From an optimization exercise on the open Yosys and OpenROAD flow, aimed at small area and a short achievable clock period; shortcuts taken in it are not production practice. RTL that was checked went through simulation tests only; none was proved equivalent to the original. Not every run is shown, and edits may drop behaviour that the tests do not exercise. For runs 2 and 4, only the layout was checked, not whether the RTL still works. Power is estimated from default activity; no workload was simulated.

Figure 1. Finished layout with every layer on (run 1).
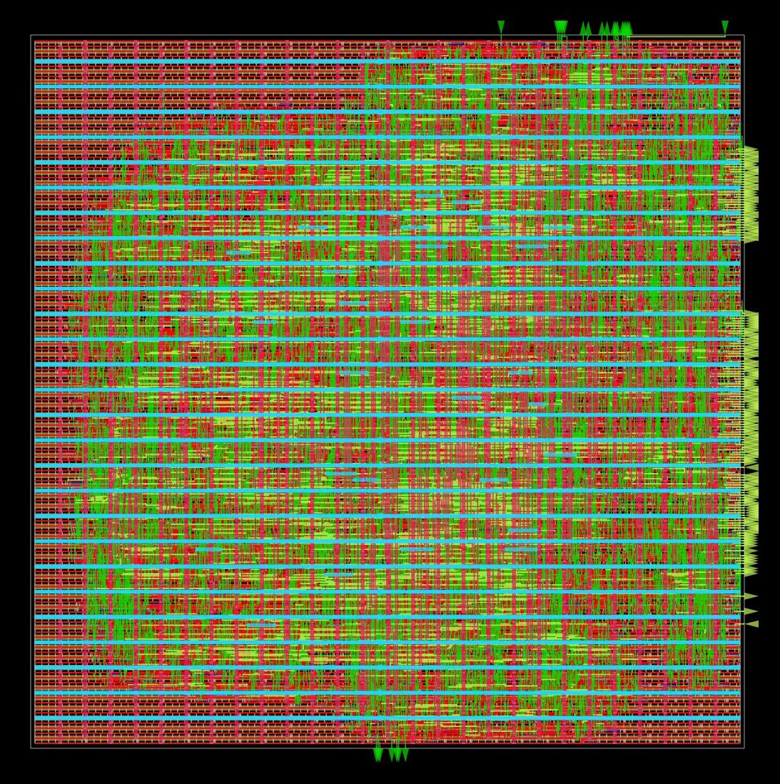
Figure 2. Signal wires on met1 (run 1).
Drawn at 1 px/µm.
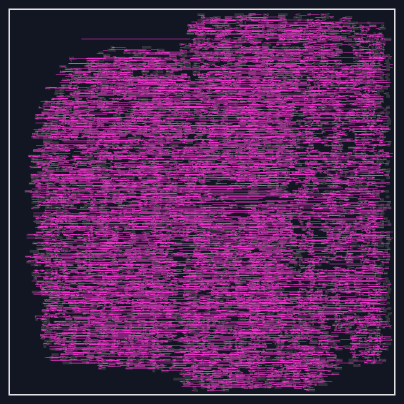
Figure 3. M4 wires (run 1).
Drawn at 1 px/µm.
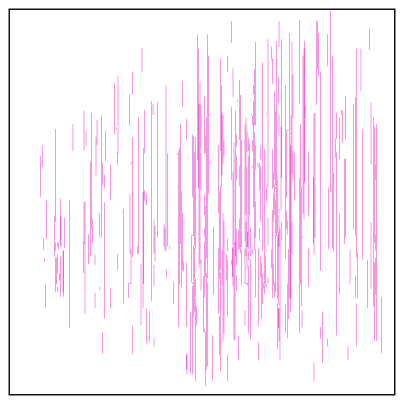
Figure 4. Logic cells by family (run 1).
Drawn at 1.5 px/µm.
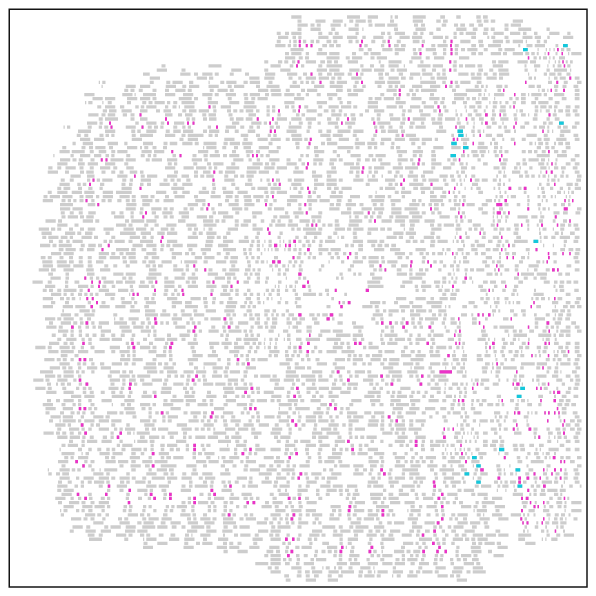
$ cat flow/run.sh
#!/bin/bash
# synth_recipe.tcl (not shown) runs the flow's synth.tcl, then flattens the netlist and writes it again
# the make line also repeats each setting of config.mk as NAME=value (left out here)
make -C /OpenROAD-flow-scripts/flow DESIGN_CONFIG=/design/flow/config.mk WORK_HOME=/design/flow/orfs CLKGATE_MAP_FILE= SYNTH_SCRIPT=/design/flow/synth_recipe.tcl finish
$ cat flow/config.mk
export PLATFORM = sky130hd
export DESIGN_NAME = riscv
export DESIGN_NICKNAME = riscv
export VERILOG_FILES = /design/flow/design.v
export SDC_FILE = /design/flow/constraint.sdc
export NUM_CORES = 4
export LEC_CHECK = 0
export CAP_MARGIN = 20
export CELL_PAD_IN_SITES_DETAIL_PLACEMENT = 1
export CORE_MARGIN = 2
export CORE_UTILIZATION = 35
export PLACE_DENSITY = 0.5
export SLEW_MARGIN = 20
export SYNTH_HIERARCHICAL = 1
export SYNTH_MINIMUM_KEEP_SIZE = 0
$ cat flow/constraint.sdc
create_clock -name core_clock -period 30.0 [get_ports {clk}]
set_input_delay 6.0000 -clock core_clock [delete_from_list [all_inputs] [get_ports {clk}]]
set_output_delay 6.0000 -clock core_clock [all_outputs]
set_load 0.01 [all_outputs]
$ cat flow/design.v
module fulladder(
    input a, 
    input b,
    input cin, 
    output reg s,
    output reg cout
);
always @(*) begin
    case({a, b, cin})
        3'b000: begin
            s = 1'b0;
            cout = 1'b0;
        end
        3'b001: begin
            s = 1'b1;
            cout = 1'b0;
        end
        3'b010: begin
            s = 1'b1;
            cout = 1'b0;
        end
        3'b011: begin
            s = 1'b0;
            cout = 1'b1;
        end
        3'b100: begin
            s = 1'b1;
            cout = 1'b0;
        end
        3'b101: begin
            s = 1'b0;
            cout = 1'b1;
        end
        3'b110: begin
            s = 1'b0;
            cout = 1'b1;
        end
        3'b111: begin
            s = 1'b1;
            cout = 1'b1;
        end
        default: begin
            s = 1'b0;
            cout = 1'b0;
        end
    endcase
end
endmodule
module genadder(A, B, S, Cin, Cout);
input [31:0]A;
input [31:0]B;
input Cin;
output [31:0]S;
output Cout;
wire [32:0] internal_carry;
genvar i;
generate
    for(i = 0; i < 32; i = i + 1) begin
        fulladder U (.a(A[i]), .b(B[i]), .cin(internal_carry[i]), .s(S[i]), .cout(internal_carry[i+1]));
    end
endgenerate
assign internal_carry[0] = Cin;
assign Cout = internal_carry[32];
endmodule
module adder32(A, B, S, Cin, Cout);
input [31:0] A;
input [31:0] B;
input Cin;
output [31:0] S, Cout;
wire [31:0] internalcarry;
fulladder B0(.a(A[0]), .b(B[0]), .cin(Cin), .cout(internalcarry[0]), .s(S[0]));
fulladder B1(.a(A[1]), .b(B[1]), .cin(internalcarry[0]), .cout(internalcarry[1]), .s(S[1]));
fulladder B2(.a(A[2]), .b(B[2]), .cin(internalcarry[1]), .cout(internalcarry[2]), .s(S[2]));
fulladder B3(.a(A[3]), .b(B[3]), .cin(internalcarry[2]), .cout(internalcarry[3]), .s(S[3]));
fulladder B4(.a(A[4]), .b(B[4]), .cin(internalcarry[3]), .cout(internalcarry[4]), .s(S[4]));
fulladder B5(.a(A[5]), .b(B[5]), .cin(internalcarry[4]), .cout(internalcarry[5]), .s(S[5]));
fulladder B6(.a(A[6]), .b(B[6]), .cin(internalcarry[5]), .cout(internalcarry[6]), .s(S[6]));
fulladder B7(.a(A[7]), .b(B[7]), .cin(internalcarry[6]), .cout(internalcarry[7]), .s(S[7]));
fulladder B8(.a(A[8]), .b(B[8]), .cin(internalcarry[7]), .cout(internalcarry[8]), .s(S[8]));
fulladder B9(.a(A[9]), .b(B[9]), .cin(internalcarry[8]), .cout(internalcarry[9]), .s(S[9]));
fulladder B10(.a(A[10]), .b(B[10]), .cin(internalcarry[9]), .cout(internalcarry[10]), .s(S[10]));
fulladder B11(.a(A[11]), .b(B[11]), .cin(internalcarry[10]), .cout(internalcarry[11]), .s(S[11]));
fulladder B12(.a(A[12]), .b(B[12]), .cin(internalcarry[11]), .cout(internalcarry[12]), .s(S[12]));
fulladder B13(.a(A[13]), .b(B[13]), .cin(internalcarry[12]), .cout(internalcarry[13]), .s(S[13]));
fulladder B14(.a(A[14]), .b(B[14]), .cin(internalcarry[13]), .cout(internalcarry[14]), .s(S[14]));
fulladder B15(.a(A[15]), .b(B[15]), .cin(internalcarry[14]), .cout(internalcarry[15]), .s(S[15]));
fulladder B16(.a(A[16]), .b(B[16]), .cin(internalcarry[15]), .cout(internalcarry[16]), .s(S[16]));
fulladder B17(.a(A[17]), .b(B[17]), .cin(internalcarry[16]), .cout(internalcarry[17]), .s(S[17]));
fulladder B18(.a(A[18]), .b(B[18]), .cin(internalcarry[17]), .cout(internalcarry[18]), .s(S[18]));
fulladder B19(.a(A[19]), .b(B[19]), .cin(internalcarry[18]), .cout(internalcarry[19]), .s(S[19]));
fulladder B20(.a(A[20]), .b(B[20]), .cin(internalcarry[19]), .cout(internalcarry[20]), .s(S[20]));
fulladder B21(.a(A[21]), .b(B[21]), .cin(internalcarry[20]), .cout(internalcarry[21]), .s(S[21]));
fulladder B22(.a(A[22]), .b(B[22]), .cin(internalcarry[21]), .cout(internalcarry[22]), .s(S[22]));
fulladder B23(.a(A[23]), .b(B[23]), .cin(internalcarry[22]), .cout(internalcarry[23]), .s(S[23]));
fulladder B24(.a(A[24]), .b(B[24]), .cin(internalcarry[23]), .cout(internalcarry[24]), .s(S[24]));
fulladder B25(.a(A[25]), .b(B[25]), .cin(internalcarry[24]), .cout(internalcarry[25]), .s(S[25]));
fulladder B26(.a(A[26]), .b(B[26]), .cin(internalcarry[25]), .cout(internalcarry[26]), .s(S[26]));
fulladder B27(.a(A[27]), .b(B[27]), .cin(internalcarry[26]), .cout(internalcarry[27]), .s(S[27]));
fulladder B28(.a(A[28]), .b(B[28]), .cin(internalcarry[27]), .cout(internalcarry[28]), .s(S[28]));
fulladder B29(.a(A[29]), .b(B[29]), .cin(internalcarry[28]), .cout(internalcarry[29]), .s(S[29]));
fulladder B30(.a(A[30]), .b(B[30]), .cin(internalcarry[29]), .cout(internalcarry[30]), .s(S[30]));
fulladder B31(.a(A[31]), .b(B[31]), .cin(internalcarry[30]), .cout(internalcarry[31]), .s(S[31]));
endmodule
module alu(
input [31:0] a,b,    
input [3:0] func, 
output [31:0] out
);
reg [31:0] result;
assign out = result;
wire [31:0] add_result;
wire [31:0] cout;
adder32 alu_adder(.A(a), .B(b), .Cin(1'b0), .S(add_result), .Cout(cout));
always @(*) begin
    case(func)
        4'b0000: begin  
            result = add_result;
            end
        4'b0001: begin  
            result = a - b;
            end
        4'b0010: begin  
            result = a & b;
            end
        4'b0011: begin  
            result = a | b;
            end
        4'b0100: begin  
            result = a ^ b;
            end
        4'b1011: begin  
            result = a + b;
            end
        default: begin
            result = 32'h00000000;
        end
    endcase
end
endmodule
module alu_mux(r2, imm, sel, out);
input [31:0] r2,imm;
input [6:0] sel;
output reg [31:0] out;
always @ (*) begin
    case (sel)
        7'b0010011, 7'b0110111, 7'b0100011, 7'b0000011, 7'b1100111: begin
            out = imm;
        end
        default: begin
            out = r2;
        end
    endcase
end
endmodule
module decode (
    input  [31:0] inst_encoding,    
    output reg [6:0] opcode,  
    output reg [2:0] funct3,
    output reg [6:0] funct7,
    output reg [4:0] rs1,
    output reg [4:0] rs2,
    output reg [4:0] rd,
    output reg [31:0] imm,
    output reg writeback,
    output reg we,
    output reg mem_we,
    output reg [3:0] alu_op,       
    output reg is_jump                
);
    always @ (*) begin
        opcode = inst_encoding[6:0];
        rd     = inst_encoding[11:7];
        funct3 = inst_encoding[14:12];
        rs1    = inst_encoding[19:15];
        rs2    = inst_encoding[24:20];
        funct7 = inst_encoding[31:25];
        imm    = 32'b0;  
        alu_op = 4'b0000;
        is_jump = 1'b0;  
        case (opcode)
            7'b0110011: begin
                case (funct3)
                    3'b000: begin
                        if (funct7 == 7'b0100000)
                            alu_op = 4'b0001;
                        else
                            alu_op = 4'b0000;
                    end
                    3'b111:	alu_op = 4'b0010;
                    3'b110:		alu_op = 4'b0011;
                    default:		alu_op = 4'b1111;
                endcase
            end
            7'b0010011: begin
                case (funct3)
                    3'b000:	alu_op = 4'b1011;
                    default:		alu_op = 4'b1111;
                endcase
            end
            7'b0110111: begin  
                alu_op = 4'b1011;
                rs1 = 5'b00000;
            end
            7'b1101111: begin
                is_jump = 1'b1;
                alu_op = 4'b0000;  
            end
            7'b1100111: begin
                is_jump = 1'b1;
                alu_op = 4'b0000;
            end
            7'b0100011: begin
                case (funct3)
                    3'b010:     alu_op = 4'b1011;
                endcase
            end
            7'b0000011: begin
                case (funct3)
                    3'b010:     alu_op = 4'b1011;
                endcase
            end
        endcase
        case (opcode)
            7'b1101111: begin
                imm =       {{11{inst_encoding[31]}}, inst_encoding[31], inst_encoding[19:12], inst_encoding[20], inst_encoding[30:21], 1'b0};
            end
            7'b0010011, 7'b0000011: begin
                imm =       {{20{inst_encoding[31]}}, inst_encoding[31:20]};
            end
            7'b0110111: begin  
                imm =       {{inst_encoding[31:12]}, 12'b0};
            end
            7'b1100111: begin
                imm =       {{20{inst_encoding[31]}}, inst_encoding[31:20]};
            end
            7'b0100011: begin
                imm =       {{20{inst_encoding[31]}}, inst_encoding[31:25], inst_encoding[11:7]};
            end
            7'b0000011: begin
                imm =       {{20{inst_encoding[31]}}, inst_encoding[31:20]};
            end
        endcase
        case (opcode)
            7'b0110111, 7'b1101111, 7'b1100111, 7'b0000011: begin
                writeback = 1'b1;
            end
            default: writeback = 1'b0;
        endcase
        case (opcode)
            7'b0110011, 7'b0010011, 7'b0110111, 7'b1101111, 7'b1100111, 7'b0000011: begin
                we = 1'b1;
            end
            default: we = 1'b0;
        endcase
        case (opcode)
            7'b0100011: begin
                mem_we = 1'b1;
            end
            default mem_we = 1'b0;
        endcase
    end
endmodule
module dff (q, d, clk, rst);
    output          q;
    input           d;
    input           clk;
    input           rst;
    reg             state;
    assign q = state;
    always @(posedge clk) begin
        state <= rst? 0 : d;
    end
endmodule
module register32(din, we, dout, clk, rst);
input [31:0] din;
input we, clk, rst;
output [31:0] dout;
genvar i;
generate
    for(i = 0; i < 32; i = i + 1) begin
        dff U (.q(dout[i]), .d(we ? din[i] : dout[i]), .clk(clk), .rst(rst));
    end
endgenerate
endmodule
module register(a0, a1, wr, we, din, clk, rst, q0, q1);
    input [31:0] din;
    input [4:0] wr;
    input clk, rst, we;
    input [4:0] a0;
    input [4:0] a1;
    output [31:0] q0,q1;
    wire [31:0] r[0:31];
    assign r[0] = 32'b0;
    genvar i;
    generate
        for(i = 1; i < 32; i = i + 1) begin
            register32 rgstr(.din(din), .we(we && (wr == i)), .dout(r[i]), .clk(clk), .rst(rst));
        end
    endgenerate
    assign q0 = r[a0];
    assign q1 = r[a1];
endmodule
module tripple_mux(plus_4, jump, ra, sel, out);
input [31:0] plus_4,jump, ra;
input [6:0] sel;
output reg [31:0] out;
always @ (*) begin
    case (sel)
        7'b1101111: begin
            out = jump;
        end
        7'b1100111: begin
            out = ra;
        end
        default: begin
            out = plus_4;
        end
    endcase
end
endmodule
module write_mux(jump, alu_out, dmem_out, sel, out);
input [31:0] jump, alu_out, dmem_out;
input [6:0] sel;
output reg [31:0] out;
always @ (*) begin
    case (sel)
        7'b1101111, 7'b1100111: begin
            out = jump;
        end
        7'b0100011: begin
            out = dmem_out;
        end
        7'b0000011: begin
            out = dmem_out;
        end
        default: begin
            out = alu_out;
        end
    endcase
end
endmodule
module riscv(clk, rst, imem_addr, imem_rdata, dmem_addr, dmem_wdata, dmem_we, dmem_rdata);
input clk, rst;
output [31:0] imem_addr;
input  [31:0] imem_rdata;
output [31:0] dmem_addr;
output [31:0] dmem_wdata;
output        dmem_we;
input  [31:0] dmem_rdata;
wire [31:0] inst = imem_rdata;
wire [6:0] op  = inst[6:0];
wire [4:0] rd  = inst[11:7];
wire [2:0] f3  = inst[14:12];
wire [4:0] rs1 = inst[19:15];
wire [4:0] rs2 = inst[24:20];
wire [6:0] f7  = inst[31:25];
wire is_r    = (op == 7'b0110011);
wire is_i    = (op == 7'b0010011);
wire is_lui  = (op == 7'b0110111);
wire is_jal  = (op == 7'b1101111);
wire is_jalr = (op == 7'b1100111);
wire is_ld   = (op == 7'b0000011);
wire is_st   = (op == 7'b0100011);
reg  [31:0] pc;
wire [1023:0] xs;                
assign xs[31:0] = 32'b0;
wire [31:0] sel1, sel2;
dec5 dec_rs1 (.a(rs1), .y(sel1));
dec5 dec_rs2 (.a(rs2), .y(sel2));
wire [31:0] a, b;
genvar g, h;
generate
    for (h = 0; h < 32; h = h + 1) begin : rd_bit
        wire [30:0] col;
        for (g = 1; g < 32; g = g + 1) begin : c
            assign col[g-1] = xs[32*g + h];
        end
        sel_or31 ra (.s(sel1[31:1]), .d(col), .y(a[h]));
        sel_or31 rb (.s(sel2[31:1]), .d(col), .y(b[h]));
    end
endgenerate
wire        s_form = ~op[6] & op[5] & ~op[4];
wire [31:0] imm_ls = {{20{inst[31]}}, inst[31:25], s_form ? inst[11:7] : inst[24:20]};
wire [31:0] addr_sum;
add32 addr_add (.a(a), .b(imm_ls), .s(addr_sum));
wire        sub = (f7 == 7'b0100000);
wire [31:0] r_sum = sub ? (a - b) : (a + b);
wire [31:0] pc4  = {pc[31:2] + 30'd1, pc[1:0]};
wire [31:0] immj = {{12{inst[31]}}, inst[19:12], inst[20], inst[30:21], 1'b0};
wire [31:0] pcj  = {pc[31:1] + immj[31:1], pc[0]};
wire nr = ~rst;
wire w_addi = nr & is_i & (f3 == 3'b000);
wire w_add  = nr & is_r & (f3 == 3'b000);
wire w_and  = nr & is_r & (f3 == 3'b111);
wire w_or   = nr & is_r & (f3 == 3'b110);
wire w_lui  = nr & is_lui;
wire w_link = nr & (is_jal | is_jalr);
wire w_ld   = nr & is_ld;
wire [31:0] wdata = ({32{w_addi}} & addr_sum)
                  | ({32{w_add}}  & r_sum)
                  | ({32{w_and}}  & (a & b))
                  | ({32{w_or}}   & (a | b))
                  | ({32{w_lui}}  & {inst[31:12], 12'b0})
                  | ({32{w_link}} & pc4)
                  | ({32{w_ld}}   & dmem_rdata);
wire wen = is_r | is_i | is_lui | is_jal | is_jalr | is_ld;
wire [31:0] seld;
dec5 dec_rd (.a(rd), .y(seld));
generate
    for (g = 1; g < 32; g = g + 1) begin : regs
        reg  [31:0] x;
        wire [31:0] nx;
        wire en = rst | (wen & seld[g]);
        hold32 hx (.en(en), .en_n(~en), .d(wdata), .q(x), .y(nx));
        always @(posedge clk)
            x <= nx;
        assign xs[32*g +: 32] = x;
    end
endgenerate
wire [31:0] next_pc = ({32{nr & is_jal}}  & pcj)
                    | ({32{nr & is_jalr}} & {addr_sum[31:1], 1'b0})
                    | ({32{nr & ~is_jal & ~is_jalr}} & pc4);
always @(posedge clk)
    pc <= next_pc;
assign imem_addr  = pc;
assign dmem_addr  = addr_sum;
assign dmem_wdata = b;
assign dmem_we    = is_st;
endmodule
module dec5(a, y);
input  [4:0]  a;
output [31:0] y;
assign y = 32'b1 << a;
endmodule
module sel_or31(s, d, y);
input  [30:0] s, d;
output        y;
assign y = |(s & d);
endmodule
module hold32(en, en_n, d, q, y);
input         en, en_n;
input  [31:0] d, q;
output [31:0] y;
assign y = ({32{en}} & d) | ({32{en_n}} & q);
endmodule
module add32(a, b, s);
input  [31:0] a, b;
output [31:0] s;
assign s = a + b;
endmodule
==> impl_metrics.toml, run 1 <==
[run_status]
status = "no timing/DRC/antenna violations"

[routing]
met1_length_um = 106000
routed-wl-met2_um = 116000
drt_iter0_drc = 6242
maxUsedRoutingLayer = "met5"
postRouteAntennaNets = 0
wire_per_inst_um = 37.9
routed_via_density = 6.99
remaining_drc_errors = 0
first_pass_iters = 9

[sta]
fin_skew_ns = 0.0541
drv_slew = 0
hold_viol_final = 0
max_slew_margin_pct = 14.3
fmax_mhz = 53.7
setup-violations-final = 0
layout_min_cycle_time_ns = 18.62
min_period_over_period_pct = 62.1
holdWs_ns = 0.486

[setup_path]
worstPathCellList = "clkdlybuf4s50_1, nand2b_1, nor2_2, buf_4, a22o_1, a221oi_2, nand3_1, or4_1, ha_1, o21ai_1, a21o_1, a21o_2, a21oi_1, nor4b_1, a311oi_1, clkdlybuf4s50_1"
cp_slowest_cell = "or4_1"
arrival_ns = 12.62
end_kind = "primary output"
cp_max_fo = 32
critical_path_class = "primary input to primary output"
path_buf_inv = 3
worst_ep_required_time_ns = 24.00
crit_top_cell = "clkdlybuf4s50_1"
critPathLaunchType = "primary input"
max_stage_delay_ns = 0.89

[final_layout]
n_all_inverters = 71
seqCellArea_mm2 = 0.0205
clkbuf_count = 166
largest_cell_class = "multi-input combinational cells"
multi_input_area_mm2 = 0.0280
drive_gt1_share_pct = 12.0
sh_seq_area_pct = 35.2
area_growth_pct = 15.1
antenna_cells = 21
nonClkBufAreaFrac_pct = 5.20
nets = 5241
clkCellAreaFrac_pct = 6.81
buffers = 327

[power_and_ir_drop]
p_clk_share_pct = 47.4
p_comb_share_pct = 9.3
p_per_area_mw_per_mm2 = 54.4
sw_frac_of_total_pct = 26.9
pwr-share-seq_pct = 43.4
leakage_nw = 21.9
net-switching-power_mw = 0.852
ir_worst_vdd_uv = 50.5

[floorplan]
die_w_um = 384
die_area_mm2 = 0.148
start_util_pct = 35.2
taps = 1903
io_pins = 163

[hold_path]
hold_path_class = "register to register"

[logic_synthesis]
synth_area_mm2 = 0.0506
syn_avg_cell_area_um2 = 10.3
synth_warnings = 7
syn-num-nets = 5052
postSynthCellCount = 4887

[clock_network]
htreeDepth = 3
numCtsBuffers = 112
clkTransAtPathRegs_ns = 0.06
ctsHoldBuffers = 0
root_buffer = "clkbuf_16"
cts_resized = 0
cts_tree = "done"
clk_latency_ns = 0.78
ctsLongestPathBuffers = 3

[global_route]
grt_pass1_vias = 47500
grt_pass1_wl_um = 373000
antenna_found_initial = 61
grtUsageMet2_pct = 52.8
busiest_layer = "met2"
overflow = 0
grt_max_degree = 36
grt_usage_pct = 34.9

[placed_design]
placed_area_mm2 = 0.0540
portBuffers = 162
hpwl_um = 173000

[job]
drv_cap = 0
Back to the opening pictures, Figure 1:
final instance area: 0.0582 mm²
# rows: 139
final core utilization: 40.6%
Die Span Y: 384 µm

Back to the opening pictures, Figure 2:
wire length on this layer = 106 mm
nets with wire on the layer = 4964
share of all routed wire = 39%
longest straight run = 157 µm
final wirelength: 269000 µm
M1 GR Usage: 43.9%
via count: 49600

Back to the opening pictures, Figure 3:
longest straight run = 216 µm
nets with wire on the layer = 213

Back to the opening pictures, Figure 4:
cyan -> mux cells  # cells 18
magenta -> nand cells  # cells 456, where spread over the die
multi-input logic portion of the cell area: 48.1%
Final Non-Filler Cells: 7096
commonest non-fill, non-tap cell in the layout: dfxtp_1

-- run 1: sequential cells by signal, summed over array words and instances (netlist names) --
signal,cells
regs.x,992
pc,32
-- run 1: worst register-to-register path, cell delays in order (launching register included) --
cell	delay (ns)
dfxtp_1	0.33
a22oi_1	0.20
nand4_1	0.64
or4_1	0.95
nor4_1	0.54
nand2_1	0.25
nor3b_4	0.56
and2b_2	0.24
nor2_1	0.05
xnor2_1	0.16
ha_1	0.40
a21oi_1	0.21
o21bai_1	0.09
a221oi_1	0.45
a31oi_1	0.26
o41ai_1	0.77
a22oi_1	0.25
mux2i_1	0.20
o21ai_4	0.16
buf_4	0.52
a22o_2	0.31
-- run 1: final timing paths --
path / startpoint / end / slack (ns) / cells after the start
max: imem_rdata[18] / dmem_addr[27] / 11.38 / 16
min: pc[0] / pc[0] / 0.49 / 1
max reg2reg: regs[8].x[2] / regs[7].x[30] / 22.39 / 20
min reg2reg: pc[0] / pc[0] / 0.49 / 1
-- run 1: per-stage QoR --
| stage | std cells | power (mW) | worst slack, ns |
|---|---|---|---|
| after global placement | 6855 | 1.69 | 11.60 |
| final | 7096 | 3.17 | 11.38 |
| after floorplan | 4887 | 1.58 | 13.32 |
| after CTS | 7066 | 3.18 | 11.58 |
| after global routing | 7076 | 3.25 | 11.34 |
| after detailed placement | 6856 | 1.69 | 11.59 |
-- run 1: power groups by stage --
| stage | clock network, mW | logic, mW | registers (mW) |
|---|---|---|---|
| 2_1_floorplan | 0 | 0.176 | 1.40 |
| 3_3_place_gp | 0 | 0.282 | 1.40 |
| 3_5_place_dp | 0 | 0.285 | 1.40 |
| 4_1_cts | 1.52 | 0.286 | 1.37 |
| 5_1_grt | 1.57 | 0.305 | 1.38 |
| 6_report | 1.50 | 0.293 | 1.38 |
-- run 1: placed cells by master (no fill, tap or decap), drive strengths merged, types with 14 or more instances in the layout --
cell              n
buf             167
a21o             78
dfxtp          1024
nand2b           18
a211oi           31
nor2            192
xnor2            68
ha               96
a221oi           77
nand3           173
xor2             54
or4              69
diode            21
inv              71
clkdlybuf4s50   160
a22o           1065
nor3             19
clkbuf          166
nor2b            14
clkinv           30
nand4           139
maj3             30
o211ai           21
o21ai            85
a222oi           87
a22oi           779
a21oi           102
nand2           111
--- run 2 (diff from run 1) ---
--- a/flow/design.v
+++ b/flow/design.v
@@ -349,102 +349,40 @@
 input  [31:0] dmem_rdata;
-wire [31:0] inst = imem_rdata;
-wire [6:0] op  = inst[6:0];
-wire [4:0] rd  = inst[11:7];
-wire [2:0] f3  = inst[14:12];
-wire [4:0] rs1 = inst[19:15];
-wire [4:0] rs2 = inst[24:20];
-wire [6:0] f7  = inst[31:25];
-wire is_r    = (op == 7'b0110011);
-wire is_i    = (op == 7'b0010011);
-wire is_lui  = (op == 7'b0110111);
-wire is_jal  = (op == 7'b1101111);
-wire is_jalr = (op == 7'b1100111);
-wire is_ld   = (op == 7'b0000011);
-wire is_st   = (op == 7'b0100011);
-reg  [31:0] pc;
-wire [1023:0] xs;                
-assign xs[31:0] = 32'b0;
-wire [31:0] sel1, sel2;
-dec5 dec_rs1 (.a(rs1), .y(sel1));
-dec5 dec_rs2 (.a(rs2), .y(sel2));
-wire [31:0] a, b;
-genvar g, h;
-generate
-    for (h = 0; h < 32; h = h + 1) begin : rd_bit
-        wire [30:0] col;
-        for (g = 1; g < 32; g = g + 1) begin : c
-            assign col[g-1] = xs[32*g + h];
-        end
-        sel_or31 ra (.s(sel1[31:1]), .d(col), .y(a[h]));
-        sel_or31 rb (.s(sel2[31:1]), .d(col), .y(b[h]));
-    end
-endgenerate
-wire        s_form = ~op[6] & op[5] & ~op[4];
-wire [31:0] imm_ls = {{20{inst[31]}}, inst[31:25], s_form ? inst[11:7] : inst[24:20]};
-wire [31:0] addr_sum;
-add32 addr_add (.a(a), .b(imm_ls), .s(addr_sum));
-wire        sub = (f7 == 7'b0100000);
-wire [31:0] r_sum = sub ? (a - b) : (a + b);
-wire [31:0] pc4  = {pc[31:2] + 30'd1, pc[1:0]};
-wire [31:0] immj = {{12{inst[31]}}, inst[19:12], inst[20], inst[30:21], 1'b0};
-wire [31:0] pcj  = {pc[31:1] + immj[31:1], pc[0]};
-wire nr = ~rst;
-wire w_addi = nr & is_i & (f3 == 3'b000);
-wire w_add  = nr & is_r & (f3 == 3'b000);
-wire w_and  = nr & is_r & (f3 == 3'b111);
-wire w_or   = nr & is_r & (f3 == 3'b110);
-wire w_lui  = nr & is_lui;
-wire w_link = nr & (is_jal | is_jalr);
-wire w_ld   = nr & is_ld;
-wire [31:0] wdata = ({32{w_addi}} & addr_sum)
-                  | ({32{w_add}}  & r_sum)
-                  | ({32{w_and}}  & (a & b))
-                  | ({32{w_or}}   & (a | b))
-                  | ({32{w_lui}}  & {inst[31:12], 12'b0})
-                  | ({32{w_link}} & pc4)
-                  | ({32{w_ld}}   & dmem_rdata);
-wire wen = is_r | is_i | is_lui | is_jal | is_jalr | is_ld;
-wire [31:0] seld;
-dec5 dec_rd (.a(rd), .y(seld));
-generate
-    for (g = 1; g < 32; g = g + 1) begin : regs
-        reg  [31:0] x;
-        wire [31:0] nx;
-        wire en = rst | (wen & seld[g]);
-        hold32 hx (.en(en), .en_n(~en), .d(wdata), .q(x), .y(nx));
-        always @(posedge clk)
-            x <= nx;
-        assign xs[32*g +: 32] = x;
-    end
-endgenerate
-wire [31:0] next_pc = ({32{nr & is_jal}}  & pcj)
-                    | ({32{nr & is_jalr}} & {addr_sum[31:1], 1'b0})
-                    | ({32{nr & ~is_jal & ~is_jalr}} & pc4);
-always @(posedge clk)
-    pc <= next_pc;
-assign imem_addr  = pc;
-assign dmem_addr  = addr_sum;
-assign dmem_wdata = b;
-assign dmem_we    = is_st;
-endmodule
-module dec5(a, y);
-input  [4:0]  a;
-output [31:0] y;
-assign y = 32'b1 << a;
-endmodule
-module sel_or31(s, d, y);
-input  [30:0] s, d;
-output        y;
-assign y = |(s & d);
-endmodule
-module hold32(en, en_n, d, q, y);
-input         en, en_n;
-input  [31:0] d, q;
-output [31:0] y;
-assign y = ({32{en}} & d) | ({32{en_n}} & q);
-endmodule
-module add32(a, b, s);
-input  [31:0] a, b;
-output [31:0] s;
-assign s = a + b;
+wire [31:0] curr_pc;
+wire [31:0] next_pc;
+wire [31:0] pc_plus_4;
+wire [31:0] pc_plus_imm;
+wire [31:0] inst_encoding;
+wire [6:0] opcode;
+wire [2:0] funct3;
+wire [6:0] funct7;
+wire [4:0] rs1;
+wire [4:0] rs2;
+wire [4:0] rd;
+wire [31:0] imm;
+wire writeback;
+wire we;
+wire [31:0] reg_data_1;
+wire [31:0] reg_data_2;
+wire [3:0] alu_op;
+wire [31:0] alu_out;
+wire [31:0] alu_in;
+wire is_jump;
+wire [31:0] writeback_data;
+wire mem_we;
+wire [31:0] mem_out;
+genadder pcadder(.A(curr_pc), .B(32'h4), .S(pc_plus_4), .Cin(1'b0), .Cout());
+genadder pc_imm_adder(.A(curr_pc), .B(imm), .S(pc_plus_imm), .Cin(1'b0), .Cout());
+tripple_mux pc_mux(.plus_4(pc_plus_4), .jump(pc_plus_imm), .ra({alu_out[31:1], 1'b0}), .sel(opcode), .out(next_pc));
+register32 pcmodule(.din(next_pc), .we(1'b1), .dout(curr_pc), .clk(clk), .rst(rst));
+assign imem_addr = curr_pc;
+assign inst_encoding = imem_rdata;
+decode decoder(.inst_encoding(inst_encoding), .opcode(opcode), .funct3(funct3), .funct7(funct7), .rs1(rs1), .rs2(rs2), .rd(rd), .imm(imm), .writeback(writeback), .we(we), .mem_we(mem_we), .alu_op(alu_op), .is_jump(is_jump));
+write_mux reg_mux(.jump(pc_plus_4), .alu_out(alu_out), .dmem_out(mem_out), .sel(opcode), .out(writeback_data));
+register registr(.a0(rs1), .a1(rs2), .wr(rd), .we(we), .din(writeback_data), .clk(clk), .rst(rst), .q0(reg_data_1), .q1(reg_data_2));
+alu_mux mux1(.r2(reg_data_2), .imm(imm), .sel(opcode), .out(alu_in));
+alu riscv_alu(.a(reg_data_1), .b(alu_in), .func(alu_op), .out(alu_out));
+assign dmem_addr = alu_out;
+assign dmem_wdata = reg_data_2;
+assign dmem_we = mem_we;
+assign mem_out = dmem_rdata;
 endmodule
--- a/flow/config.mk
+++ b/flow/config.mk
@@ -13,3 +13 @@
 export SLEW_MARGIN = 20
-export SYNTH_HIERARCHICAL = 1
-export SYNTH_MINIMUM_KEEP_SIZE = 0
Figure 5. Logic cells by family (run 2).
Drawn at 1.5 px/µm.
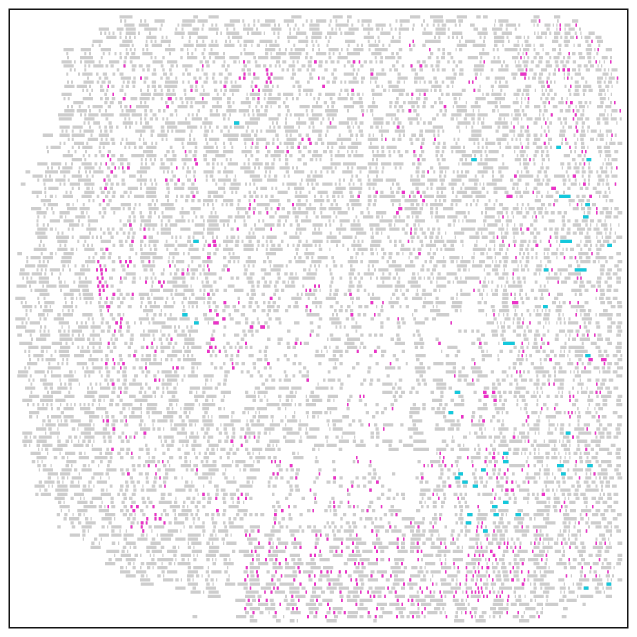
magenta -> nand cells  # cells 715, where spread over the die
cyan -> mux cells  # cells 39

==> run 2 against run 1 <==
Flip-flop and latch count stayed put; synthesized cell count is 46% higher; via count is 37% higher; first-iteration DRC count is 79% higher; die area is 15% higher; count of clock-buffer cells in the layout is 1 lower; power is 1.8% higher; core utilization is 0.45 points higher; combinational power is 4% lower; critical endpoint is now dmem_addr[31]; critical path depth is 86 higher; sequential share of layout area is 4.9 points lower; synthesized area is 15% higher.
==> impl_metrics.toml, run 2 <==
[routing]
postRouteAntennaNets = 0
drt_iter0_drc = 11200
vias = 68000
routed_via_density = 7.24
remaining_drc_errors = 0
wire_per_inst_um = 43.2
first_pass_iters = 9

[setup_path]
crit_top_cell = "ha_1"
critical_path_class = "primary input to primary output"
end_kind = "primary output"
cp_max_fo = 30
cp_slowest_cell = "buf_4"
max_stage_delay_ns = 0.60
arrival_ns = 22.71
ff2ff_setup_slack_ns = 13.13
worst_ep_required_time_ns = 24.00
critPathLaunchType = "primary input"

[clock_network]
clk_latency_ns = 0.83
clkTransAtPathRegs_ns = 0.06
htreeDepth = 3
numCtsBuffers = 119
cts_tree = "done"
clock_sinks = 1024
ctsLongestPathBuffers = 3
root_buffer = "clkbuf_16"

[logic_synthesis]
synth_most_common_cell = "dfxtp_1"
ys_seq_elements = 1024
synthTopCellsByCount = "1024 x dfxtp_1, 724 x a21oi_1, 586 x o21ai_0"
synth_cell_types = 109
syn_avg_cell_area_um2 = 8.13
synth_area_mm2 = 0.0581
postSynthCellCount = 7140
synth_edf_count = 0
async_flop_share_pct = 0
syn-num-nets = 7451
synth_top_cell_area_share_pct = 35.3
synth_area_leaders = "dfxtp_1 35%, a22oi_1 6.6%, a21oi_1 6.2%"
yosysTopAreaCell = "dfxtp_1"
yosys_most_used_dff = "dfxtp_1"
synth_warnings = 8
ys_seq_area_share_pct = 35.3

[floorplan]
start_util_pct = 35.2
die_area_mm2 = 0.169
core-area_mm2 = 0.165
io_pins = 163

[sta]
tightest_slew_ns = 1.32
setup_ws_ns = 1.29
drv_slew = 0
layout_min_cycle_time_ns = 28.71
setup-violations-final = 0
fmax_mhz = 34.8
hold_viol_final = 0
min_period_over_period_pct = 95.7
max_slew_margin_pct = 11.7
fin_skew_ns = 0.0622

[final_layout]
nets = 7355
top_register = "registr.genblk1.rgstr.genblk1.U.state"
layout_commonest_cell = "dfxtp_1"
area_growth_pct = 16.5
drive_gt1_share_pct = 12.7
largest_reg_flops = 992
fin_util_pct = 41.0
final_area_mm2 = 0.0676
final_cell_mix = "1024 x dfxtp_1, 689 x a21oi_1, 576 x o21ai_0, 509 x a22oi_1, 487 x nor2_1"

[power_and_ir_drop]
leakage_nw = 25.8
ir_worst_vdd_uv = 48.5
power.total_mw = 3.23
p_per_area_mw_per_mm2 = 47.7

[global_route]
antenna_found_initial = 50
overflow = 0
grt_usage_pct = 46.1
grt_pass1_vias = 63100
grt_pass1_wl_um = 543000
grt_max_degree = 121

[placed_design]
dp_slack_ns = 0.284
placed_area_mm2 = 0.0630
place_inst = 9088
hpwl_um = 274000
gp_congestion = 1.08
portBuffers = 162

[run_status]
status = "no timing/DRC/antenna violations"

[job]
drv_cap = 0

[hold_path]
hold_path_class = "register to register"
Figure 6. Finished layout with every layer on (run 2).
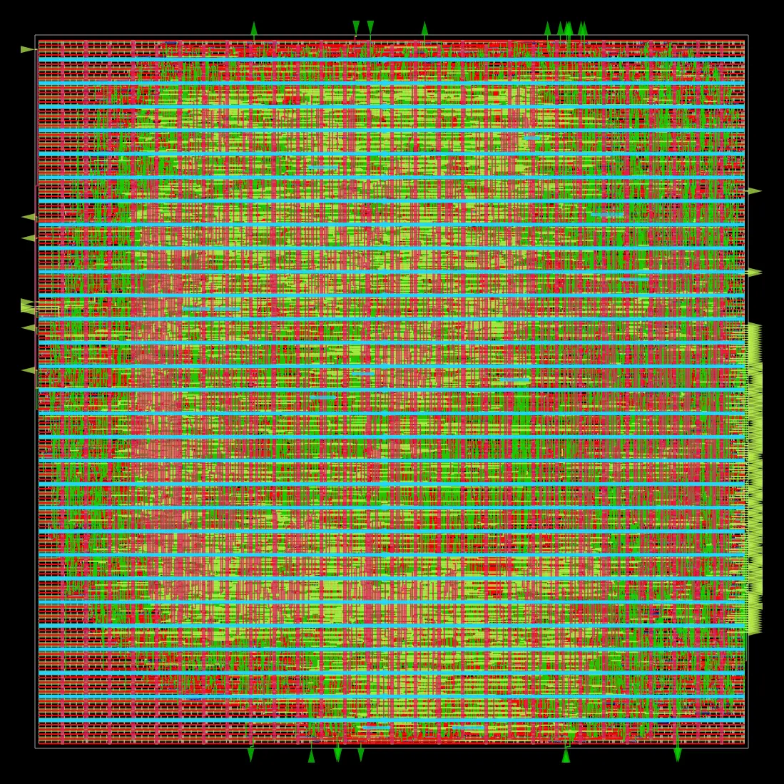
final wirelength: 406000 µm
Die Span X: 411 µm
# rows: 149
Final Non-Filler Cells: 9389

[run 2: cell type report]
cell class / instances / area (µm²)
fillers: 19100 / 97200
multi-input cells: 5148 / 34500
well taps: 2189 / 2740
repair buffers: 566 / 4930
flip-flops and latches: 1024 / 20500
clock inverters: 55 / 682
diodes: 57 / 143
clock buffers: 165 / 3450
inverters: 185 / 702
[run 2: worst paths after layout]
check	end	start	cells past startpoint
max	dmem_addr[31]	imem_rdata[22]	102
min reg2reg	registr.genblk1[4].rgstr.genblk1[30].U.state	registr.genblk1[4].rgstr.genblk1[30].U.state	2
min	registr.genblk1[4].rgstr.genblk1[30].U.state	registr.genblk1[4].rgstr.genblk1[30].U.state	2
max reg2reg	registr.genblk1[25].rgstr.genblk1[31].U.state	registr.genblk1[17].rgstr.genblk1[0].U.state	107
[run 2: cells by family (layout without fill, tap and decap cells)]
kind of cell	Yosys count	after routing	synth area share (%)
xor gates and xnor gates	118	118	1.79
buffers and inverters	969	971	7.18
muxes	39	39	0.806
and+or+nand+nor	1886	1887	16.5
adders and majority gates	245	245	5.29
AOI/OAI and AO/OA	2859	2859	33.2
other	0	57	0
DFF	1024	1024	35.3
[run 2: worst max-delay path: cells and delay by family]
kind	cells	cell delay, ns
AOI/OAI and AO/OA	31	6.04
xor gates and xnor gates	1	0.16
adders and majority gates	29	5.30
buffers and inverters	28	3.40
muxes	1	0.08
and+or+nand+nor	12	1.68
[run 2: routing by layer]
metal	GRT usage, %	wire (µm)
met5	0.480	149
met4	33.0	35200
met3	21.1	59700
met2	63.0	158000
met1	56.5	153000
[run 2: per-stage QoR]
stage / hold slack, ns / setup TNS, ns
2_1_floorplan: 0.441 / 0
3_5_place_dp: 0.471 / 0
5_1_grt: 0.507 / -0.0330
6_report: 0.481 / 0
4_1_cts: 0.479 / 0
3_3_place_gp: 0.457 / 0
[run 2: timing repair]
action	in CTS	in global routing
hold buffers	0	0
setup endpoints to repair	0	4
buffers inserted	0	19
gates resized for setup	0	31
[run 2: where the power goes]
group	internal [mW]	switching (mW)
Clock	0.906	0.675
Sequential	1.36	0.00382
Combinational	0.0669	0.213
## Run 3: large edit since run 2, in outline
flow/design.v: 388 -> 926 lines; modules unchanged: 0
  c_inv: new, 4 lines
  c_nand2: new, 4 lines
  c_nand3: new, 4 lines
  c_nand4: new, 4 lines
  c_nor2: new, 4 lines
  c_nor3: new, 4 lines
  c_xor2: new, 4 lines
  c_xnor2: new, 4 lines
  c_maj3: new, 4 lines
  c_a21oi: new, 4 lines
  c_o21ai: new, 4 lines
  c_aoi22: new, 4 lines
  c_aoi222: new, 4 lines
  c_hold: new, 4 lines
  c_ha: new, 5 lines
  add32_ks: new, 395 lines
  add32_bk: new, 304 lines
  dec5: new, 23 lines
  rbit: new, 18 lines
  rbit_f: new, 20 lines
  riscv: edited, 47 -> 105 lines
  removed: fulladder, genadder, adder32, alu, alu_mux, decode, dff, register32, register, tripple_mux, write_mux
==> module c_nor2 as of run 3 <==
module c_nor2(a, b, y);
input a, b; output y;
assign y = ~(a | b);
endmodule
==> module c_xnor2 as of run 3 <==
module c_xnor2(a, b, y);
input a, b; output y;
assign y = ~(a ^ b);
endmodule
==> module c_maj3 as of run 3 <==
module c_maj3(a, b, c, y);
input a, b, c; output y;
assign y = (a & b) | (a & c) | (b & c);
endmodule
==> module c_inv as of run 3 <==
module c_inv(a, y);
input a; output y;
assign y = ~a;
endmodule
==> module c_aoi222 as of run 3 <==
module c_aoi222(a0, b0, a1, b1, a2, b2, y);
input a0, b0, a1, b1, a2, b2; output y;
assign y = ~((a0 & b0) | (a1 & b1) | (a2 & b2));
endmodule
==> module dec5 as of run 3 <==
module dec5(a, y);
input  [4:0]  a;
output [31:0] y;
wire   [4:0]  an;
wire   [3:0]  lo_n;
wire   [7:0]  hi_n;
genvar i;
generate
    for (i = 0; i < 5; i = i + 1) begin : iv
        c_inv u (.a(a[i]), .y(an[i]));
    end
    for (i = 0; i < 4; i = i + 1) begin : lo
        c_nand2 u (.a((i % 2) ? a[0] : an[0]), .b(((i / 2) % 2) ? a[1] : an[1]), .y(lo_n[i]));
    end
    for (i = 0; i < 8; i = i + 1) begin : hi
        c_nand3 u (.a((i % 2) ? a[2] : an[2]), .b(((i / 2) % 2) ? a[3] : an[3]),
                   .c(((i / 4) % 2) ? a[4] : an[4]), .y(hi_n[i]));
    end
    for (i = 0; i < 32; i = i + 1) begin : o
        c_nor2 u (.a(lo_n[i % 4]), .b(hi_n[i / 4]), .y(y[i]));
    end
endgenerate
endmodule
==> module rbit as of run 3 <==
module rbit(s, d, yn);
input  [30:0] s, d;
output        yn;
wire   [10:0] n;
wire   [2:0]  m;
genvar i;
generate
    for (i = 0; i < 10; i = i + 1) begin : t
        c_aoi222 u (.a0(s[3*i]), .b0(d[3*i]), .a1(s[3*i+1]), .b1(d[3*i+1]),
                    .a2(s[3*i+2]), .b2(d[3*i+2]), .y(n[i]));
    end
endgenerate
c_nand2 u10 (.a(s[30]), .b(d[30]), .y(n[10]));
c_nand4 v0 (.a(n[0]), .b(n[1]), .c(n[2]), .d(n[3]), .y(m[0]));
c_nand4 v1 (.a(n[4]), .b(n[5]), .c(n[6]), .d(n[7]), .y(m[1]));
c_nand3 v2 (.a(n[8]), .b(n[9]), .c(n[10]), .y(m[2]));
c_nor3  w  (.a(m[0]), .b(m[1]), .c(m[2]), .y(yn));
endmodule
==> module c_xor2 as of run 3 <==
module c_xor2(a, b, y);
input a, b; output y;
assign y = a ^ b;
endmodule
==> module c_nor3 as of run 3 <==
module c_nor3(a, b, c, y);
input a, b, c; output y;
assign y = ~(a | b | c);
endmodule
==> module c_hold as of run 3 <==
module c_hold(en, en_n, d, q, y);
input en, en_n, d, q; output y;
assign y = (en & d) | (en_n & q);
endmodule
==> module c_nand4 as of run 3 <==
module c_nand4(a, b, c, d, y);
input a, b, c, d; output y;
assign y = ~(a & b & c & d);
endmodule
==> module c_nand2 as of run 3 <==
module c_nand2(a, b, y);
input a, b; output y;
assign y = ~(a & b);
endmodule
==> module c_nand3 as of run 3 <==
module c_nand3(a, b, c, y);
input a, b, c; output y;
assign y = ~(a & b & c);
endmodule
==> module c_ha as of run 3 <==
module c_ha(a, b, s, c);
input a, b; output s, c;
assign s = a ^ b;
assign c = a & b;
endmodule
==> module riscv as of run 3 <==
module riscv(clk, rst, imem_addr, imem_rdata, dmem_addr, dmem_wdata, dmem_we, dmem_rdata);
input clk, rst;
output [31:0] imem_addr;
input  [31:0] imem_rdata;
output [31:0] dmem_addr;
output [31:0] dmem_wdata;
output        dmem_we;
input  [31:0] dmem_rdata;
wire [31:0] inst = imem_rdata;
wire [6:0] op  = inst[6:0];
wire [4:0] rd  = inst[11:7];
wire [2:0] f3  = inst[14:12];
wire [4:0] rs1 = inst[19:15];
wire [4:0] rs2 = inst[24:20];
wire [6:0] f7  = inst[31:25];
wire is_r    = (op == 7'b0110011);
wire is_i    = (op == 7'b0010011);
wire is_lui  = (op == 7'b0110111);
wire is_jal  = (op == 7'b1101111);
wire is_jalr = (op == 7'b1100111);
wire is_ld   = (op == 7'b0000011);
wire is_st   = (op == 7'b0100011);
reg  [31:0] pc;
wire [1023:0] xs;                
assign xs[31:0] = 32'b0;
wire [31:0] sel1, sel2;
dec5 dec_rs1 (.a(rs1), .y(sel1));
dec5 dec_rs2 (.a(rs2), .y(sel2));
wire [31:0] a;                   
wire [31:0] bn;                  
wire [31:0] b = ~bn;
genvar g, h;
generate
    for (h = 0; h < 32; h = h + 1) begin : rd_bit
        wire [30:0] col;
        for (g = 1; g < 32; g = g + 1) begin : c
            assign col[g-1] = xs[32*g + h];
        end
        rbit_f ra (.s(sel1[31:1]), .d(col), .y(a[h]));
        rbit   rb (.s(sel2[31:1]), .d(col), .yn(bn[h]));
    end
endgenerate
wire        s_form = ~op[6] & op[5] & ~op[4];
wire [31:0] imm_ls = {{20{inst[31]}}, inst[31:25], s_form ? inst[11:7] : inst[24:20]};
wire [31:0] addr_sum;
add32_ks addr_add (.a(a), .b(imm_ls), .s(addr_sum));
wire        sub  = is_r & (f3 == 3'b000) & (f7 == 7'b0100000);
wire [31:0] immj = {{12{inst[31]}}, inst[19:12], inst[20], inst[30:21], 1'b0};
wire [31:0] ga   = is_jal ? pc : a;
wire [31:0] gb   = is_jal ? immj : (b ^ {32{sub}});
wire [31:0] gsum, g_andn, g_orn;
add32_bk gen_add (.a(ga), .b(gb), .c(sub), .s(gsum), .andn(g_andn), .orn(g_orn));
wire [31:0] pc4;
wire [31:3] ic;                  
assign pc4[1:0] = pc[1:0];
assign pc4[2] = ~pc[2];
assign ic[3] = pc[2];
generate
    for (h = 3; h < 31; h = h + 1) begin : inc
        c_ha u (.a(pc[h]), .b(ic[h]), .s(pc4[h]), .c(ic[h+1]));
    end
endgenerate
assign pc4[31] = pc[31] ^ ic[31];
wire nr = ~rst;
wire w_addi = nr & is_i & (f3 == 3'b000);
wire w_add  = nr & is_r & (f3 == 3'b000);
wire w_and  = nr & is_r & (f3 == 3'b111);
wire w_or   = nr & is_r & (f3 == 3'b110);
wire w_lui  = nr & is_lui;
wire w_link = nr & (is_jal | is_jalr);
wire w_ld   = nr & is_ld;
wire [31:0] wdata = ({32{w_addi}} & addr_sum)
                  | ({32{w_add}}  & gsum)
                  | ({32{w_and}}  & ~g_andn)
                  | ({32{w_or}}   & ~g_orn)
                  | ({32{w_lui}}  & {inst[31:12], 12'b0})
                  | ({32{w_link}} & pc4)
                  | ({32{w_ld}}   & dmem_rdata);
wire wen = is_r | is_i | is_lui | is_jal | is_jalr | is_ld;
wire [31:0] seld;
dec5 dec_rd (.a(rd), .y(seld));
generate
    for (g = 1; g < 32; g = g + 1) begin : regs
        reg  [31:0] x;
        wire [31:0] nx;
        wire en = rst | (wen & seld[g]);
        wire en_n = ~en;
        for (h = 0; h < 32; h = h + 1) begin : b
            c_hold hx (.en(en), .en_n(en_n), .d(wdata[h]), .q(x[h]), .y(nx[h]));
        end
        always @(posedge clk)
            x <= nx;
        assign xs[32*g +: 32] = x;
    end
endgenerate
wire [31:0] next_pc = ({32{nr & is_jal}}  & gsum)
                    | ({32{nr & is_jalr}} & {addr_sum[31:1], 1'b0})
                    | ({32{nr & ~is_jal & ~is_jalr}} & pc4);
always @(posedge clk)
    pc <= next_pc;
assign imem_addr  = pc;
assign dmem_addr  = addr_sum;
assign dmem_wdata = b;
assign dmem_we    = is_st;
endmodule
==> module c_o21ai as of run 3 <==
module c_o21ai(a1, a2, b1, y);
input a1, a2, b1; output y;
assign y = ~((a1 | a2) & b1);
endmodule
==> module c_a21oi as of run 3 <==
module c_a21oi(a1, a2, b1, y);
input a1, a2, b1; output y;
assign y = ~((a1 & a2) | b1);
endmodule
==> module rbit_f as of run 3 <==
module rbit_f(s, d, y);
input  [30:0] s, d;
output        y;
wire   [15:0] n;
wire   [3:0]  m;
wire   [1:0]  k;
genvar i;
generate
    for (i = 0; i < 15; i = i + 1) begin : t
        c_aoi22 u (.a0(s[2*i]), .b0(d[2*i]), .a1(s[2*i+1]), .b1(d[2*i+1]), .y(n[i]));
    end
    for (i = 0; i < 4; i = i + 1) begin : v
        c_nand4 u (.a(n[4*i]), .b(n[4*i+1]), .c(n[4*i+2]), .d(n[4*i+3]), .y(m[i]));
    end
endgenerate
c_nand2 u15 (.a(s[30]), .b(d[30]), .y(n[15]));
c_nor2  w0 (.a(m[0]), .b(m[1]), .y(k[0]));
c_nor2  w1 (.a(m[2]), .b(m[3]), .y(k[1]));
c_nand2 z  (.a(k[0]), .b(k[1]), .y(y));
endmodule
==> module c_aoi22 as of run 3 <==
module c_aoi22(a0, b0, a1, b1, y);
input a0, b0, a1, b1; output y;
assign y = ~((a0 & b0) | (a1 & b1));
endmodule
==> flow/flow/run.sh (new file) <==
#!/bin/bash
# Layout flow: the standard ORFS flow (standard.sh, unchanged synthesis),
# run with these differences:
#  - before floorplanning (flow/downsize.tcl), every logic cell is set to its
#    smallest drive strength, so only timing repair sizes cells up, and the
#    register read decoders start at drive 2 / 4;
#  - input/output ports are buffered with buf_1 cells (repair may size them);
set -euo pipefail
export PRE_FLOORPLAN_TCL="$(pwd)/flow/downsize.tcl"
export BUFFER_PORTS_ARGS="-buffer_cell sky130_fd_sc_hd__buf_1"
export SETUP_SLACK_MARGIN=14
export GRT_SETUP_SLACK_MARGIN=13
export PRE_GLOBAL_ROUTE_TCL="$(pwd)/flow/grt_margin.tcl"
bash standard.sh > standard.log 2>&1
==> flow/flow/downsize.tcl (new file) <==
# Start the layout from the smallest drive strength of every logic cell:
# each combinational cell is replaced by the member of its family (same
# function and pins, another _N suffix) with the least area. Timing repair
# later sizes up the cells on paths that need it. Flip-flops are left alone.
set db [ord::get_db]
set dont_use {}
if { [info exists ::env(DONT_USE_CELLS)] } { set dont_use $::env(DONT_USE_CELLS) }
set swapped 0
foreach inst [[ord::get_db_block] getInsts] {
  set master [$inst getMaster]
  set name [$master getName]
  if { ![regexp {^(sky130_fd_sc_hd__[a-z0-9]+)_([0-9]+)$} $name -> base size] } { continue }
  if { [regexp {__(s?e?df|dl|conb|tap|fill|decap|diode)} $base] } { continue }
  set best $master
  set best_area [expr { [$master getWidth] * [$master getHeight] }]
  foreach s {0 1 2 4} {
    set cand [$db findMaster ${base}_$s]
    if { $cand eq "NULL" || [lsearch -exact $dont_use ${base}_$s] >= 0 } { continue }
    set a [expr { [$cand getWidth] * [$cand getHeight] }]
    if { $a < $best_area } { set best $cand; set best_area $a }
  }
  if { $best ne $master } {
    $inst swapMaster $best
    incr swapped
  }
}
puts "downsize: $swapped cells swapped to a smaller size"

# The register read decoders (dec_rs1, dec_rs2) start larger: their outputs
# drive one gate in each of the 32 bit slices of a read port.
proc size_driver { pattern size } {
  set db [ord::get_db]
  set n 0
  foreach net [[ord::get_db_block] getNets] {
    if { ![string match $pattern [$net getName]] } { continue }
    foreach it [$net getITerms] {
      if { ![$it isOutputSignal] } { continue }
      set inst [$it getInst]
      set name [[$inst getMaster] getName]
      if { [regexp {^(sky130_fd_sc_hd__[a-z0-9]+)_([0-9]+)$} $name -> base s] } {
        set cand [$db findMaster ${base}_$size]
        if { $cand ne "NULL" } { $inst swapMaster $cand; incr n }
      }
    }
  }
  return $n
}
set sized 0
foreach d {dec_rs1 dec_rs2} {
  incr sized [size_driver "$d.an*" 2]
  incr sized [size_driver "$d.lo*" 2]
  incr sized [size_driver "$d.hi*" 2]
  incr sized [size_driver "$d.o*" 4]
}
puts "downsize: $sized read-decoder cells sized up"
==> flow/flow/grt_margin.tcl (new file) <==
# Global-route stage: repair only setup slack below GRT_SETUP_SLACK_MARGIN,
# not the full margin used before, so the more pessimistic global-route
# parasitics do not trigger another round of sizing.
if { [info exists ::env(GRT_SETUP_SLACK_MARGIN)] } {
  set ::env(SETUP_SLACK_MARGIN) $::env(GRT_SETUP_SLACK_MARGIN)
}
==> flow/standard.sh (new file) <==
#!/bin/bash
# synth_recipe.tcl (not shown) runs the flow's synth.tcl, then flattens the netlist and writes it again
# the make line also repeats each setting of config.mk as NAME=value (left out here)
make -C /OpenROAD-flow-scripts/flow DESIGN_CONFIG=/design/flow/config.mk WORK_HOME=/design/flow/orfs CLKGATE_MAP_FILE= SYNTH_SCRIPT=/design/flow/synth_recipe.tcl "${@:-finish}"
--- a/flow/config.mk
+++ b/flow/config.mk
@@ -9,5 +9,10 @@
 export CELL_PAD_IN_SITES_DETAIL_PLACEMENT = 1
 export CORE_MARGIN = 2
-export CORE_UTILIZATION = 35
-export PLACE_DENSITY = 0.5
+export CORE_UTILIZATION = 55
+export CTS_BUF_LIST = sky130_fd_sc_hd__clkbuf_8
+export CTS_CLUSTER_DIAMETER = 45
+export CTS_CLUSTER_SIZE = 14
+export PLACE_DENSITY = 0.65
 export SLEW_MARGIN = 20
+export SYNTH_HIERARCHICAL = 1
+export SYNTH_MINIMUM_KEEP_SIZE = 0
removed: flow/run.sh
Figure 7. Logic cells by family (run 3).
Drawn at 2 px/µm.
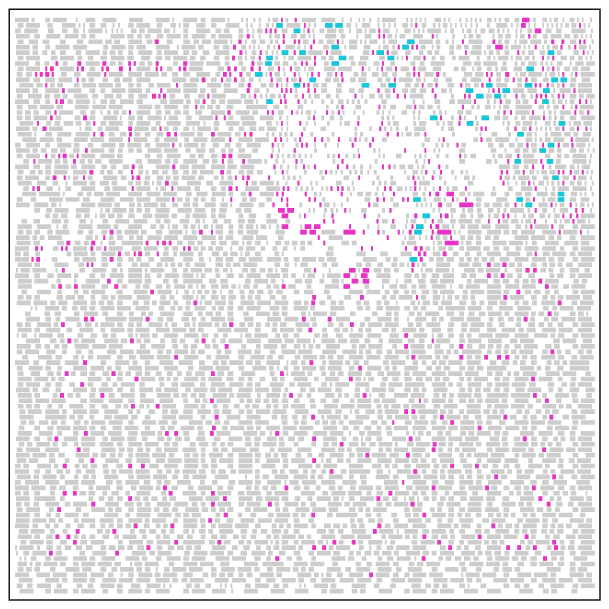
cyan -> mux cells  # cells 52
magenta -> nand cells  # cells 654, where spread over the die
Final Non-Filler Cells: 6244
multi-input logic portion of the cell area: 49.0%

==> run 3 against run 2 <==
Still clean on timing, DRC and antenna; routed wire length fell by 37%; combinational power down 34%; non-clock buffer count is 219 lower; worst hold slack gained 0.023 ns; synthesized area fell by 20%; first-iteration DRC count rose by 0.19%; clock skew fell by 0.012 ns; final cell count decreased by 33%.
==> impl_metrics.toml, run 3 <==
[run_status]
status = "no timing/DRC/antenna violations"

[sta]
setup-violations-final = 0
tightest_slew_ns = 1.37
min_period_over_period_pct = 55.6
fin_skew_ns = 0.0504
fin_setup_tns_ns = 0
layout_min_cycle_time_ns = 16.68
hold_viol_final = 0
max_slew_margin_pct = 8.43
fmax_mhz = 60.0
drv_slew = 0

[final_layout]
layout_commonest_cell = "dfxtp_1"
area_growth_pct = 14.6
final_cell_mix = "1024 x dfxtp_1, 995 x a22o_1, 537 x a22oi_1, 375 x nand2_1, 350 x a222oi_1"
nets = 5093
largest_reg_flops = 992
top_register = "regs.x"

[logic_synthesis]
syn_avg_cell_area_um2 = 9.98
synth_area_mm2 = 0.0465
postSynthCellCount = 4656
syn-num-nets = 4750

[setup_path]
end_kind = "primary output"
crit_top_cell = "buf_1"
max_stage_delay_ns = 1.26
r2r-start = "regs[10].x[0]"
critPathLaunchType = "primary input"
cp_max_fo = 32
cpLargestDelayFamily = "simple AND/OR/NAND/NOR gates"
path_buf_inv = 5
worst_ep_required_time_ns = 24.00
cp-startpoint = "imem_rdata[20]"
arrival_ns = 10.68
worstPathCellList = "buf_1, inv_2, nand2_2, nor2_4, buf_4, a222oi_1, nand4_1, nor3_2, inv_1, buf_1"
critical_path_class = "primary input to primary output"
cp_slowest_cell = "nor3_2"

[hold_path]
hold_path_class = "register to register"
hold_start = "regs[31].x[18]"

[placed_design]
place_inst = 5970
gp_congestion = 1.07
portBuffers = 162
hpwl_um = 158000

[power_and_ir_drop]
net-switching-power_mw = 0.774
p_per_area_mw_per_mm2 = 50.5
ir_worst_vdd_uv = 55.4
pwr-share-seq_pct = 50.9
p_clk_share_pct = 42.2
sw_frac_of_total_pct = 28.8
p_comb_share_pct = 6.9
intPower_mw = 1.92
leakage_nw = 19.9

[clock_network]
root_buffer = "clkbuf_8"
clk_latency_ns = 0.87
clkTransAtPathRegs_ns = 0.08
ctsHoldBuffers = 0
htreeDepth = 3
numCtsBuffers = 118
ctsLongestPathBuffers = 3
cts_tree = "done"
clock_sinks = 1024

[floorplan]
die_w_um = 295
core-area_mm2 = 0.0837
die_height_um = 295
start_util_pct = 55.5
rows = 106
die_area_mm2 = 0.0868
io_pins = 163

[global_route]
grt_usage_pct = 56.1
grt_pass1_vias = 49200
grt_max_degree = 65
antenna_found_initial = 26
overflow = 0
grt_pass1_wl_um = 358000

[routing]
first_pass_iters = 13
remaining_drc_errors = 0
vias = 52200
postRouteAntennaNets = 0
routed_via_density = 8.36
drt_iter0_drc = 11200

[job]
drv_cap = 0
Figure 8. Signal wires on met1 (run 3).
Drawn at 1.5 px/µm.
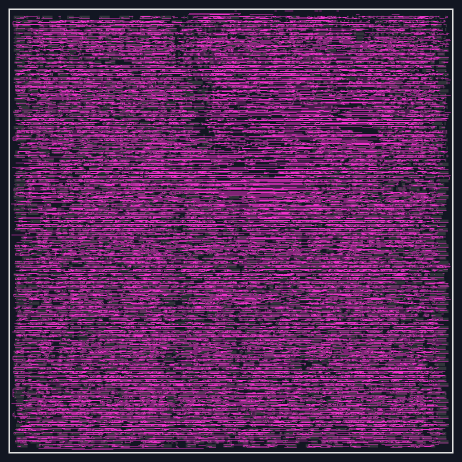
nets with wire on the layer = 4925
longest straight run = 90.6 µm
main direction = horizontal
wire length on this layer = 87.4 mm
M1 GR Usage: 69.3%
final wirelength: 256000 µm

## run 3: power groups by stage
stage | registers [mW] | logic (mW) | clock network [mW]
3_5_place_dp | 1.40 | 0.164 | 0
3_3_place_gp | 1.40 | 0.161 | 0
2_1_floorplan | 1.40 | 0.0805 | 0
4_1_cts | 1.37 | 0.169 | 1.12
5_1_grt | 1.37 | 0.184 | 1.17
6_report | 1.37 | 0.186 | 1.13
## run 3: final cells by class
type	instances	area, µm²
antenna	12	30.0
fill	9159	30400
timing repair buffer	347	2230
tap	1134	1420
clock inverter	90	962
clock buffer	129	1780
inverter	67	251
multi-input combinational	3441	26100
sequential	1024	20500
## run 3: metrics by stage
stage / hold slack [ns] / power [mW] / instance area, µm² / setup slack [ns] / utilization, %
after floorplan: 0.461 / 1.48 / 46500 / 15.48 / -
after global placement: 0.476 / 1.56 / 49800 / 13.27 / 59.5
after detailed placement: 0.481 / 1.57 / 49800 / 13.30 / 59.5
after CTS: 0.501 / 2.66 / 52900 / 14.00 / 63.3
after global routing: 0.521 / 2.73 / 53200 / 13.46 / 63.6
final: 0.504 / 2.69 / 53300 / 13.32 / 63.6
## run 3: timing repair
action / in CTS / in global routing
endpoints found under the setup margin: 29 / 0
setup buffers: 18 / 0
gates resized for setup: 38 / 0
## run 3: path summary, 6_finish.rpt
kind	endpoint	slack (ns)	cells past startpoint
max	dmem_wdata[25]	13.32	10
min	regs[31].x[18]	0.50	1
max reg2reg	regs[14].x[31]	21.64	23
min reg2reg	regs[31].x[18]	0.50	1
## run 3: metal layers
metal  up-vias  share of wire (%)  GRT usage [%]  wire (µm)
met5         -              0.088         0.0567        226
met4        28                9.4           39.9      24100
met3      1229                 18           26.0      45000
met2      5253                 39           76.2      98900
met1     25500                 34           69.3      87400
li1      20200                  -              -          -
--- run 4 (diff from run 3) ---
--- a/flow/design.v
+++ b/flow/design.v
@@ -763,21 +763,3 @@
 output [31:0] y;
-wire   [4:0]  an;
-wire   [3:0]  lo_n;
-wire   [7:0]  hi_n;
-genvar i;
-generate
-    for (i = 0; i < 5; i = i + 1) begin : iv
-        c_inv u (.a(a[i]), .y(an[i]));
-    end
-    for (i = 0; i < 4; i = i + 1) begin : lo
-        c_nand2 u (.a((i % 2) ? a[0] : an[0]), .b(((i / 2) % 2) ? a[1] : an[1]), .y(lo_n[i]));
-    end
-    for (i = 0; i < 8; i = i + 1) begin : hi
-        c_nand3 u (.a((i % 2) ? a[2] : an[2]), .b(((i / 2) % 2) ? a[3] : an[3]),
-                   .c(((i / 4) % 2) ? a[4] : an[4]), .y(hi_n[i]));
-    end
-    for (i = 0; i < 32; i = i + 1) begin : o
-        c_nor2 u (.a(lo_n[i % 4]), .b(hi_n[i / 4]), .y(y[i]));
-    end
-endgenerate
+assign y = 32'b1 << a;
 endmodule
==> flow/flow/run.sh (replaced) <==
#!/bin/bash
# Layout flow: the standard ORFS flow (standard.sh, unchanged synthesis),
# run with these differences:
#  - before floorplanning, every logic cell is set to its smallest drive
#    strength (flow/downsize.tcl), so only timing repair sizes cells up;
#  - input/output ports are buffered with buf_1 cells;
set -euo pipefail
export PRE_FLOORPLAN_TCL="$(pwd)/flow/downsize.tcl"
export BUFFER_PORTS_ARGS="-buffer_cell sky130_fd_sc_hd__buf_1"
export SETUP_SLACK_MARGIN=16
bash standard.sh > standard.log 2>&1
--- a/flow/flow/downsize.tcl
+++ b/flow/flow/downsize.tcl
@@ -27,29 +27 @@
 puts "downsize: $swapped cells swapped to a smaller size"
-
-# The register read decoders (dec_rs1, dec_rs2) start larger: their outputs
-# drive one gate in each of the 32 bit slices of a read port.
-proc size_driver { pattern size } {
-  set db [ord::get_db]
-  set n 0
-  foreach net [[ord::get_db_block] getNets] {
-    if { ![string match $pattern [$net getName]] } { continue }
-    foreach it [$net getITerms] {
-      if { ![$it isOutputSignal] } { continue }
-      set inst [$it getInst]
-      set name [[$inst getMaster] getName]
-      if { [regexp {^(sky130_fd_sc_hd__[a-z0-9]+)_([0-9]+)$} $name -> base s] } {
-        set cand [$db findMaster ${base}_$size]
-        if { $cand ne "NULL" } { $inst swapMaster $cand; incr n }
-      }
-    }
-  }
-  return $n
-}
-set sized 0
-foreach d {dec_rs1 dec_rs2} {
-  incr sized [size_driver "$d.an*" 2]
-  incr sized [size_driver "$d.lo*" 2]
-  incr sized [size_driver "$d.hi*" 2]
-  incr sized [size_driver "$d.o*" 4]
-}
-puts "downsize: $sized read-decoder cells sized up"
--- a/flow/config.mk
+++ b/flow/config.mk
@@ -12,4 +12,4 @@
 export CTS_BUF_LIST = sky130_fd_sc_hd__clkbuf_8
-export CTS_CLUSTER_DIAMETER = 45
-export CTS_CLUSTER_SIZE = 14
+export CTS_CLUSTER_DIAMETER = 50
+export CTS_CLUSTER_SIZE = 16
 export PLACE_DENSITY = 0.65
removed: flow/flow/grt_margin.tcl
==> run 4 against run 3 <==
The run now fails in 5_1_grt; synthesized area decreased by 1.1%; synthesized cell count decreased by 0.13%.
==> impl_metrics.toml, run 4 <==
[floorplan]
rows = 106
die_height_um = 293
die_w_um = 293
io_pins = 163
start_util_pct = 55.3

[placed_design]
dp_slack_ns = 13.21
gp_congestion = 1.11
hpwl_um = 155000
portBuffers = 162

[logic_synthesis]
postSynthCellCount = 4650
syn_avg_cell_area_um2 = 9.88
synth_warnings = 7
syn-num-nets = 4744
synth_area_mm2 = 0.0460

[clock_network]
htreeDepth = 3
root_buffer = "clkbuf_8"
ctsLongestPathBuffers = 3
numCtsBuffers = 109
ctsHoldBuffers = 0

[global_route]
grt_usage_pct = 82.8
grt_max_degree = 65
overflow = 160

[sta]
postGrtWorstEndpoint = "dmem_addr[31]"
worst_endpoint_kind = "primary output"

[run_status]
error_line = "[ERROR GRT-0232] Routing congestion too high. Check the congestion heatmap in the GUI."
lastStage = "5_1_grt"
status = "stopped before the end"
==> run 4: power by group through the flow <==
stage	clock network, mW	logic, mW	registers (mW)
2_1_floorplan	0	0.0802	1.40
3_3_place_gp	0	0.160	1.40
3_5_place_dp	0	0.164	1.40
4_1_cts	1.12	0.196	1.37
==> run 4: repair_timing <==
action                                  4_1_cts
gates cloned                                 23
endpoints found under the setup margin       64
buffers inserted                            169
pin swaps                                   218
resized for setup                           641
==> run 4: per-stage QoR <==
| stage | cell area, µm² | std cells |
|---|---|---|
| CTS | 57400 | 6314 |
| global placement | 49900 | 5914 |
| floorplan | 46500 | 4650 |
| detailed placement | 49900 | 5916 |
==> run 4: how the worst max path moves through the flow <==
stage                    end  depth (start not counted)
4_1_cts        dmem_addr[28]                         16
2_1_floorplan  dmem_addr[30]                         13
3_3_place_gp   dmem_addr[29]                         16
3_5_place_dp   dmem_addr[29]                         16
==> run 4: layer usage <==
layer / track usage, % / GRT overflow
met3: 72.6 / 0
met1: 83.2 / 0
met4: 81.5 / 86
met5: 40.6 / 0
met2: 95.1 / 74
--- run 5: outline of the changes from run 4 ---
flow/design.v: 908 -> 965 lines; modules unchanged: 17
  add32_ks: edited, 395 -> 430 lines
  dec5: edited, 5 -> 24 lines
  rbit_f: edited, 20 -> 20 lines
  riscv: edited, 105 -> 108 lines
==> module rbit_f as of run 5 <==
module rbit_f(s, d, y, k);
input  [30:0] s, d;
output        y;
output [1:0]  k;
wire   [15:0] n;
wire   [3:0]  m;
genvar i;
generate
    for (i = 0; i < 15; i = i + 1) begin : t
        c_aoi22 u (.a0(s[2*i]), .b0(d[2*i]), .a1(s[2*i+1]), .b1(d[2*i+1]), .y(n[i]));
    end
    for (i = 0; i < 4; i = i + 1) begin : v
        c_nand4 u (.a(n[4*i]), .b(n[4*i+1]), .c(n[4*i+2]), .d(n[4*i+3]), .y(m[i]));
    end
endgenerate
c_nand2 u15 (.a(s[30]), .b(d[30]), .y(n[15]));
c_nor2  w0 (.a(m[0]), .b(m[1]), .y(k[0]));
c_nor2  w1 (.a(m[2]), .b(m[3]), .y(k[1]));
c_nand2 z  (.a(k[0]), .b(k[1]), .y(y));
endmodule
==> module riscv as of run 5 <==
module riscv(clk, rst, imem_addr, imem_rdata, dmem_addr, dmem_wdata, dmem_we, dmem_rdata);
input clk, rst;
output [31:0] imem_addr;
input  [31:0] imem_rdata;
output [31:0] dmem_addr;
output [31:0] dmem_wdata;
output        dmem_we;
input  [31:0] dmem_rdata;
wire [31:0] inst = imem_rdata;
wire [6:0] op  = inst[6:0];
wire [4:0] rd  = inst[11:7];
wire [2:0] f3  = inst[14:12];
wire [4:0] rs1 = inst[19:15];
wire [4:0] rs2 = inst[24:20];
wire [6:0] f7  = inst[31:25];
wire is_r    = (op == 7'b0110011);
wire is_i    = (op == 7'b0010011);
wire is_lui  = (op == 7'b0110111);
wire is_jal  = (op == 7'b1101111);
wire is_jalr = (op == 7'b1100111);
wire is_ld   = (op == 7'b0000011);
wire is_st   = (op == 7'b0100011);
reg  [31:0] pc;
wire [1023:0] xs;                
assign xs[31:0] = 32'b0;
wire [31:0] sel1, sel2;          
wire [31:0] sel1h, sel2h;        
dec5 dec_rs1 (.a(rs1), .y(sel1), .yb(sel1h));
dec5 dec_rs2 (.a(rs2), .y(sel2), .yb(sel2h));
wire [31:0] a;                   
wire [31:0] ak0, ak1;            
wire [31:0] bn;                  
wire [31:0] b = ~bn;
genvar g, h;
generate
    for (h = 0; h < 32; h = h + 1) begin : rd_bit
        wire [30:0] col;
        for (g = 1; g < 32; g = g + 1) begin : c
            assign col[g-1] = xs[32*g + h];
        end
        rbit_f ra (.s(h < 16 ? sel1[31:1] : sel1h[31:1]), .d(col), .y(a[h]),
                   .k({ak1[h], ak0[h]}));
        rbit   rb (.s(h < 16 ? sel2[31:1] : sel2h[31:1]), .d(col), .yn(bn[h]));
    end
endgenerate
wire        s_form = ~op[6] & op[5] & ~op[4];
wire [31:0] imm_ls = {{20{inst[31]}}, inst[31:25], s_form ? inst[11:7] : inst[24:20]};
wire [31:0] addr_sum;
add32_ks addr_add (.a(a), .k0(ak0), .k1(ak1), .b(imm_ls), .s(addr_sum));
wire        sub  = is_r & (f3 == 3'b000) & (f7 == 7'b0100000);
wire [31:0] immj = {{12{inst[31]}}, inst[19:12], inst[20], inst[30:21], 1'b0};
wire [31:0] ga   = is_jal ? pc : a;
wire [31:0] gb   = is_jal ? immj : (b ^ {32{sub}});
wire [31:0] gsum, g_andn, g_orn;
add32_bk gen_add (.a(ga), .b(gb), .c(sub), .s(gsum), .andn(g_andn), .orn(g_orn));
wire [31:0] pc4;
wire [31:3] ic;                  
assign pc4[1:0] = pc[1:0];
assign pc4[2] = ~pc[2];
assign ic[3] = pc[2];
generate
    for (h = 3; h < 31; h = h + 1) begin : inc
        c_ha u (.a(pc[h]), .b(ic[h]), .s(pc4[h]), .c(ic[h+1]));
    end
endgenerate
assign pc4[31] = pc[31] ^ ic[31];
wire nr = ~rst;
wire w_addi = nr & is_i & (f3 == 3'b000);
wire w_add  = nr & is_r & (f3 == 3'b000);
wire w_and  = nr & is_r & (f3 == 3'b111);
wire w_or   = nr & is_r & (f3 == 3'b110);
wire w_lui  = nr & is_lui;
wire w_link = nr & (is_jal | is_jalr);
wire w_ld   = nr & is_ld;
wire [31:0] wdata = ({32{w_addi}} & addr_sum)
                  | ({32{w_add}}  & gsum)
                  | ({32{w_and}}  & ~g_andn)
                  | ({32{w_or}}   & ~g_orn)
                  | ({32{w_lui}}  & {inst[31:12], 12'b0})
                  | ({32{w_link}} & pc4)
                  | ({32{w_ld}}   & dmem_rdata);
wire wen = is_r | is_i | is_lui | is_jal | is_jalr | is_ld;
wire [31:0] seld;
dec5 dec_rd (.a(rd), .y(seld), .yb());
generate
    for (g = 1; g < 32; g = g + 1) begin : regs
        reg  [31:0] x;
        wire [31:0] nx;
        wire en = rst | (wen & seld[g]);
        wire en_n = ~en;
        for (h = 0; h < 32; h = h + 1) begin : b
            c_hold hx (.en(en), .en_n(en_n), .d(wdata[h]), .q(x[h]), .y(nx[h]));
        end
        always @(posedge clk)
            x <= nx;
        assign xs[32*g +: 32] = x;
    end
endgenerate
wire [31:0] next_pc = ({32{nr & is_jal}}  & gsum)
                    | ({32{nr & is_jalr}} & {addr_sum[31:1], 1'b0})
                    | ({32{nr & ~is_jal & ~is_jalr}} & pc4);
always @(posedge clk)
    pc <= next_pc;
assign imem_addr  = pc;
assign dmem_addr  = addr_sum;
assign dmem_wdata = b;
assign dmem_we    = is_st;
endmodule
==> module dec5 as of run 5 <==
module dec5(a, y, yb);
input  [4:0]  a;
output [31:0] y, yb;
wire   [4:0]  an;
wire   [3:0]  lo_n;
wire   [7:0]  hi_n;
genvar i;
generate
    for (i = 0; i < 5; i = i + 1) begin : iv
        c_inv u (.a(a[i]), .y(an[i]));
    end
    for (i = 0; i < 4; i = i + 1) begin : lo
        c_nand2 u (.a((i % 2) ? a[0] : an[0]), .b(((i / 2) % 2) ? a[1] : an[1]), .y(lo_n[i]));
    end
    for (i = 0; i < 8; i = i + 1) begin : hi
        c_nand3 u (.a((i % 2) ? a[2] : an[2]), .b(((i / 2) % 2) ? a[3] : an[3]),
                   .c(((i / 4) % 2) ? a[4] : an[4]), .y(hi_n[i]));
    end
    for (i = 0; i < 32; i = i + 1) begin : o
        c_nor2 u (.a(lo_n[i % 4]), .b(hi_n[i / 4]), .y(y[i]));
        c_nor2 v (.a(lo_n[i % 4]), .b(hi_n[i / 4]), .y(yb[i]));
    end
endgenerate
endmodule
==> flow/flow/run.sh (replaced) <==
#!/bin/bash
# Layout flow: the standard ORFS flow (standard.sh, unchanged synthesis),
# run with these differences:
#  - before floorplanning (flow/downsize.tcl), every logic cell is set to its
#    smallest drive strength, so only timing repair sizes cells up, and the
#    register read decoders start at drive 2 / 4;
#  - input/output ports are buffered with buf_1 cells (repair may size them);
#  - clock tree synthesis runs with the same clustering as config.mk sets,
#    without dummy loads.
# The SDC and clock period are the design's. The make run writes its full
# output to standard.log here; ORFS's per-step logs are under orfs/logs.
set -euo pipefail
export PRE_FLOORPLAN_TCL="$(pwd)/flow/downsize.tcl"
export BUFFER_PORTS_ARGS="-buffer_cell sky130_fd_sc_hd__buf_1"
export SETUP_SLACK_MARGIN=14.5
export GRT_SETUP_SLACK_MARGIN=13
export PRE_GLOBAL_ROUTE_TCL="$(pwd)/flow/grt_margin.tcl"
export CTS_ARGS="-sink_clustering_enable -repair_clock_nets -sink_clustering_size 14 -sink_clustering_max_diameter 45 -buf_list sky130_fd_sc_hd__clkbuf_8 -dont_use_dummy_load"
bash standard.sh > standard.log 2>&1
--- a/flow/flow/downsize.tcl
+++ b/flow/flow/downsize.tcl
@@ -26,2 +26,34 @@
 }
 puts "downsize: $swapped cells swapped to a smaller size"
+
+# The register read decoders (dec_rs1, dec_rs2) start larger: their outputs
+# drive one gate in each of 16 bit slices of a read port.
+proc size_driver { pattern size } {
+  set db [ord::get_db]
+  set n 0
+  foreach net [[ord::get_db_block] getNets] {
+    if { ![string match $pattern [$net getName]] } { continue }
+    foreach it [$net getITerms] {
+      if { ![$it isOutputSignal] } { continue }
+      set inst [$it getInst]
+      set name [[$inst getMaster] getName]
+      if { [regexp {^(sky130_fd_sc_hd__[a-z0-9]+)_([0-9]+)$} $name -> base s] } {
+        set cand [$db findMaster ${base}_$size]
+        if { $cand ne "NULL" } { $inst swapMaster $cand; incr n }
+      }
+    }
+  }
+  return $n
+}
+set sized 0
+foreach d {dec_rs1 dec_rs2} {
+  incr sized [size_driver "$d.an*" 2]
+  incr sized [size_driver "$d.lo*" 2]
+  incr sized [size_driver "$d.hi*" 2]
+  incr sized [size_driver "$d.o*" 2]
+}
+# The rs2 read port's last stage (nor3, net bn) drives the store data output
+# and the general adder: drive 2, not 1, so its load stays in the library's
+# max-capacitance limit.
+incr sized [size_driver "bn*" 2]
+puts "downsize: $sized read-decoder and read-port cells sized up"
==> flow/flow/grt_margin.tcl (new file) <==
# Global-route stage: repair only setup slack below GRT_SETUP_SLACK_MARGIN,
# not the full margin used before, so the more pessimistic global-route
# parasitics do not trigger another round of sizing.
if { [info exists ::env(GRT_SETUP_SLACK_MARGIN)] } {
  set ::env(SETUP_SLACK_MARGIN) $::env(GRT_SETUP_SLACK_MARGIN)
}
--- a/flow/config.mk
+++ b/flow/config.mk
@@ -11,6 +11,6 @@
 export CORE_UTILIZATION = 55
 export CTS_BUF_LIST = sky130_fd_sc_hd__clkbuf_8
-export CTS_CLUSTER_DIAMETER = 50
-export CTS_CLUSTER_SIZE = 16
+export CTS_CLUSTER_DIAMETER = 45
+export CTS_CLUSTER_SIZE = 14
 export PLACE_DENSITY = 0.65
 export SLEW_MARGIN = 20
Figure 9. Finished layout with every layer on (run 5).
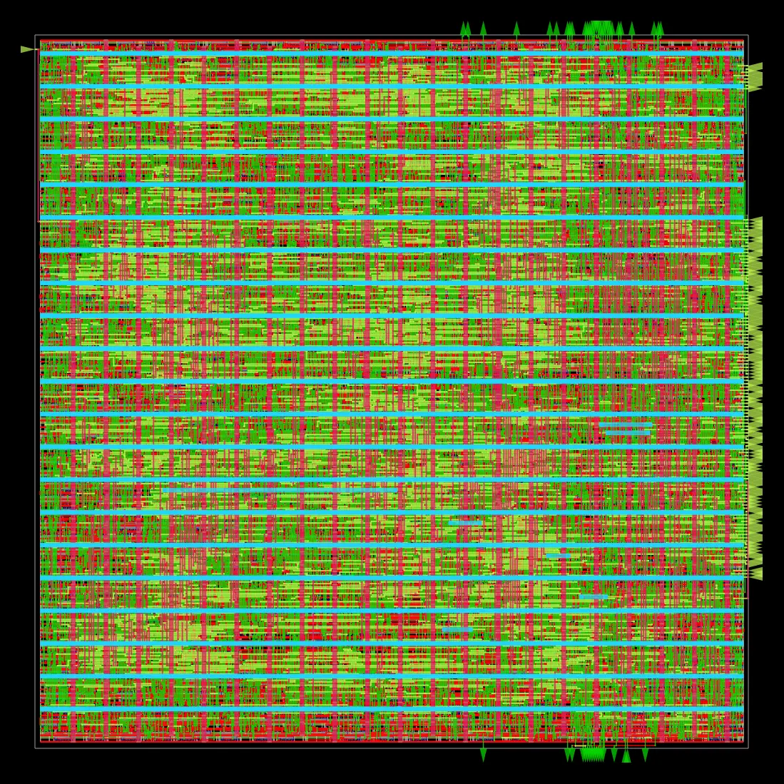
# rows: 107
final wirelength: 231000 µm

==> run 5 against run 4 <==
The run now finishes clean; synthesized area up 2.0%; synthesized cell count up 2.1%.
==> impl_metrics.toml, run 5 <==
[sta]
max_slew_margin_pct = 13.7
drv_slew = 0
tightest_slew_ns = 1.29
fin_skew_ns = 0.107
holdWs_ns = 0.505
fmax_mhz = 62.2
min_period_over_period_pct = 53.6
layout_min_cycle_time_ns = 16.09
hold_viol_final = 0
rsz0062_at_grt = "no"
setup-violations-final = 0
fin_setup_tns_ns = 0

[final_layout]
drive_gt1_share_pct = 12.9
largest_reg_flops = 992
nets = 5180
top_register = "regs.x"
final_cell_mix = "1024 x dfxtp_1, 995 x a22o_1, 536 x a22oi_1, 356 x nand2_1, 350 x a222oi_1"
area_growth_pct = 12.9
layout_commonest_cell = "dfxtp_1"

[setup_path]
cp_max_fo = 16
r2r-start = "regs[13].x[0]"
arrival_ns = 10.09
critPathLaunchType = "primary input"
end_kind = "primary output"
critical_path_class = "primary input to primary output"
cp-startpoint = "imem_rdata[20]"
worst_ep_required_time_ns = 24.00

[floorplan]
io_pins = 163
start_util_pct = 55.3
die_w_um = 296
die_height_um = 296
die_area_mm2 = 0.0876
core-area_mm2 = 0.0849

[power_and_ir_drop]
leakage_nw = 19.7
p_per_area_mw_per_mm2 = 45.6
ir_worst_vdd_uv = 44.0

[job]
drv_cap = 0

[logic_synthesis]
syn_avg_cell_area_um2 = 9.88
syn-num-nets = 4843
postSynthCellCount = 4749
synth_area_mm2 = 0.0469
synth_warnings = 7

[global_route]
grt_max_degree = 56
grt_usage_pct = 50.6
antenna_found_initial = 14
overflow = 0
grt_pass1_wl_um = 334000
grt_pass1_vias = 49800

[run_status]
status = "no timing/DRC/antenna violations"

[hold_path]
hold_start = "regs[13].x[3]"
hold_path_class = "register to register"

[clock_network]
clk_latency_ns = 0.86
numCtsBuffers = 120
ctsLongestPathBuffers = 3
clkTransAtPathRegs_ns = 0.06
htreeDepth = 3
cts_tree = "done"
clock_sinks = 1024
root_buffer = "clkbuf_8"

[routing]
routed_via_density = 8.20
drt_iter0_drc = 9687
wire_per_inst_um = 37.0
first_pass_iters = 13
remaining_drc_errors = 0
postRouteAntennaNets = 0
vias = 51100

[placed_design]
portBuffers = 162
hpwl_um = 154000
gp_congestion = 1.05
Figure 10. Logic cells by family (run 5).
Drawn at 2 px/µm.
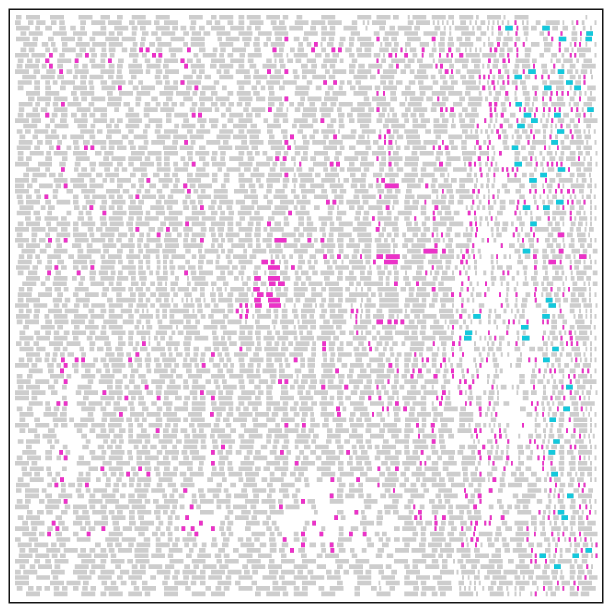
magenta -> nand cells  # cells 663, where spread over the die
cyan -> mux cells  # cells 52, where a column on the right
Final Non-Filler Cells: 6237
multi-input logic portion of the cell area: 50.0%

==> run 5: layout make-up <==
cell class / instances / area [µm²]
antenna: 9 / 22.5
clock buffer: 120 / 1650
fill: 9410 / 32000
inverter: 98 / 368
multi-input combinational: 3490 / 26500
sequential: 1024 / 20500
tap: 1144 / 1430
timing repair buffer: 352 / 2470
==> run 5: worst max-delay path, stage by stage <==
cell and delay [ns]:
buf_1 0.71, inv_2 0.14, nand2_2 0.62, nor2_2 0.34, a222oi_1 0.76, nand4_1 0.60, nor3_2 0.66, inv_1 0.08
buf_1 0.14
==> run 5: final timing paths <==
check | endpoint | slack [ns] | cells after the start
worst min-delay path | regs[13].x[3] | 0.50 | 1
worst min register to register | regs[13].x[3] | 0.50 | 1
worst max-delay path | dmem_wdata[13] | 13.91 | 9
worst max register to register | regs[11].x[31] | 22.82 | 23
==> run 5: power by group <==
part           internal (mW)  switching [mW]  total (mW)
Sequential              1.37         0.00630        1.37
Clock                  0.350           0.498       0.848
Combinational         0.0388           0.153       0.192
==> run 5: what timing repair did <==
action / in CTS / in global routing
buffers inserted: 70 / 0
hold buffers: 0 / 0
setup endpoints to repair: 31 / 0
resized for setup: 128 / 0
==> run 5: through the flow <==
stage	setup WS, ns	power [mW]	instance area (µm²)	cells	utilization, %
final	13.91	2.41	52900	6237	62.4
after global routing	14.04	2.45	52900	6232	62.3
after CTS	14.47	2.38	52800	6223	62.2
after detailed placement	13.20	1.57	49800	6032	58.7
after global placement	13.36	1.56	49700	6027	58.5
after floorplan	15.47	1.48	46900	4749	-
==> run 5: layer usage <==
metal / routed length, µm / global-route usage, %
met5: 173 / 0
met4: 14500 / 25.7
met3: 34800 / 20.9
met2: 99200 / 77.3
met1: 82400 / 61.0
--- run 6 (diff from run 5) ---
--- a/flow/flow/run.sh
+++ b/flow/flow/run.sh
@@ -15,3 +15,3 @@
 export SETUP_SLACK_MARGIN=14.5
-export GRT_SETUP_SLACK_MARGIN=13
+export GRT_SETUP_SLACK_MARGIN=14.5
 export PRE_GLOBAL_ROUTE_TCL="$(pwd)/flow/grt_margin.tcl"
Figure 11. Signal wires on met1 (run 6).
Drawn at 1.5 px/µm.
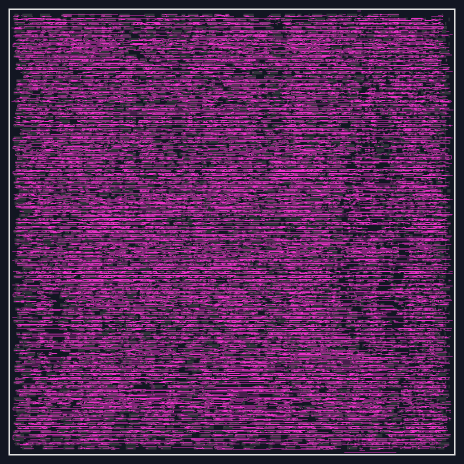
nets with wire on the layer = 5063
longest straight run = 77.6 µm

==> run 6 against run 5 <==
Routed wire length rose by 5.4%; via count grew 3.4%; worst hold slack gained 0.0021 ns; non-clock buffer count grew 64; power increased by 0.84%; clock skew decreased by 0.0097 ns; maximum frequency up 0.75%; final cell count rose by 1.1%; core utilization grew 1.5 points; cell area increased by 2.3%; count of clock-buffer cells in the layout did not move; clock power is 0.7% higher; critical endpoint is now dmem_addr[21]; largest power group unchanged.
==> impl_metrics.toml, run 6 <==
[run_status]
status = "no timing/DRC/antenna violations"

[floorplan]
die_area_mm2 = 0.0876
start_util_pct = 55.3
rows = 107
die_w_um = 296
core-area_mm2 = 0.0849

[routing]
vias = 52900
totalWireLength_um = 244000
drt_iter0_drc = 10500
postRouteAntennaNets = 0
first_pass_iters = 11
wire_per_inst_um = 38.6
routed_via_density = 8.39
remaining_drc_errors = 0

[sta]
rsz0062_at_grt = "yes"
hold_viol_final = 0
fin_setup_tns_ns = 0
setup-violations-final = 0
setup_ws_ns = 14.03
max_slew_margin_pct = 13.3
tightest_slew_ns = 1.30
layout_min_cycle_time_ns = 15.97
holdWs_ns = 0.507
min_period_over_period_pct = 53.2
drv_slew = 0
fin_skew_ns = 0.0970
fmax_mhz = 62.6

[final_layout]
layout_commonest_cell = "dfxtp_1"
seqCellArea_mm2 = 0.0205
largest_reg_flops = 992
drive_gt1_share_pct = 15.9
final_cell_mix = "1024 x dfxtp_1, 995 x a22o_1, 533 x a22oi_1, 356 x nand2_1, 350 x a222oi_1"
fin_util_pct = 63.8
multi_input_area_mm2 = 0.0271
fill_cells = 9245
area_growth_pct = 15.5
top_register = "regs.x"
nets = 5249

[power_and_ir_drop]
ir_worst_vdd_uv = 45.1
p_per_area_mw_per_mm2 = 44.9
leakage_nw = 20.3
power.total_mw = 2.43

[setup_path]
critPathLaunchType = "primary input"
cp_max_fo = 7
rr_endpoint = "regs[10].x[31]"
ff2ff_setup_slack_ns = 22.82
r2r-start = "regs[13].x[0]"
worstPathCellList = "buf_6, inv_2, nand3_4, buf_12, nor2_4, buf_4, a22oi_1, nand4_1, nor2_2, nand3_1, a21oi_1, o21ai_1, a21oi_2, o21ai_1, a21oi_2, xnor2_2, buf_1"
reg2reg_depth = 23
cpLargestDelayFamily = "compound AO/OA/AOI/OAI gates"
arrival_ns = 9.97
path_buf_inv = 5
end_kind = "primary output"
worst_ep_required_time_ns = 24.00
max_stage_delay_ns = 0.57
cp_slowest_cell = "nand4_1"
critical_path_class = "primary input to primary output"

[hold_path]
hold_end = "regs[28].x[22]"
hold_start = "regs[28].x[22]"
worstHoldPathCells = 1
hold_path_class = "register to register"

[clock_network]
ctsLongestPathBuffers = 3
root_buffer = "clkbuf_8"
ctsHoldBuffers = 0
htreeDepth = 3
clock_sinks = 1024
clk_latency_ns = 0.87
numCtsBuffers = 120
cts_tree = "done"
clkTransAtPathRegs_ns = 0.06

[logic_synthesis]
syn_avg_cell_area_um2 = 9.88
synth_area_mm2 = 0.0469
postSynthCellCount = 4749
synth_warnings = 7
syn-num-nets = 4843

[job]
drv_cap = 0

[placed_design]
dp_slack_ns = 13.20
portBuffers = 162
hpwl_um = 154000
gp_congestion = 1.05

[global_route]
grt_max_degree = 56
antenna_found_initial = 9
grt_usage_pct = 50.6
grt_pass1_vias = 49800
overflow = 0
grt_pass1_wl_um = 334000
Figure 12. Finished layout with every layer on (run 6).
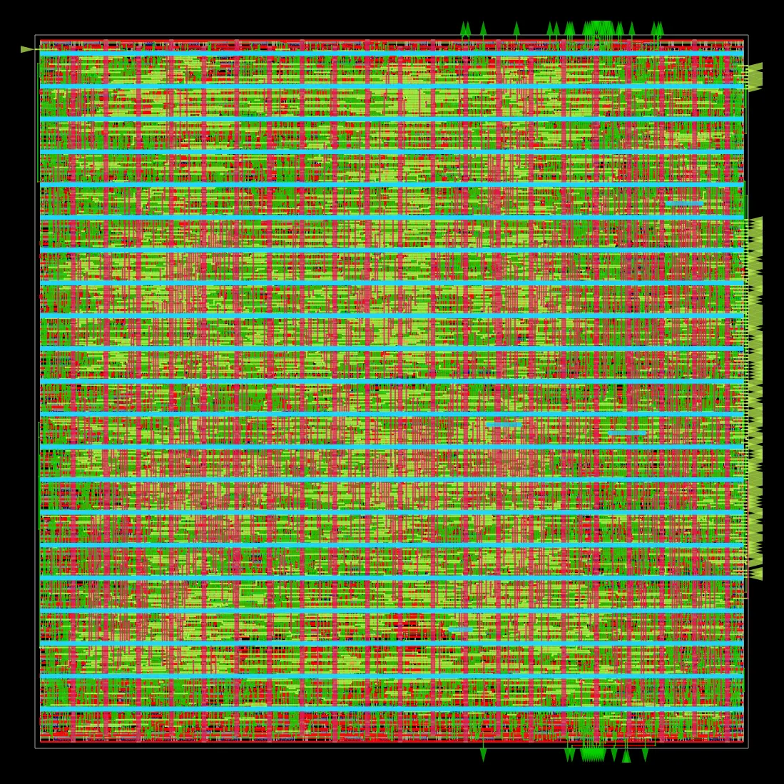
final instance area: 0.0542 mm²
# IOs: 163
Final Non-Filler Cells: 6303
Die Span Y: 296 µm

run 6: layer usage:
metal / global-route usage (%) / share of wire, %
met4: 25.7 / 7.4
met5: 0 / 0.020
met3: 20.9 / 16
met2: 77.3 / 42
met1: 61.0 / 34
run 6: worst max-delay path by stage:
| stage | startpoint | end | slack (ns) | cells past startpoint |
|---|---|---|---|---|
| after global routing | imem_rdata[18] | dmem_addr[21] | 14.09 | 17 |
| after global placement | imem_rdata[18] | dmem_addr[31] | 13.36 | 14 |
| after detailed placement | imem_rdata[18] | dmem_addr[31] | 13.20 | 14 |
| after floorplan | imem_rdata[5] | dmem_addr[28] | 15.47 | 11 |
| final | imem_rdata[18] | dmem_addr[21] | 14.03 | 17 |
| after CTS | imem_rdata[17] | dmem_addr[21] | 14.47 | 15 |
run 6: what timing repair did:
action                     CTS  global route
buffers inserted            70            64
pin swaps                   49            65
cloned                       1             5
setup endpoints to repair   31            56
gates resized for setup    128           143
run 6: stage by stage:
| step | std cells | instance area, µm² |
|---|---|---|
| floorplan | 4749 | 46900 |
| global placement | 6027 | 49700 |
| detailed placement | 6032 | 49800 |
| CTS | 6223 | 52800 |
| global route | 6300 | 54200 |
| finish | 6303 | 54200 |
run 6: area by class of cell:
| cell class | count | area share, % |
|---|---|---|
| multi-input combinational | 3495 | 50.0 |
| sequential | 1024 | 37.9 |
| inverter | 98 | 0.688 |
| clock buffer | 120 | 3.05 |
| timing repair buffer | 416 | 5.72 |
| antenna | 6 | 0.0277 |
| tap | 1144 | 2.64 |
run 6: report_power, final:
part	total [mW]	switching, mW	leakage (nW)	internal (mW)
Combinational	0.206	0.161	11.2	0.0446
Clock	0.854	0.504	0.863	0.351
Sequential	1.37	0.00656	8.25	1.37
--- run 7 (diff from run 6) ---
--- a/flow/flow/run.sh
+++ b/flow/flow/run.sh
@@ -5,4 +5,5 @@
 #    smallest drive strength, so only timing repair sizes cells up, and the
-#    register read decoders start at drive 2 / 4;
-#  - input/output ports are buffered with buf_1 cells (repair may size them);
+#    register read decoders start at drive 2 / 4 and the rs2 read port last
+#    stage at drive 2;
+#  - input/output ports are buffered with buf_2 cells (repair may size them);
 #  - clock tree synthesis runs with the same clustering as config.mk sets,
@@ -13,5 +14,5 @@
 export PRE_FLOORPLAN_TCL="$(pwd)/flow/downsize.tcl"
-export BUFFER_PORTS_ARGS="-buffer_cell sky130_fd_sc_hd__buf_1"
+export BUFFER_PORTS_ARGS="-buffer_cell sky130_fd_sc_hd__buf_2"
 export SETUP_SLACK_MARGIN=14.5
-export GRT_SETUP_SLACK_MARGIN=14.5
+export GRT_SETUP_SLACK_MARGIN=13
 export PRE_GLOBAL_ROUTE_TCL="$(pwd)/flow/grt_margin.tcl"
--- a/flow/flow/downsize.tcl
+++ b/flow/flow/downsize.tcl
@@ -52,3 +52,3 @@
   incr sized [size_driver "$d.hi*" 2]
-  incr sized [size_driver "$d.o*" 2]
+  incr sized [size_driver "$d.o*" 4]
 }
Figure 13. M4 wires (run 7).
Drawn at 1.5 px/µm.
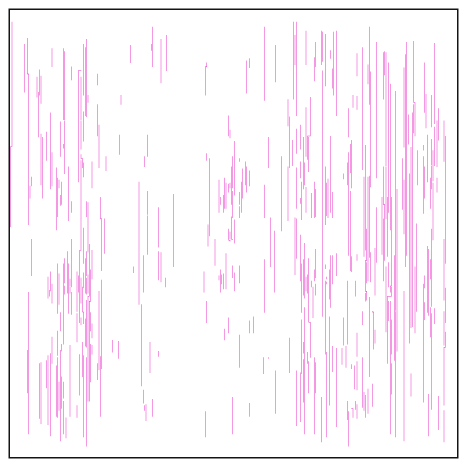
main direction = vertical
wire length on this layer = 11900 µm
share of all routed wire = 5.4%
nets with wire on the layer = 293
longest straight run = 164 µm

==> run 7 against run 6 <==
Still clean on timing, DRC and antenna; final cell count shrank 1.1%; combinational power shrank 7%; synthesized area grew 1.3%; worst hold slack lost 0.0042 ns.
==> impl_metrics.toml, run 7 <==
[run_status]
status = "no timing/DRC/antenna violations"

[sta]
max_slew_margin_pct = 14.5
hold_viol_final = 0
min_period_over_period_pct = 53.0
fin_setup_tns_ns = 0
setup-violations-final = 0
layout_min_cycle_time_ns = 15.90
rsz0062_at_grt = "no"
tightest_slew_ns = 1.28
drv_slew = 0

[routing]
first_pass_iters = 14
wire_per_inst_um = 35.5
vias = 50100
remaining_drc_errors = 0
totalWireLength_um = 221000
postRouteAntennaNets = 0
drt_iter0_drc = 9396

[placed_design]
hpwl_um = 151000
portBuffers = 162

[final_layout]
area_growth_pct = 12.9
largest_reg_flops = 992
top_register = "regs.x"
nets = 5182
layout_commonest_cell = "dfxtp_1"
drive_gt1_share_pct = 16.1

[setup_path]
worst_ep_required_time_ns = 24.00
cp_max_fo = 10
critPathLaunchType = "primary input"
arrival_ns = 9.89
end_kind = "primary output"
reg2reg_depth = 33

[clock_network]
clk_latency_ns = 0.87
clock_sinks = 1024
numCtsBuffers = 131
cts_tree = "done"
root_buffer = "clkbuf_8"
ctsLongestPathBuffers = 3
clkTransAtPathRegs_ns = 0.07
htreeDepth = 4

[power_and_ir_drop]
net-switching-power_mw = 0.658
p_clk_share_pct = 36.2
p_per_area_mw_per_mm2 = 45.7
intPower_mw = 1.79

[logic_synthesis]
synth_warnings = 7
syn_avg_cell_area_um2 = 10.0
synth_area_mm2 = 0.0475
syn-num-nets = 4843

[hold_path]
worstHoldPathCells = 1

[job]
drv_cap = 0

[floorplan]
rows = 107
io_pins = 163
core-area_mm2 = 0.0854
die_w_um = 298
start_util_pct = 55.6
die_area_mm2 = 0.0888

[global_route]
grt_usage_pct = 47.5
antenna_found_initial = 8
grt_max_degree = 62
grt_pass1_wl_um = 324000
Figure 14. Logic cells by family (run 7).
Drawn at 2 px/µm.
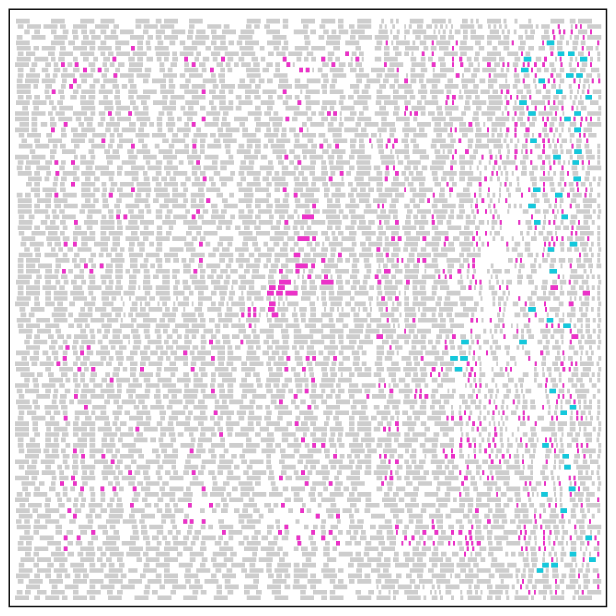
magenta -> nand cells  # cells 663, where spread over the die
cyan -> mux cells  # cells 52, where a column on the right
Final Non-Filler Cells: 6234
multi-input logic portion of the cell area: 50.1%

## run 7: path summary, 6_finish.rpt
| check | from | slack [ns] | to |
|---|---|---|---|
| max | imem_rdata[18] | 14.11 | dmem_addr[24] |
| min | regs[11].x[20] | 0.50 | regs[11].x[20] |
| max reg2reg | pc[3] | 22.84 | regs[19].x[31] |
| min reg2reg | regs[11].x[20] | 0.50 | regs[11].x[20] |
## run 7: layout make-up
class	count	area [µm²]
diodes	4	10.0
clock buffers	131	1800
fillers	9276	31800
inverters	98	368
multi-input cells	3491	26900
flip-flops and latches	1024	20500
well taps	1144	1430
repair buffers	342	2660
## run 7: critical path, cell delays in order
cell and delay (ns):
buf_4 0.23, inv_2 0.16, nand3_4 0.11, buf_12 0.19
nor2_4 0.07, buf_12 0.15, a22oi_1 0.24, nand4_1 0.41
nor2_1 0.41, nand3_1 0.18, a21oi_2 0.29, o21ai_1 0.25
a21oi_2 0.29, inv_1 0.09, a21oi_2 0.30, xnor2_1 0.28
buf_2 0.22
## run 7: per-layer routing
layer  wire [µm]  track usage (%)  vias up
li1            -                -    20400
met2       95600             72.2     4008
met5          31                0        -
met3       32100             18.6      901
met4       11900             23.3        4
met1       81700             58.7    24800
## run 7: through the flow
| stage | instances | setup WS (ns) | area (µm²) | power, mW | utilization [%] |
|---|---|---|---|---|---|
| after global routing | 6232 | 14.04 | 53700 | 2.50 | 62.8 |
| after floorplan | 4749 | 15.46 | 47500 | 1.49 | - |
| after detailed placement | 6019 | 13.64 | 50500 | 1.57 | 59.2 |
| after global placement | 6013 | 13.75 | 50400 | 1.57 | 59.0 |
| final | 6234 | 14.11 | 53700 | 2.45 | 62.8 |
| after CTS | 6229 | 14.48 | 53600 | 2.43 | 62.8 |
## run 7: timing repair
item / CTS / global route
hold buffers: 0 / 0
resized for setup: 88 / 0
buffers inserted: 77 / 0
endpoints found under the setup margin: 30 / 0
## run 7: power groups by stage
stage          Clock, mW  Combinational [mW]  Sequential (mW)
5_1_grt            0.940               0.192             1.37
3_3_place_gp           0               0.166             1.40
6_report           0.888               0.191             1.37
4_1_cts            0.883               0.180             1.37
3_5_place_dp           0               0.171             1.40
2_1_floorplan          0              0.0888             1.40
--- run 8 (diff from run 7) ---
--- a/flow/flow/run.sh
+++ b/flow/flow/run.sh
@@ -6,3 +6,3 @@
 #    register read decoders start at drive 2 / 4 and the rs2 read port last
-#    stage at drive 2;
+#    two stages at drive 2;
 #  - input/output ports are buffered with buf_2 cells (repair may size them);
--- a/flow/flow/downsize.tcl
+++ b/flow/flow/downsize.tcl
@@ -58,2 +58,4 @@
 incr sized [size_driver "bn*" 2]
+# ... and the stage before it (nand4/nand3, nets m) as well.
+incr sized [size_driver "rd_bit*rb.m*" 2]
 puts "downsize: $sized read-decoder and read-port cells sized up"
Figure 15. Register map, names as in the netlist (run 8).
Drawn at 2 px/µm.
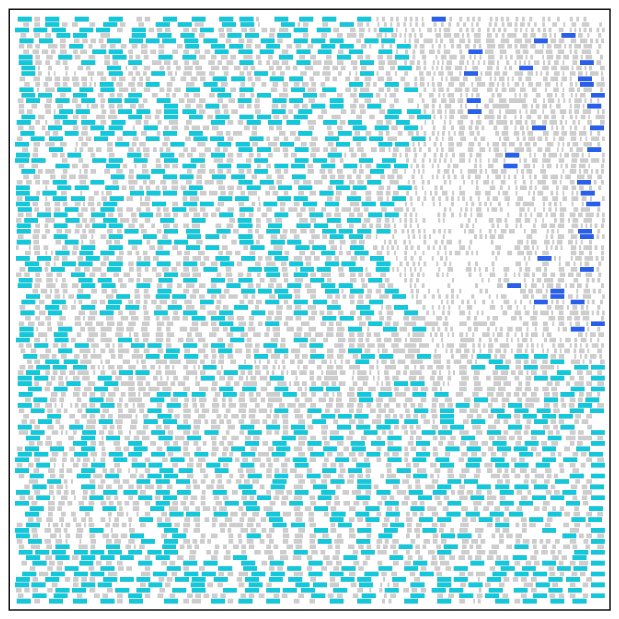
cyan -> regs.x  # flops 992, where spread over the die
blue -> pc  # flops 32
final core utilization: 61.8%
Seq power: 1.37 mW
sequential share of cell area: 38.2%

==> run 8 against run 7 <==
Still clean on timing, DRC and antenna; power decreased by 2.8%; worst hold slack improved by 0.0016 ns; count of clock-buffer cells in the layout decreased by 14; combinational power decreased by 3%; setup slack improved by 0.13 ns; largest cell class unchanged; largest power group unchanged.
==> impl_metrics.toml, run 8 <==
[run_status]
status = "no timing/DRC/antenna violations"

[setup_path]
crit_top_cell = "a21oi_1"
cp_max_fo = 16
reg2reg_depth = 33
rr_endpoint = "regs[26].x[31]"
ff2ff_setup_slack_ns = 22.84
critPathLaunchType = "primary input"
path_buf_inv = 4
critical_path_class = "primary input to primary output"
r2r-start = "pc[2]"
worst_ep_required_time_ns = 24.00
arrival_ns = 9.77
path_depth = 16
cp_slowest_cell = "nor2_4"
cpLargestDelayFamily = "simple AND/OR/NAND/NOR gates"
worstPathCellList = "buf_2, nand2_2, buf_6, nor2_4, buf_12, a22oi_1, nand4_1, nor2_4, nand3_1, a21oi_1, o21ai_1, a21oi_1, o21ai_1, a21oi_1, xnor2_1, buf_2"
end_kind = "primary output"
max_stage_delay_ns = 0.39

[floorplan]
start_util_pct = 55.4
rows = 108
die_area_mm2 = 0.0898
core-area_mm2 = 0.0868
die_height_um = 300
io_pins = 163
die_w_um = 300

[global_route]
grt_pass1_wl_um = 320000
grt_max_degree = 49
gr-usage-met3_pct = 14.1
grt_pass1_vias = 47600
busiest_layer = "met2"
grtUsageMet2_pct = 70.5
grt_usage_pct = 46.5
overflow = 0
antenna_found_initial = 7

[sta]
min_period_over_period_pct = 52.6
holdWs_ns = 0.504
rsz0062_at_grt = "no"
setup-violations-final = 0
fmax_mhz = 63.4
hold_viol_final = 0
fin_setup_tns_ns = 0
max_slew_margin_pct = 20.0
setup_ws_ns = 14.23
tightest_slew_ns = 1.20
drv_slew = 0
fin_skew_ns = 0.128
layout_min_cycle_time_ns = 15.77

[power_and_ir_drop]
ir_worst_vdd_uv = 43.2
p_per_area_mw_per_mm2 = 44.4
leakage_nw = 20.3
power.total_mw = 2.38

[placed_design]
gp_congestion = 1.06
place_inst = 6036
dp_slack_ns = 13.76
hpwl_um = 156000
portBuffers = 162
placed_area_mm2 = 0.0511

[clock_network]
clock_sinks = 1024
ctsLongestPathBuffers = 3
root_buffer = "clkbuf_8"
cts_tree = "done"
htreeDepth = 3
clkTransAtPathRegs_ns = 0.06
numCtsBuffers = 117
clk_latency_ns = 0.85
ctsHoldBuffers = 0

[final_layout]
area_growth_pct = 11.5
final_cell_mix = "1024 x dfxtp_1, 995 x a22o_1, 537 x a22oi_1, 357 x nand2_1, 350 x a222oi_1"
top_register = "regs.x"
layout_commonest_cell = "dfxtp_1"
drive_gt1_share_pct = 17.1
largest_reg_flops = 992
nets = 5146
final_area_mm2 = 0.0536
final_cells = 6214

[job]
drv_cap = 0

[hold_path]
hold_path_class = "register to register"
hold_end = "regs[10].x[12]"
hold_start = "regs[10].x[12]"
worstHoldPathCells = 1

[routing]
drt_iter0_drc = 8235
remaining_drc_errors = 0
postRouteAntennaNets = 0
first_pass_iters = 12
wire_per_inst_um = 35.0
routed_via_density = 7.87

[logic_synthesis]
synth_area_mm2 = 0.0481
postSynthCellCount = 4749
synth_warnings = 7
syn_avg_cell_area_um2 = 10.1
syn-num-nets = 4843
Figure 16. Signal wires on met1 (run 8).
Drawn at 1.5 px/µm.
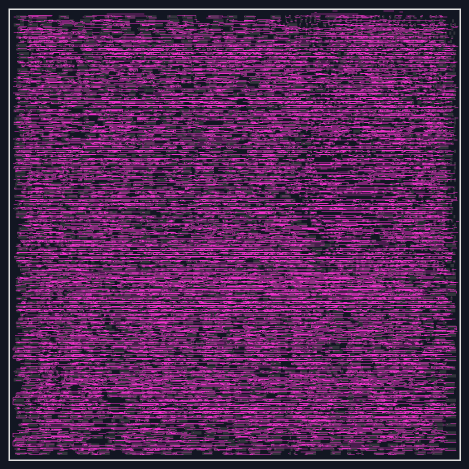
longest straight run = 116 µm
nets with wire on the layer = 4971
wire length on this layer = 82.7 mm
main direction = horizontal
share of all routed wire = 38%
via count: 48900
final wirelength: 217000 µm
M1 GR Usage: 60.3%

==> run 8: report_power, final <==
| part | internal, mW | leakage, nW | switching [mW] |
|---|---|---|---|
| clock | 0.342 | 0.841 | 0.483 |
| sequential | 1.37 | 8.25 | 0.00611 |
| combinational | 0.0363 | 11.2 | 0.149 |
==> run 8: layout make-up <==
| class | count | area [µm²] |
|---|---|---|
| clock buffers | 117 | 1610 |
| flip-flops and latches | 1024 | 20500 |
| diodes | 9 | 22.5 |
| fillers | 9491 | 33100 |
| inverters | 98 | 368 |
| well taps | 1155 | 1450 |
| repair buffers | 321 | 2230 |
| multi-input cells | 3490 | 27400 |
==> run 8: worst max path at each step <==
stage / from / to
final: imem_rdata[15] / dmem_addr[20]
after global placement: imem_rdata[16] / dmem_addr[24]
after global routing: imem_rdata[15] / dmem_addr[23]
after CTS: imem_rdata[15] / dmem_addr[31]
after floorplan: imem_rdata[16] / dmem_addr[28]
after detailed placement: imem_rdata[17] / dmem_addr[16]
==> run 8: worst register-to-register path, delay by kind of cell (launching register included) <==
kind,cells,cell delay [ns]
xor gates and xnor gates,1,0.18
DFF,1,0.35
AOI/OAI and AO/OA,3,0.90
buffers and inverters,1,0.27
adders and majority gates,28,5.42
==> run 8: layer usage <==
| metal | share of wire (%) | vias to the layer above |
|---|---|---|
| met4 | 5.7 | 0 |
| li1 | - | 20300 |
| met2 | 43 | 3478 |
| met3 | 13 | 755 |
| met5 | 0 | - |
| met1 | 38 | 24400 |
==> run 8: repair_timing <==
| item | CTS | global route |
|---|---|---|
| endpoints found under the setup margin | 30 | 0 |
| setup buffers | 51 | 0 |
| hold endpoints to repair | 0 | 0 |
| gates resized for setup | 88 | 0 |

==> notes/layouts.md <==
Pictures saved along the way, in no particular order.

Signal wires on met1.
panel A
Drawn at 1 px/µm.
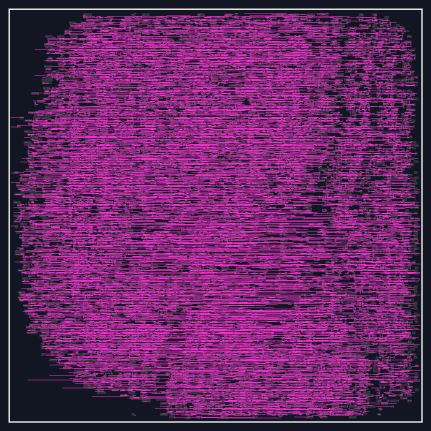
panel B
Drawn at 1.5 px/µm.
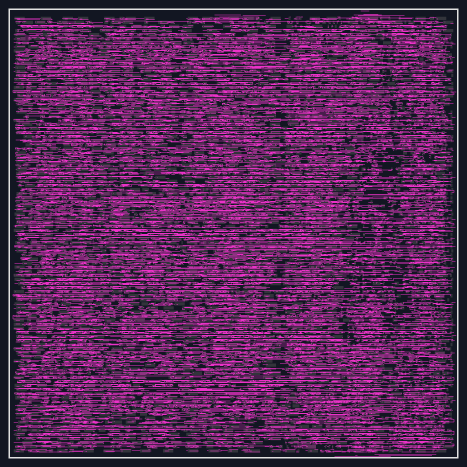
panel C
Drawn at 1.5 px/µm.
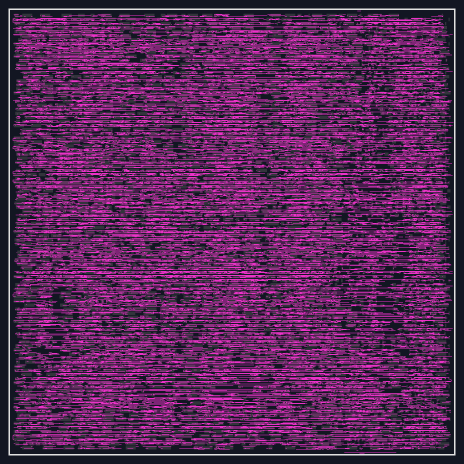
Of these, largest die: panel A
- run 2 = panel A
- run 5 = panel C
- run 7 = panel B

Key to panel C:
main direction = horizontal
longest straight run = 104 µm
nets with wire on the layer = 4998
share of all routed wire = 36%


==> notes/layouts.md <==
Pictures saved along the way, in no particular order.

M4 wires.
shot_01.png
Drawn at 1.5 px/µm.
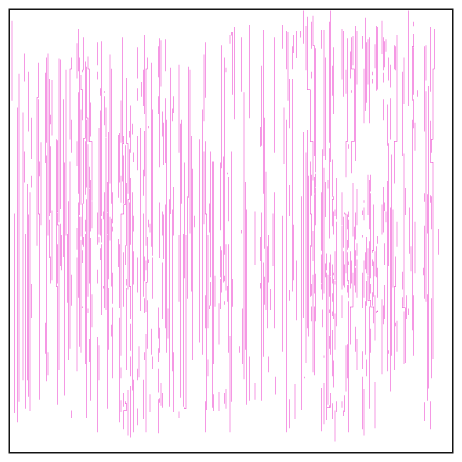
shot_02.png
Drawn at 1.5 px/µm.
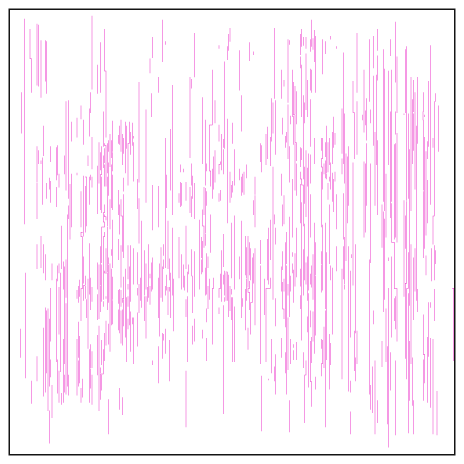
shot_03.png
Drawn at 1 px/µm.
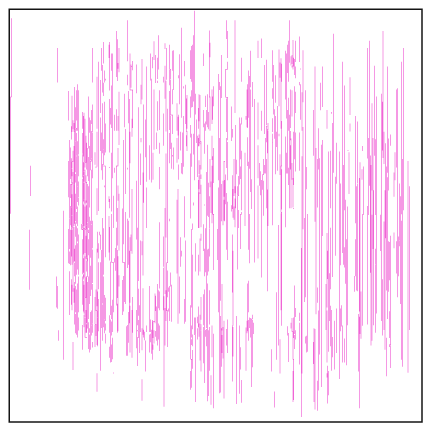
shot_04.png
Drawn at 1.5 px/µm.
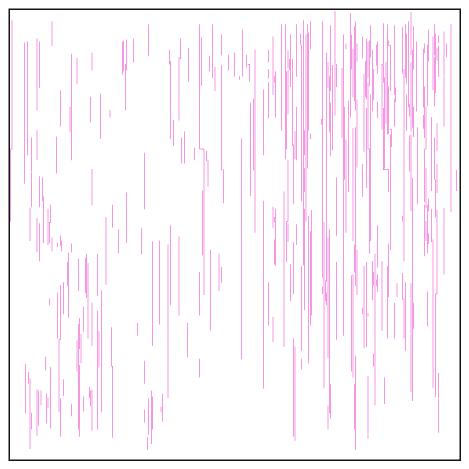
shot_01.png: run 3
shot_03.png: run 2
shot_04.png: run 8
shot_02.png: run 6
- largest die: shot_03.png

Key to shot_01.png:
main direction = vertical
wire length on this layer = 24.1 mm
nets with wire on the layer = 413

[afterwards: timing with drivers on the ports]
Ports are ideal in the flow. The routed layouts listed here were re-timed in OpenROAD.
Step 1 sets driving cells, clkbuf_16 on the clock port and buf_2 on the other inputs (assumed; they add their load-dependent delay and slew).
Step 2 also shifts input and output timing later by t, the mid clock arrival at the registers, as if the neighbouring blocks saw the same clock.
a / b / c = ideal ports / drivers / drivers and shift; a / b = the first two.
run | t (ns) | setup WS [ns] | latest minus earliest clock arrival (ns) | worst register clock-pin slew, ns
run 1 | 0.836 | 11.381 / 11.351 / 11.351 | 0.054 / 0.054 | 0.07 / 0.07
run 2 | 0.882 | 1.286 / 1.113 / 1.113 | 0.062 / 0.062 | 0.07 / 0.07
run 3 | 0.915 | 13.323 / 13.295 / 13.295 | 0.050 / 0.051 | 0.10 / 0.10
run 5 | 0.879 | 13.913 / 13.876 / 13.876 | 0.107 / 0.107 | 0.10 / 0.10
run 6 | 0.894 | 14.032 / 13.981 / 13.981 | 0.097 / 0.097 | 0.09 / 0.09
run 7 | 0.896 | 14.105 / 14.075 / 14.075 | 0.077 / 0.076 | 0.10 / 0.10
run 8 | 0.856 | 14.231 / 14.207 / 14.207 | 0.128 / 0.128 | 0.09 / 0.09
After both steps setup and hold are still met in every run listed. For run 2, which loses most, drivers alone change the setup slack by -0.173 ns; drivers and shift together by -0.173 ns.
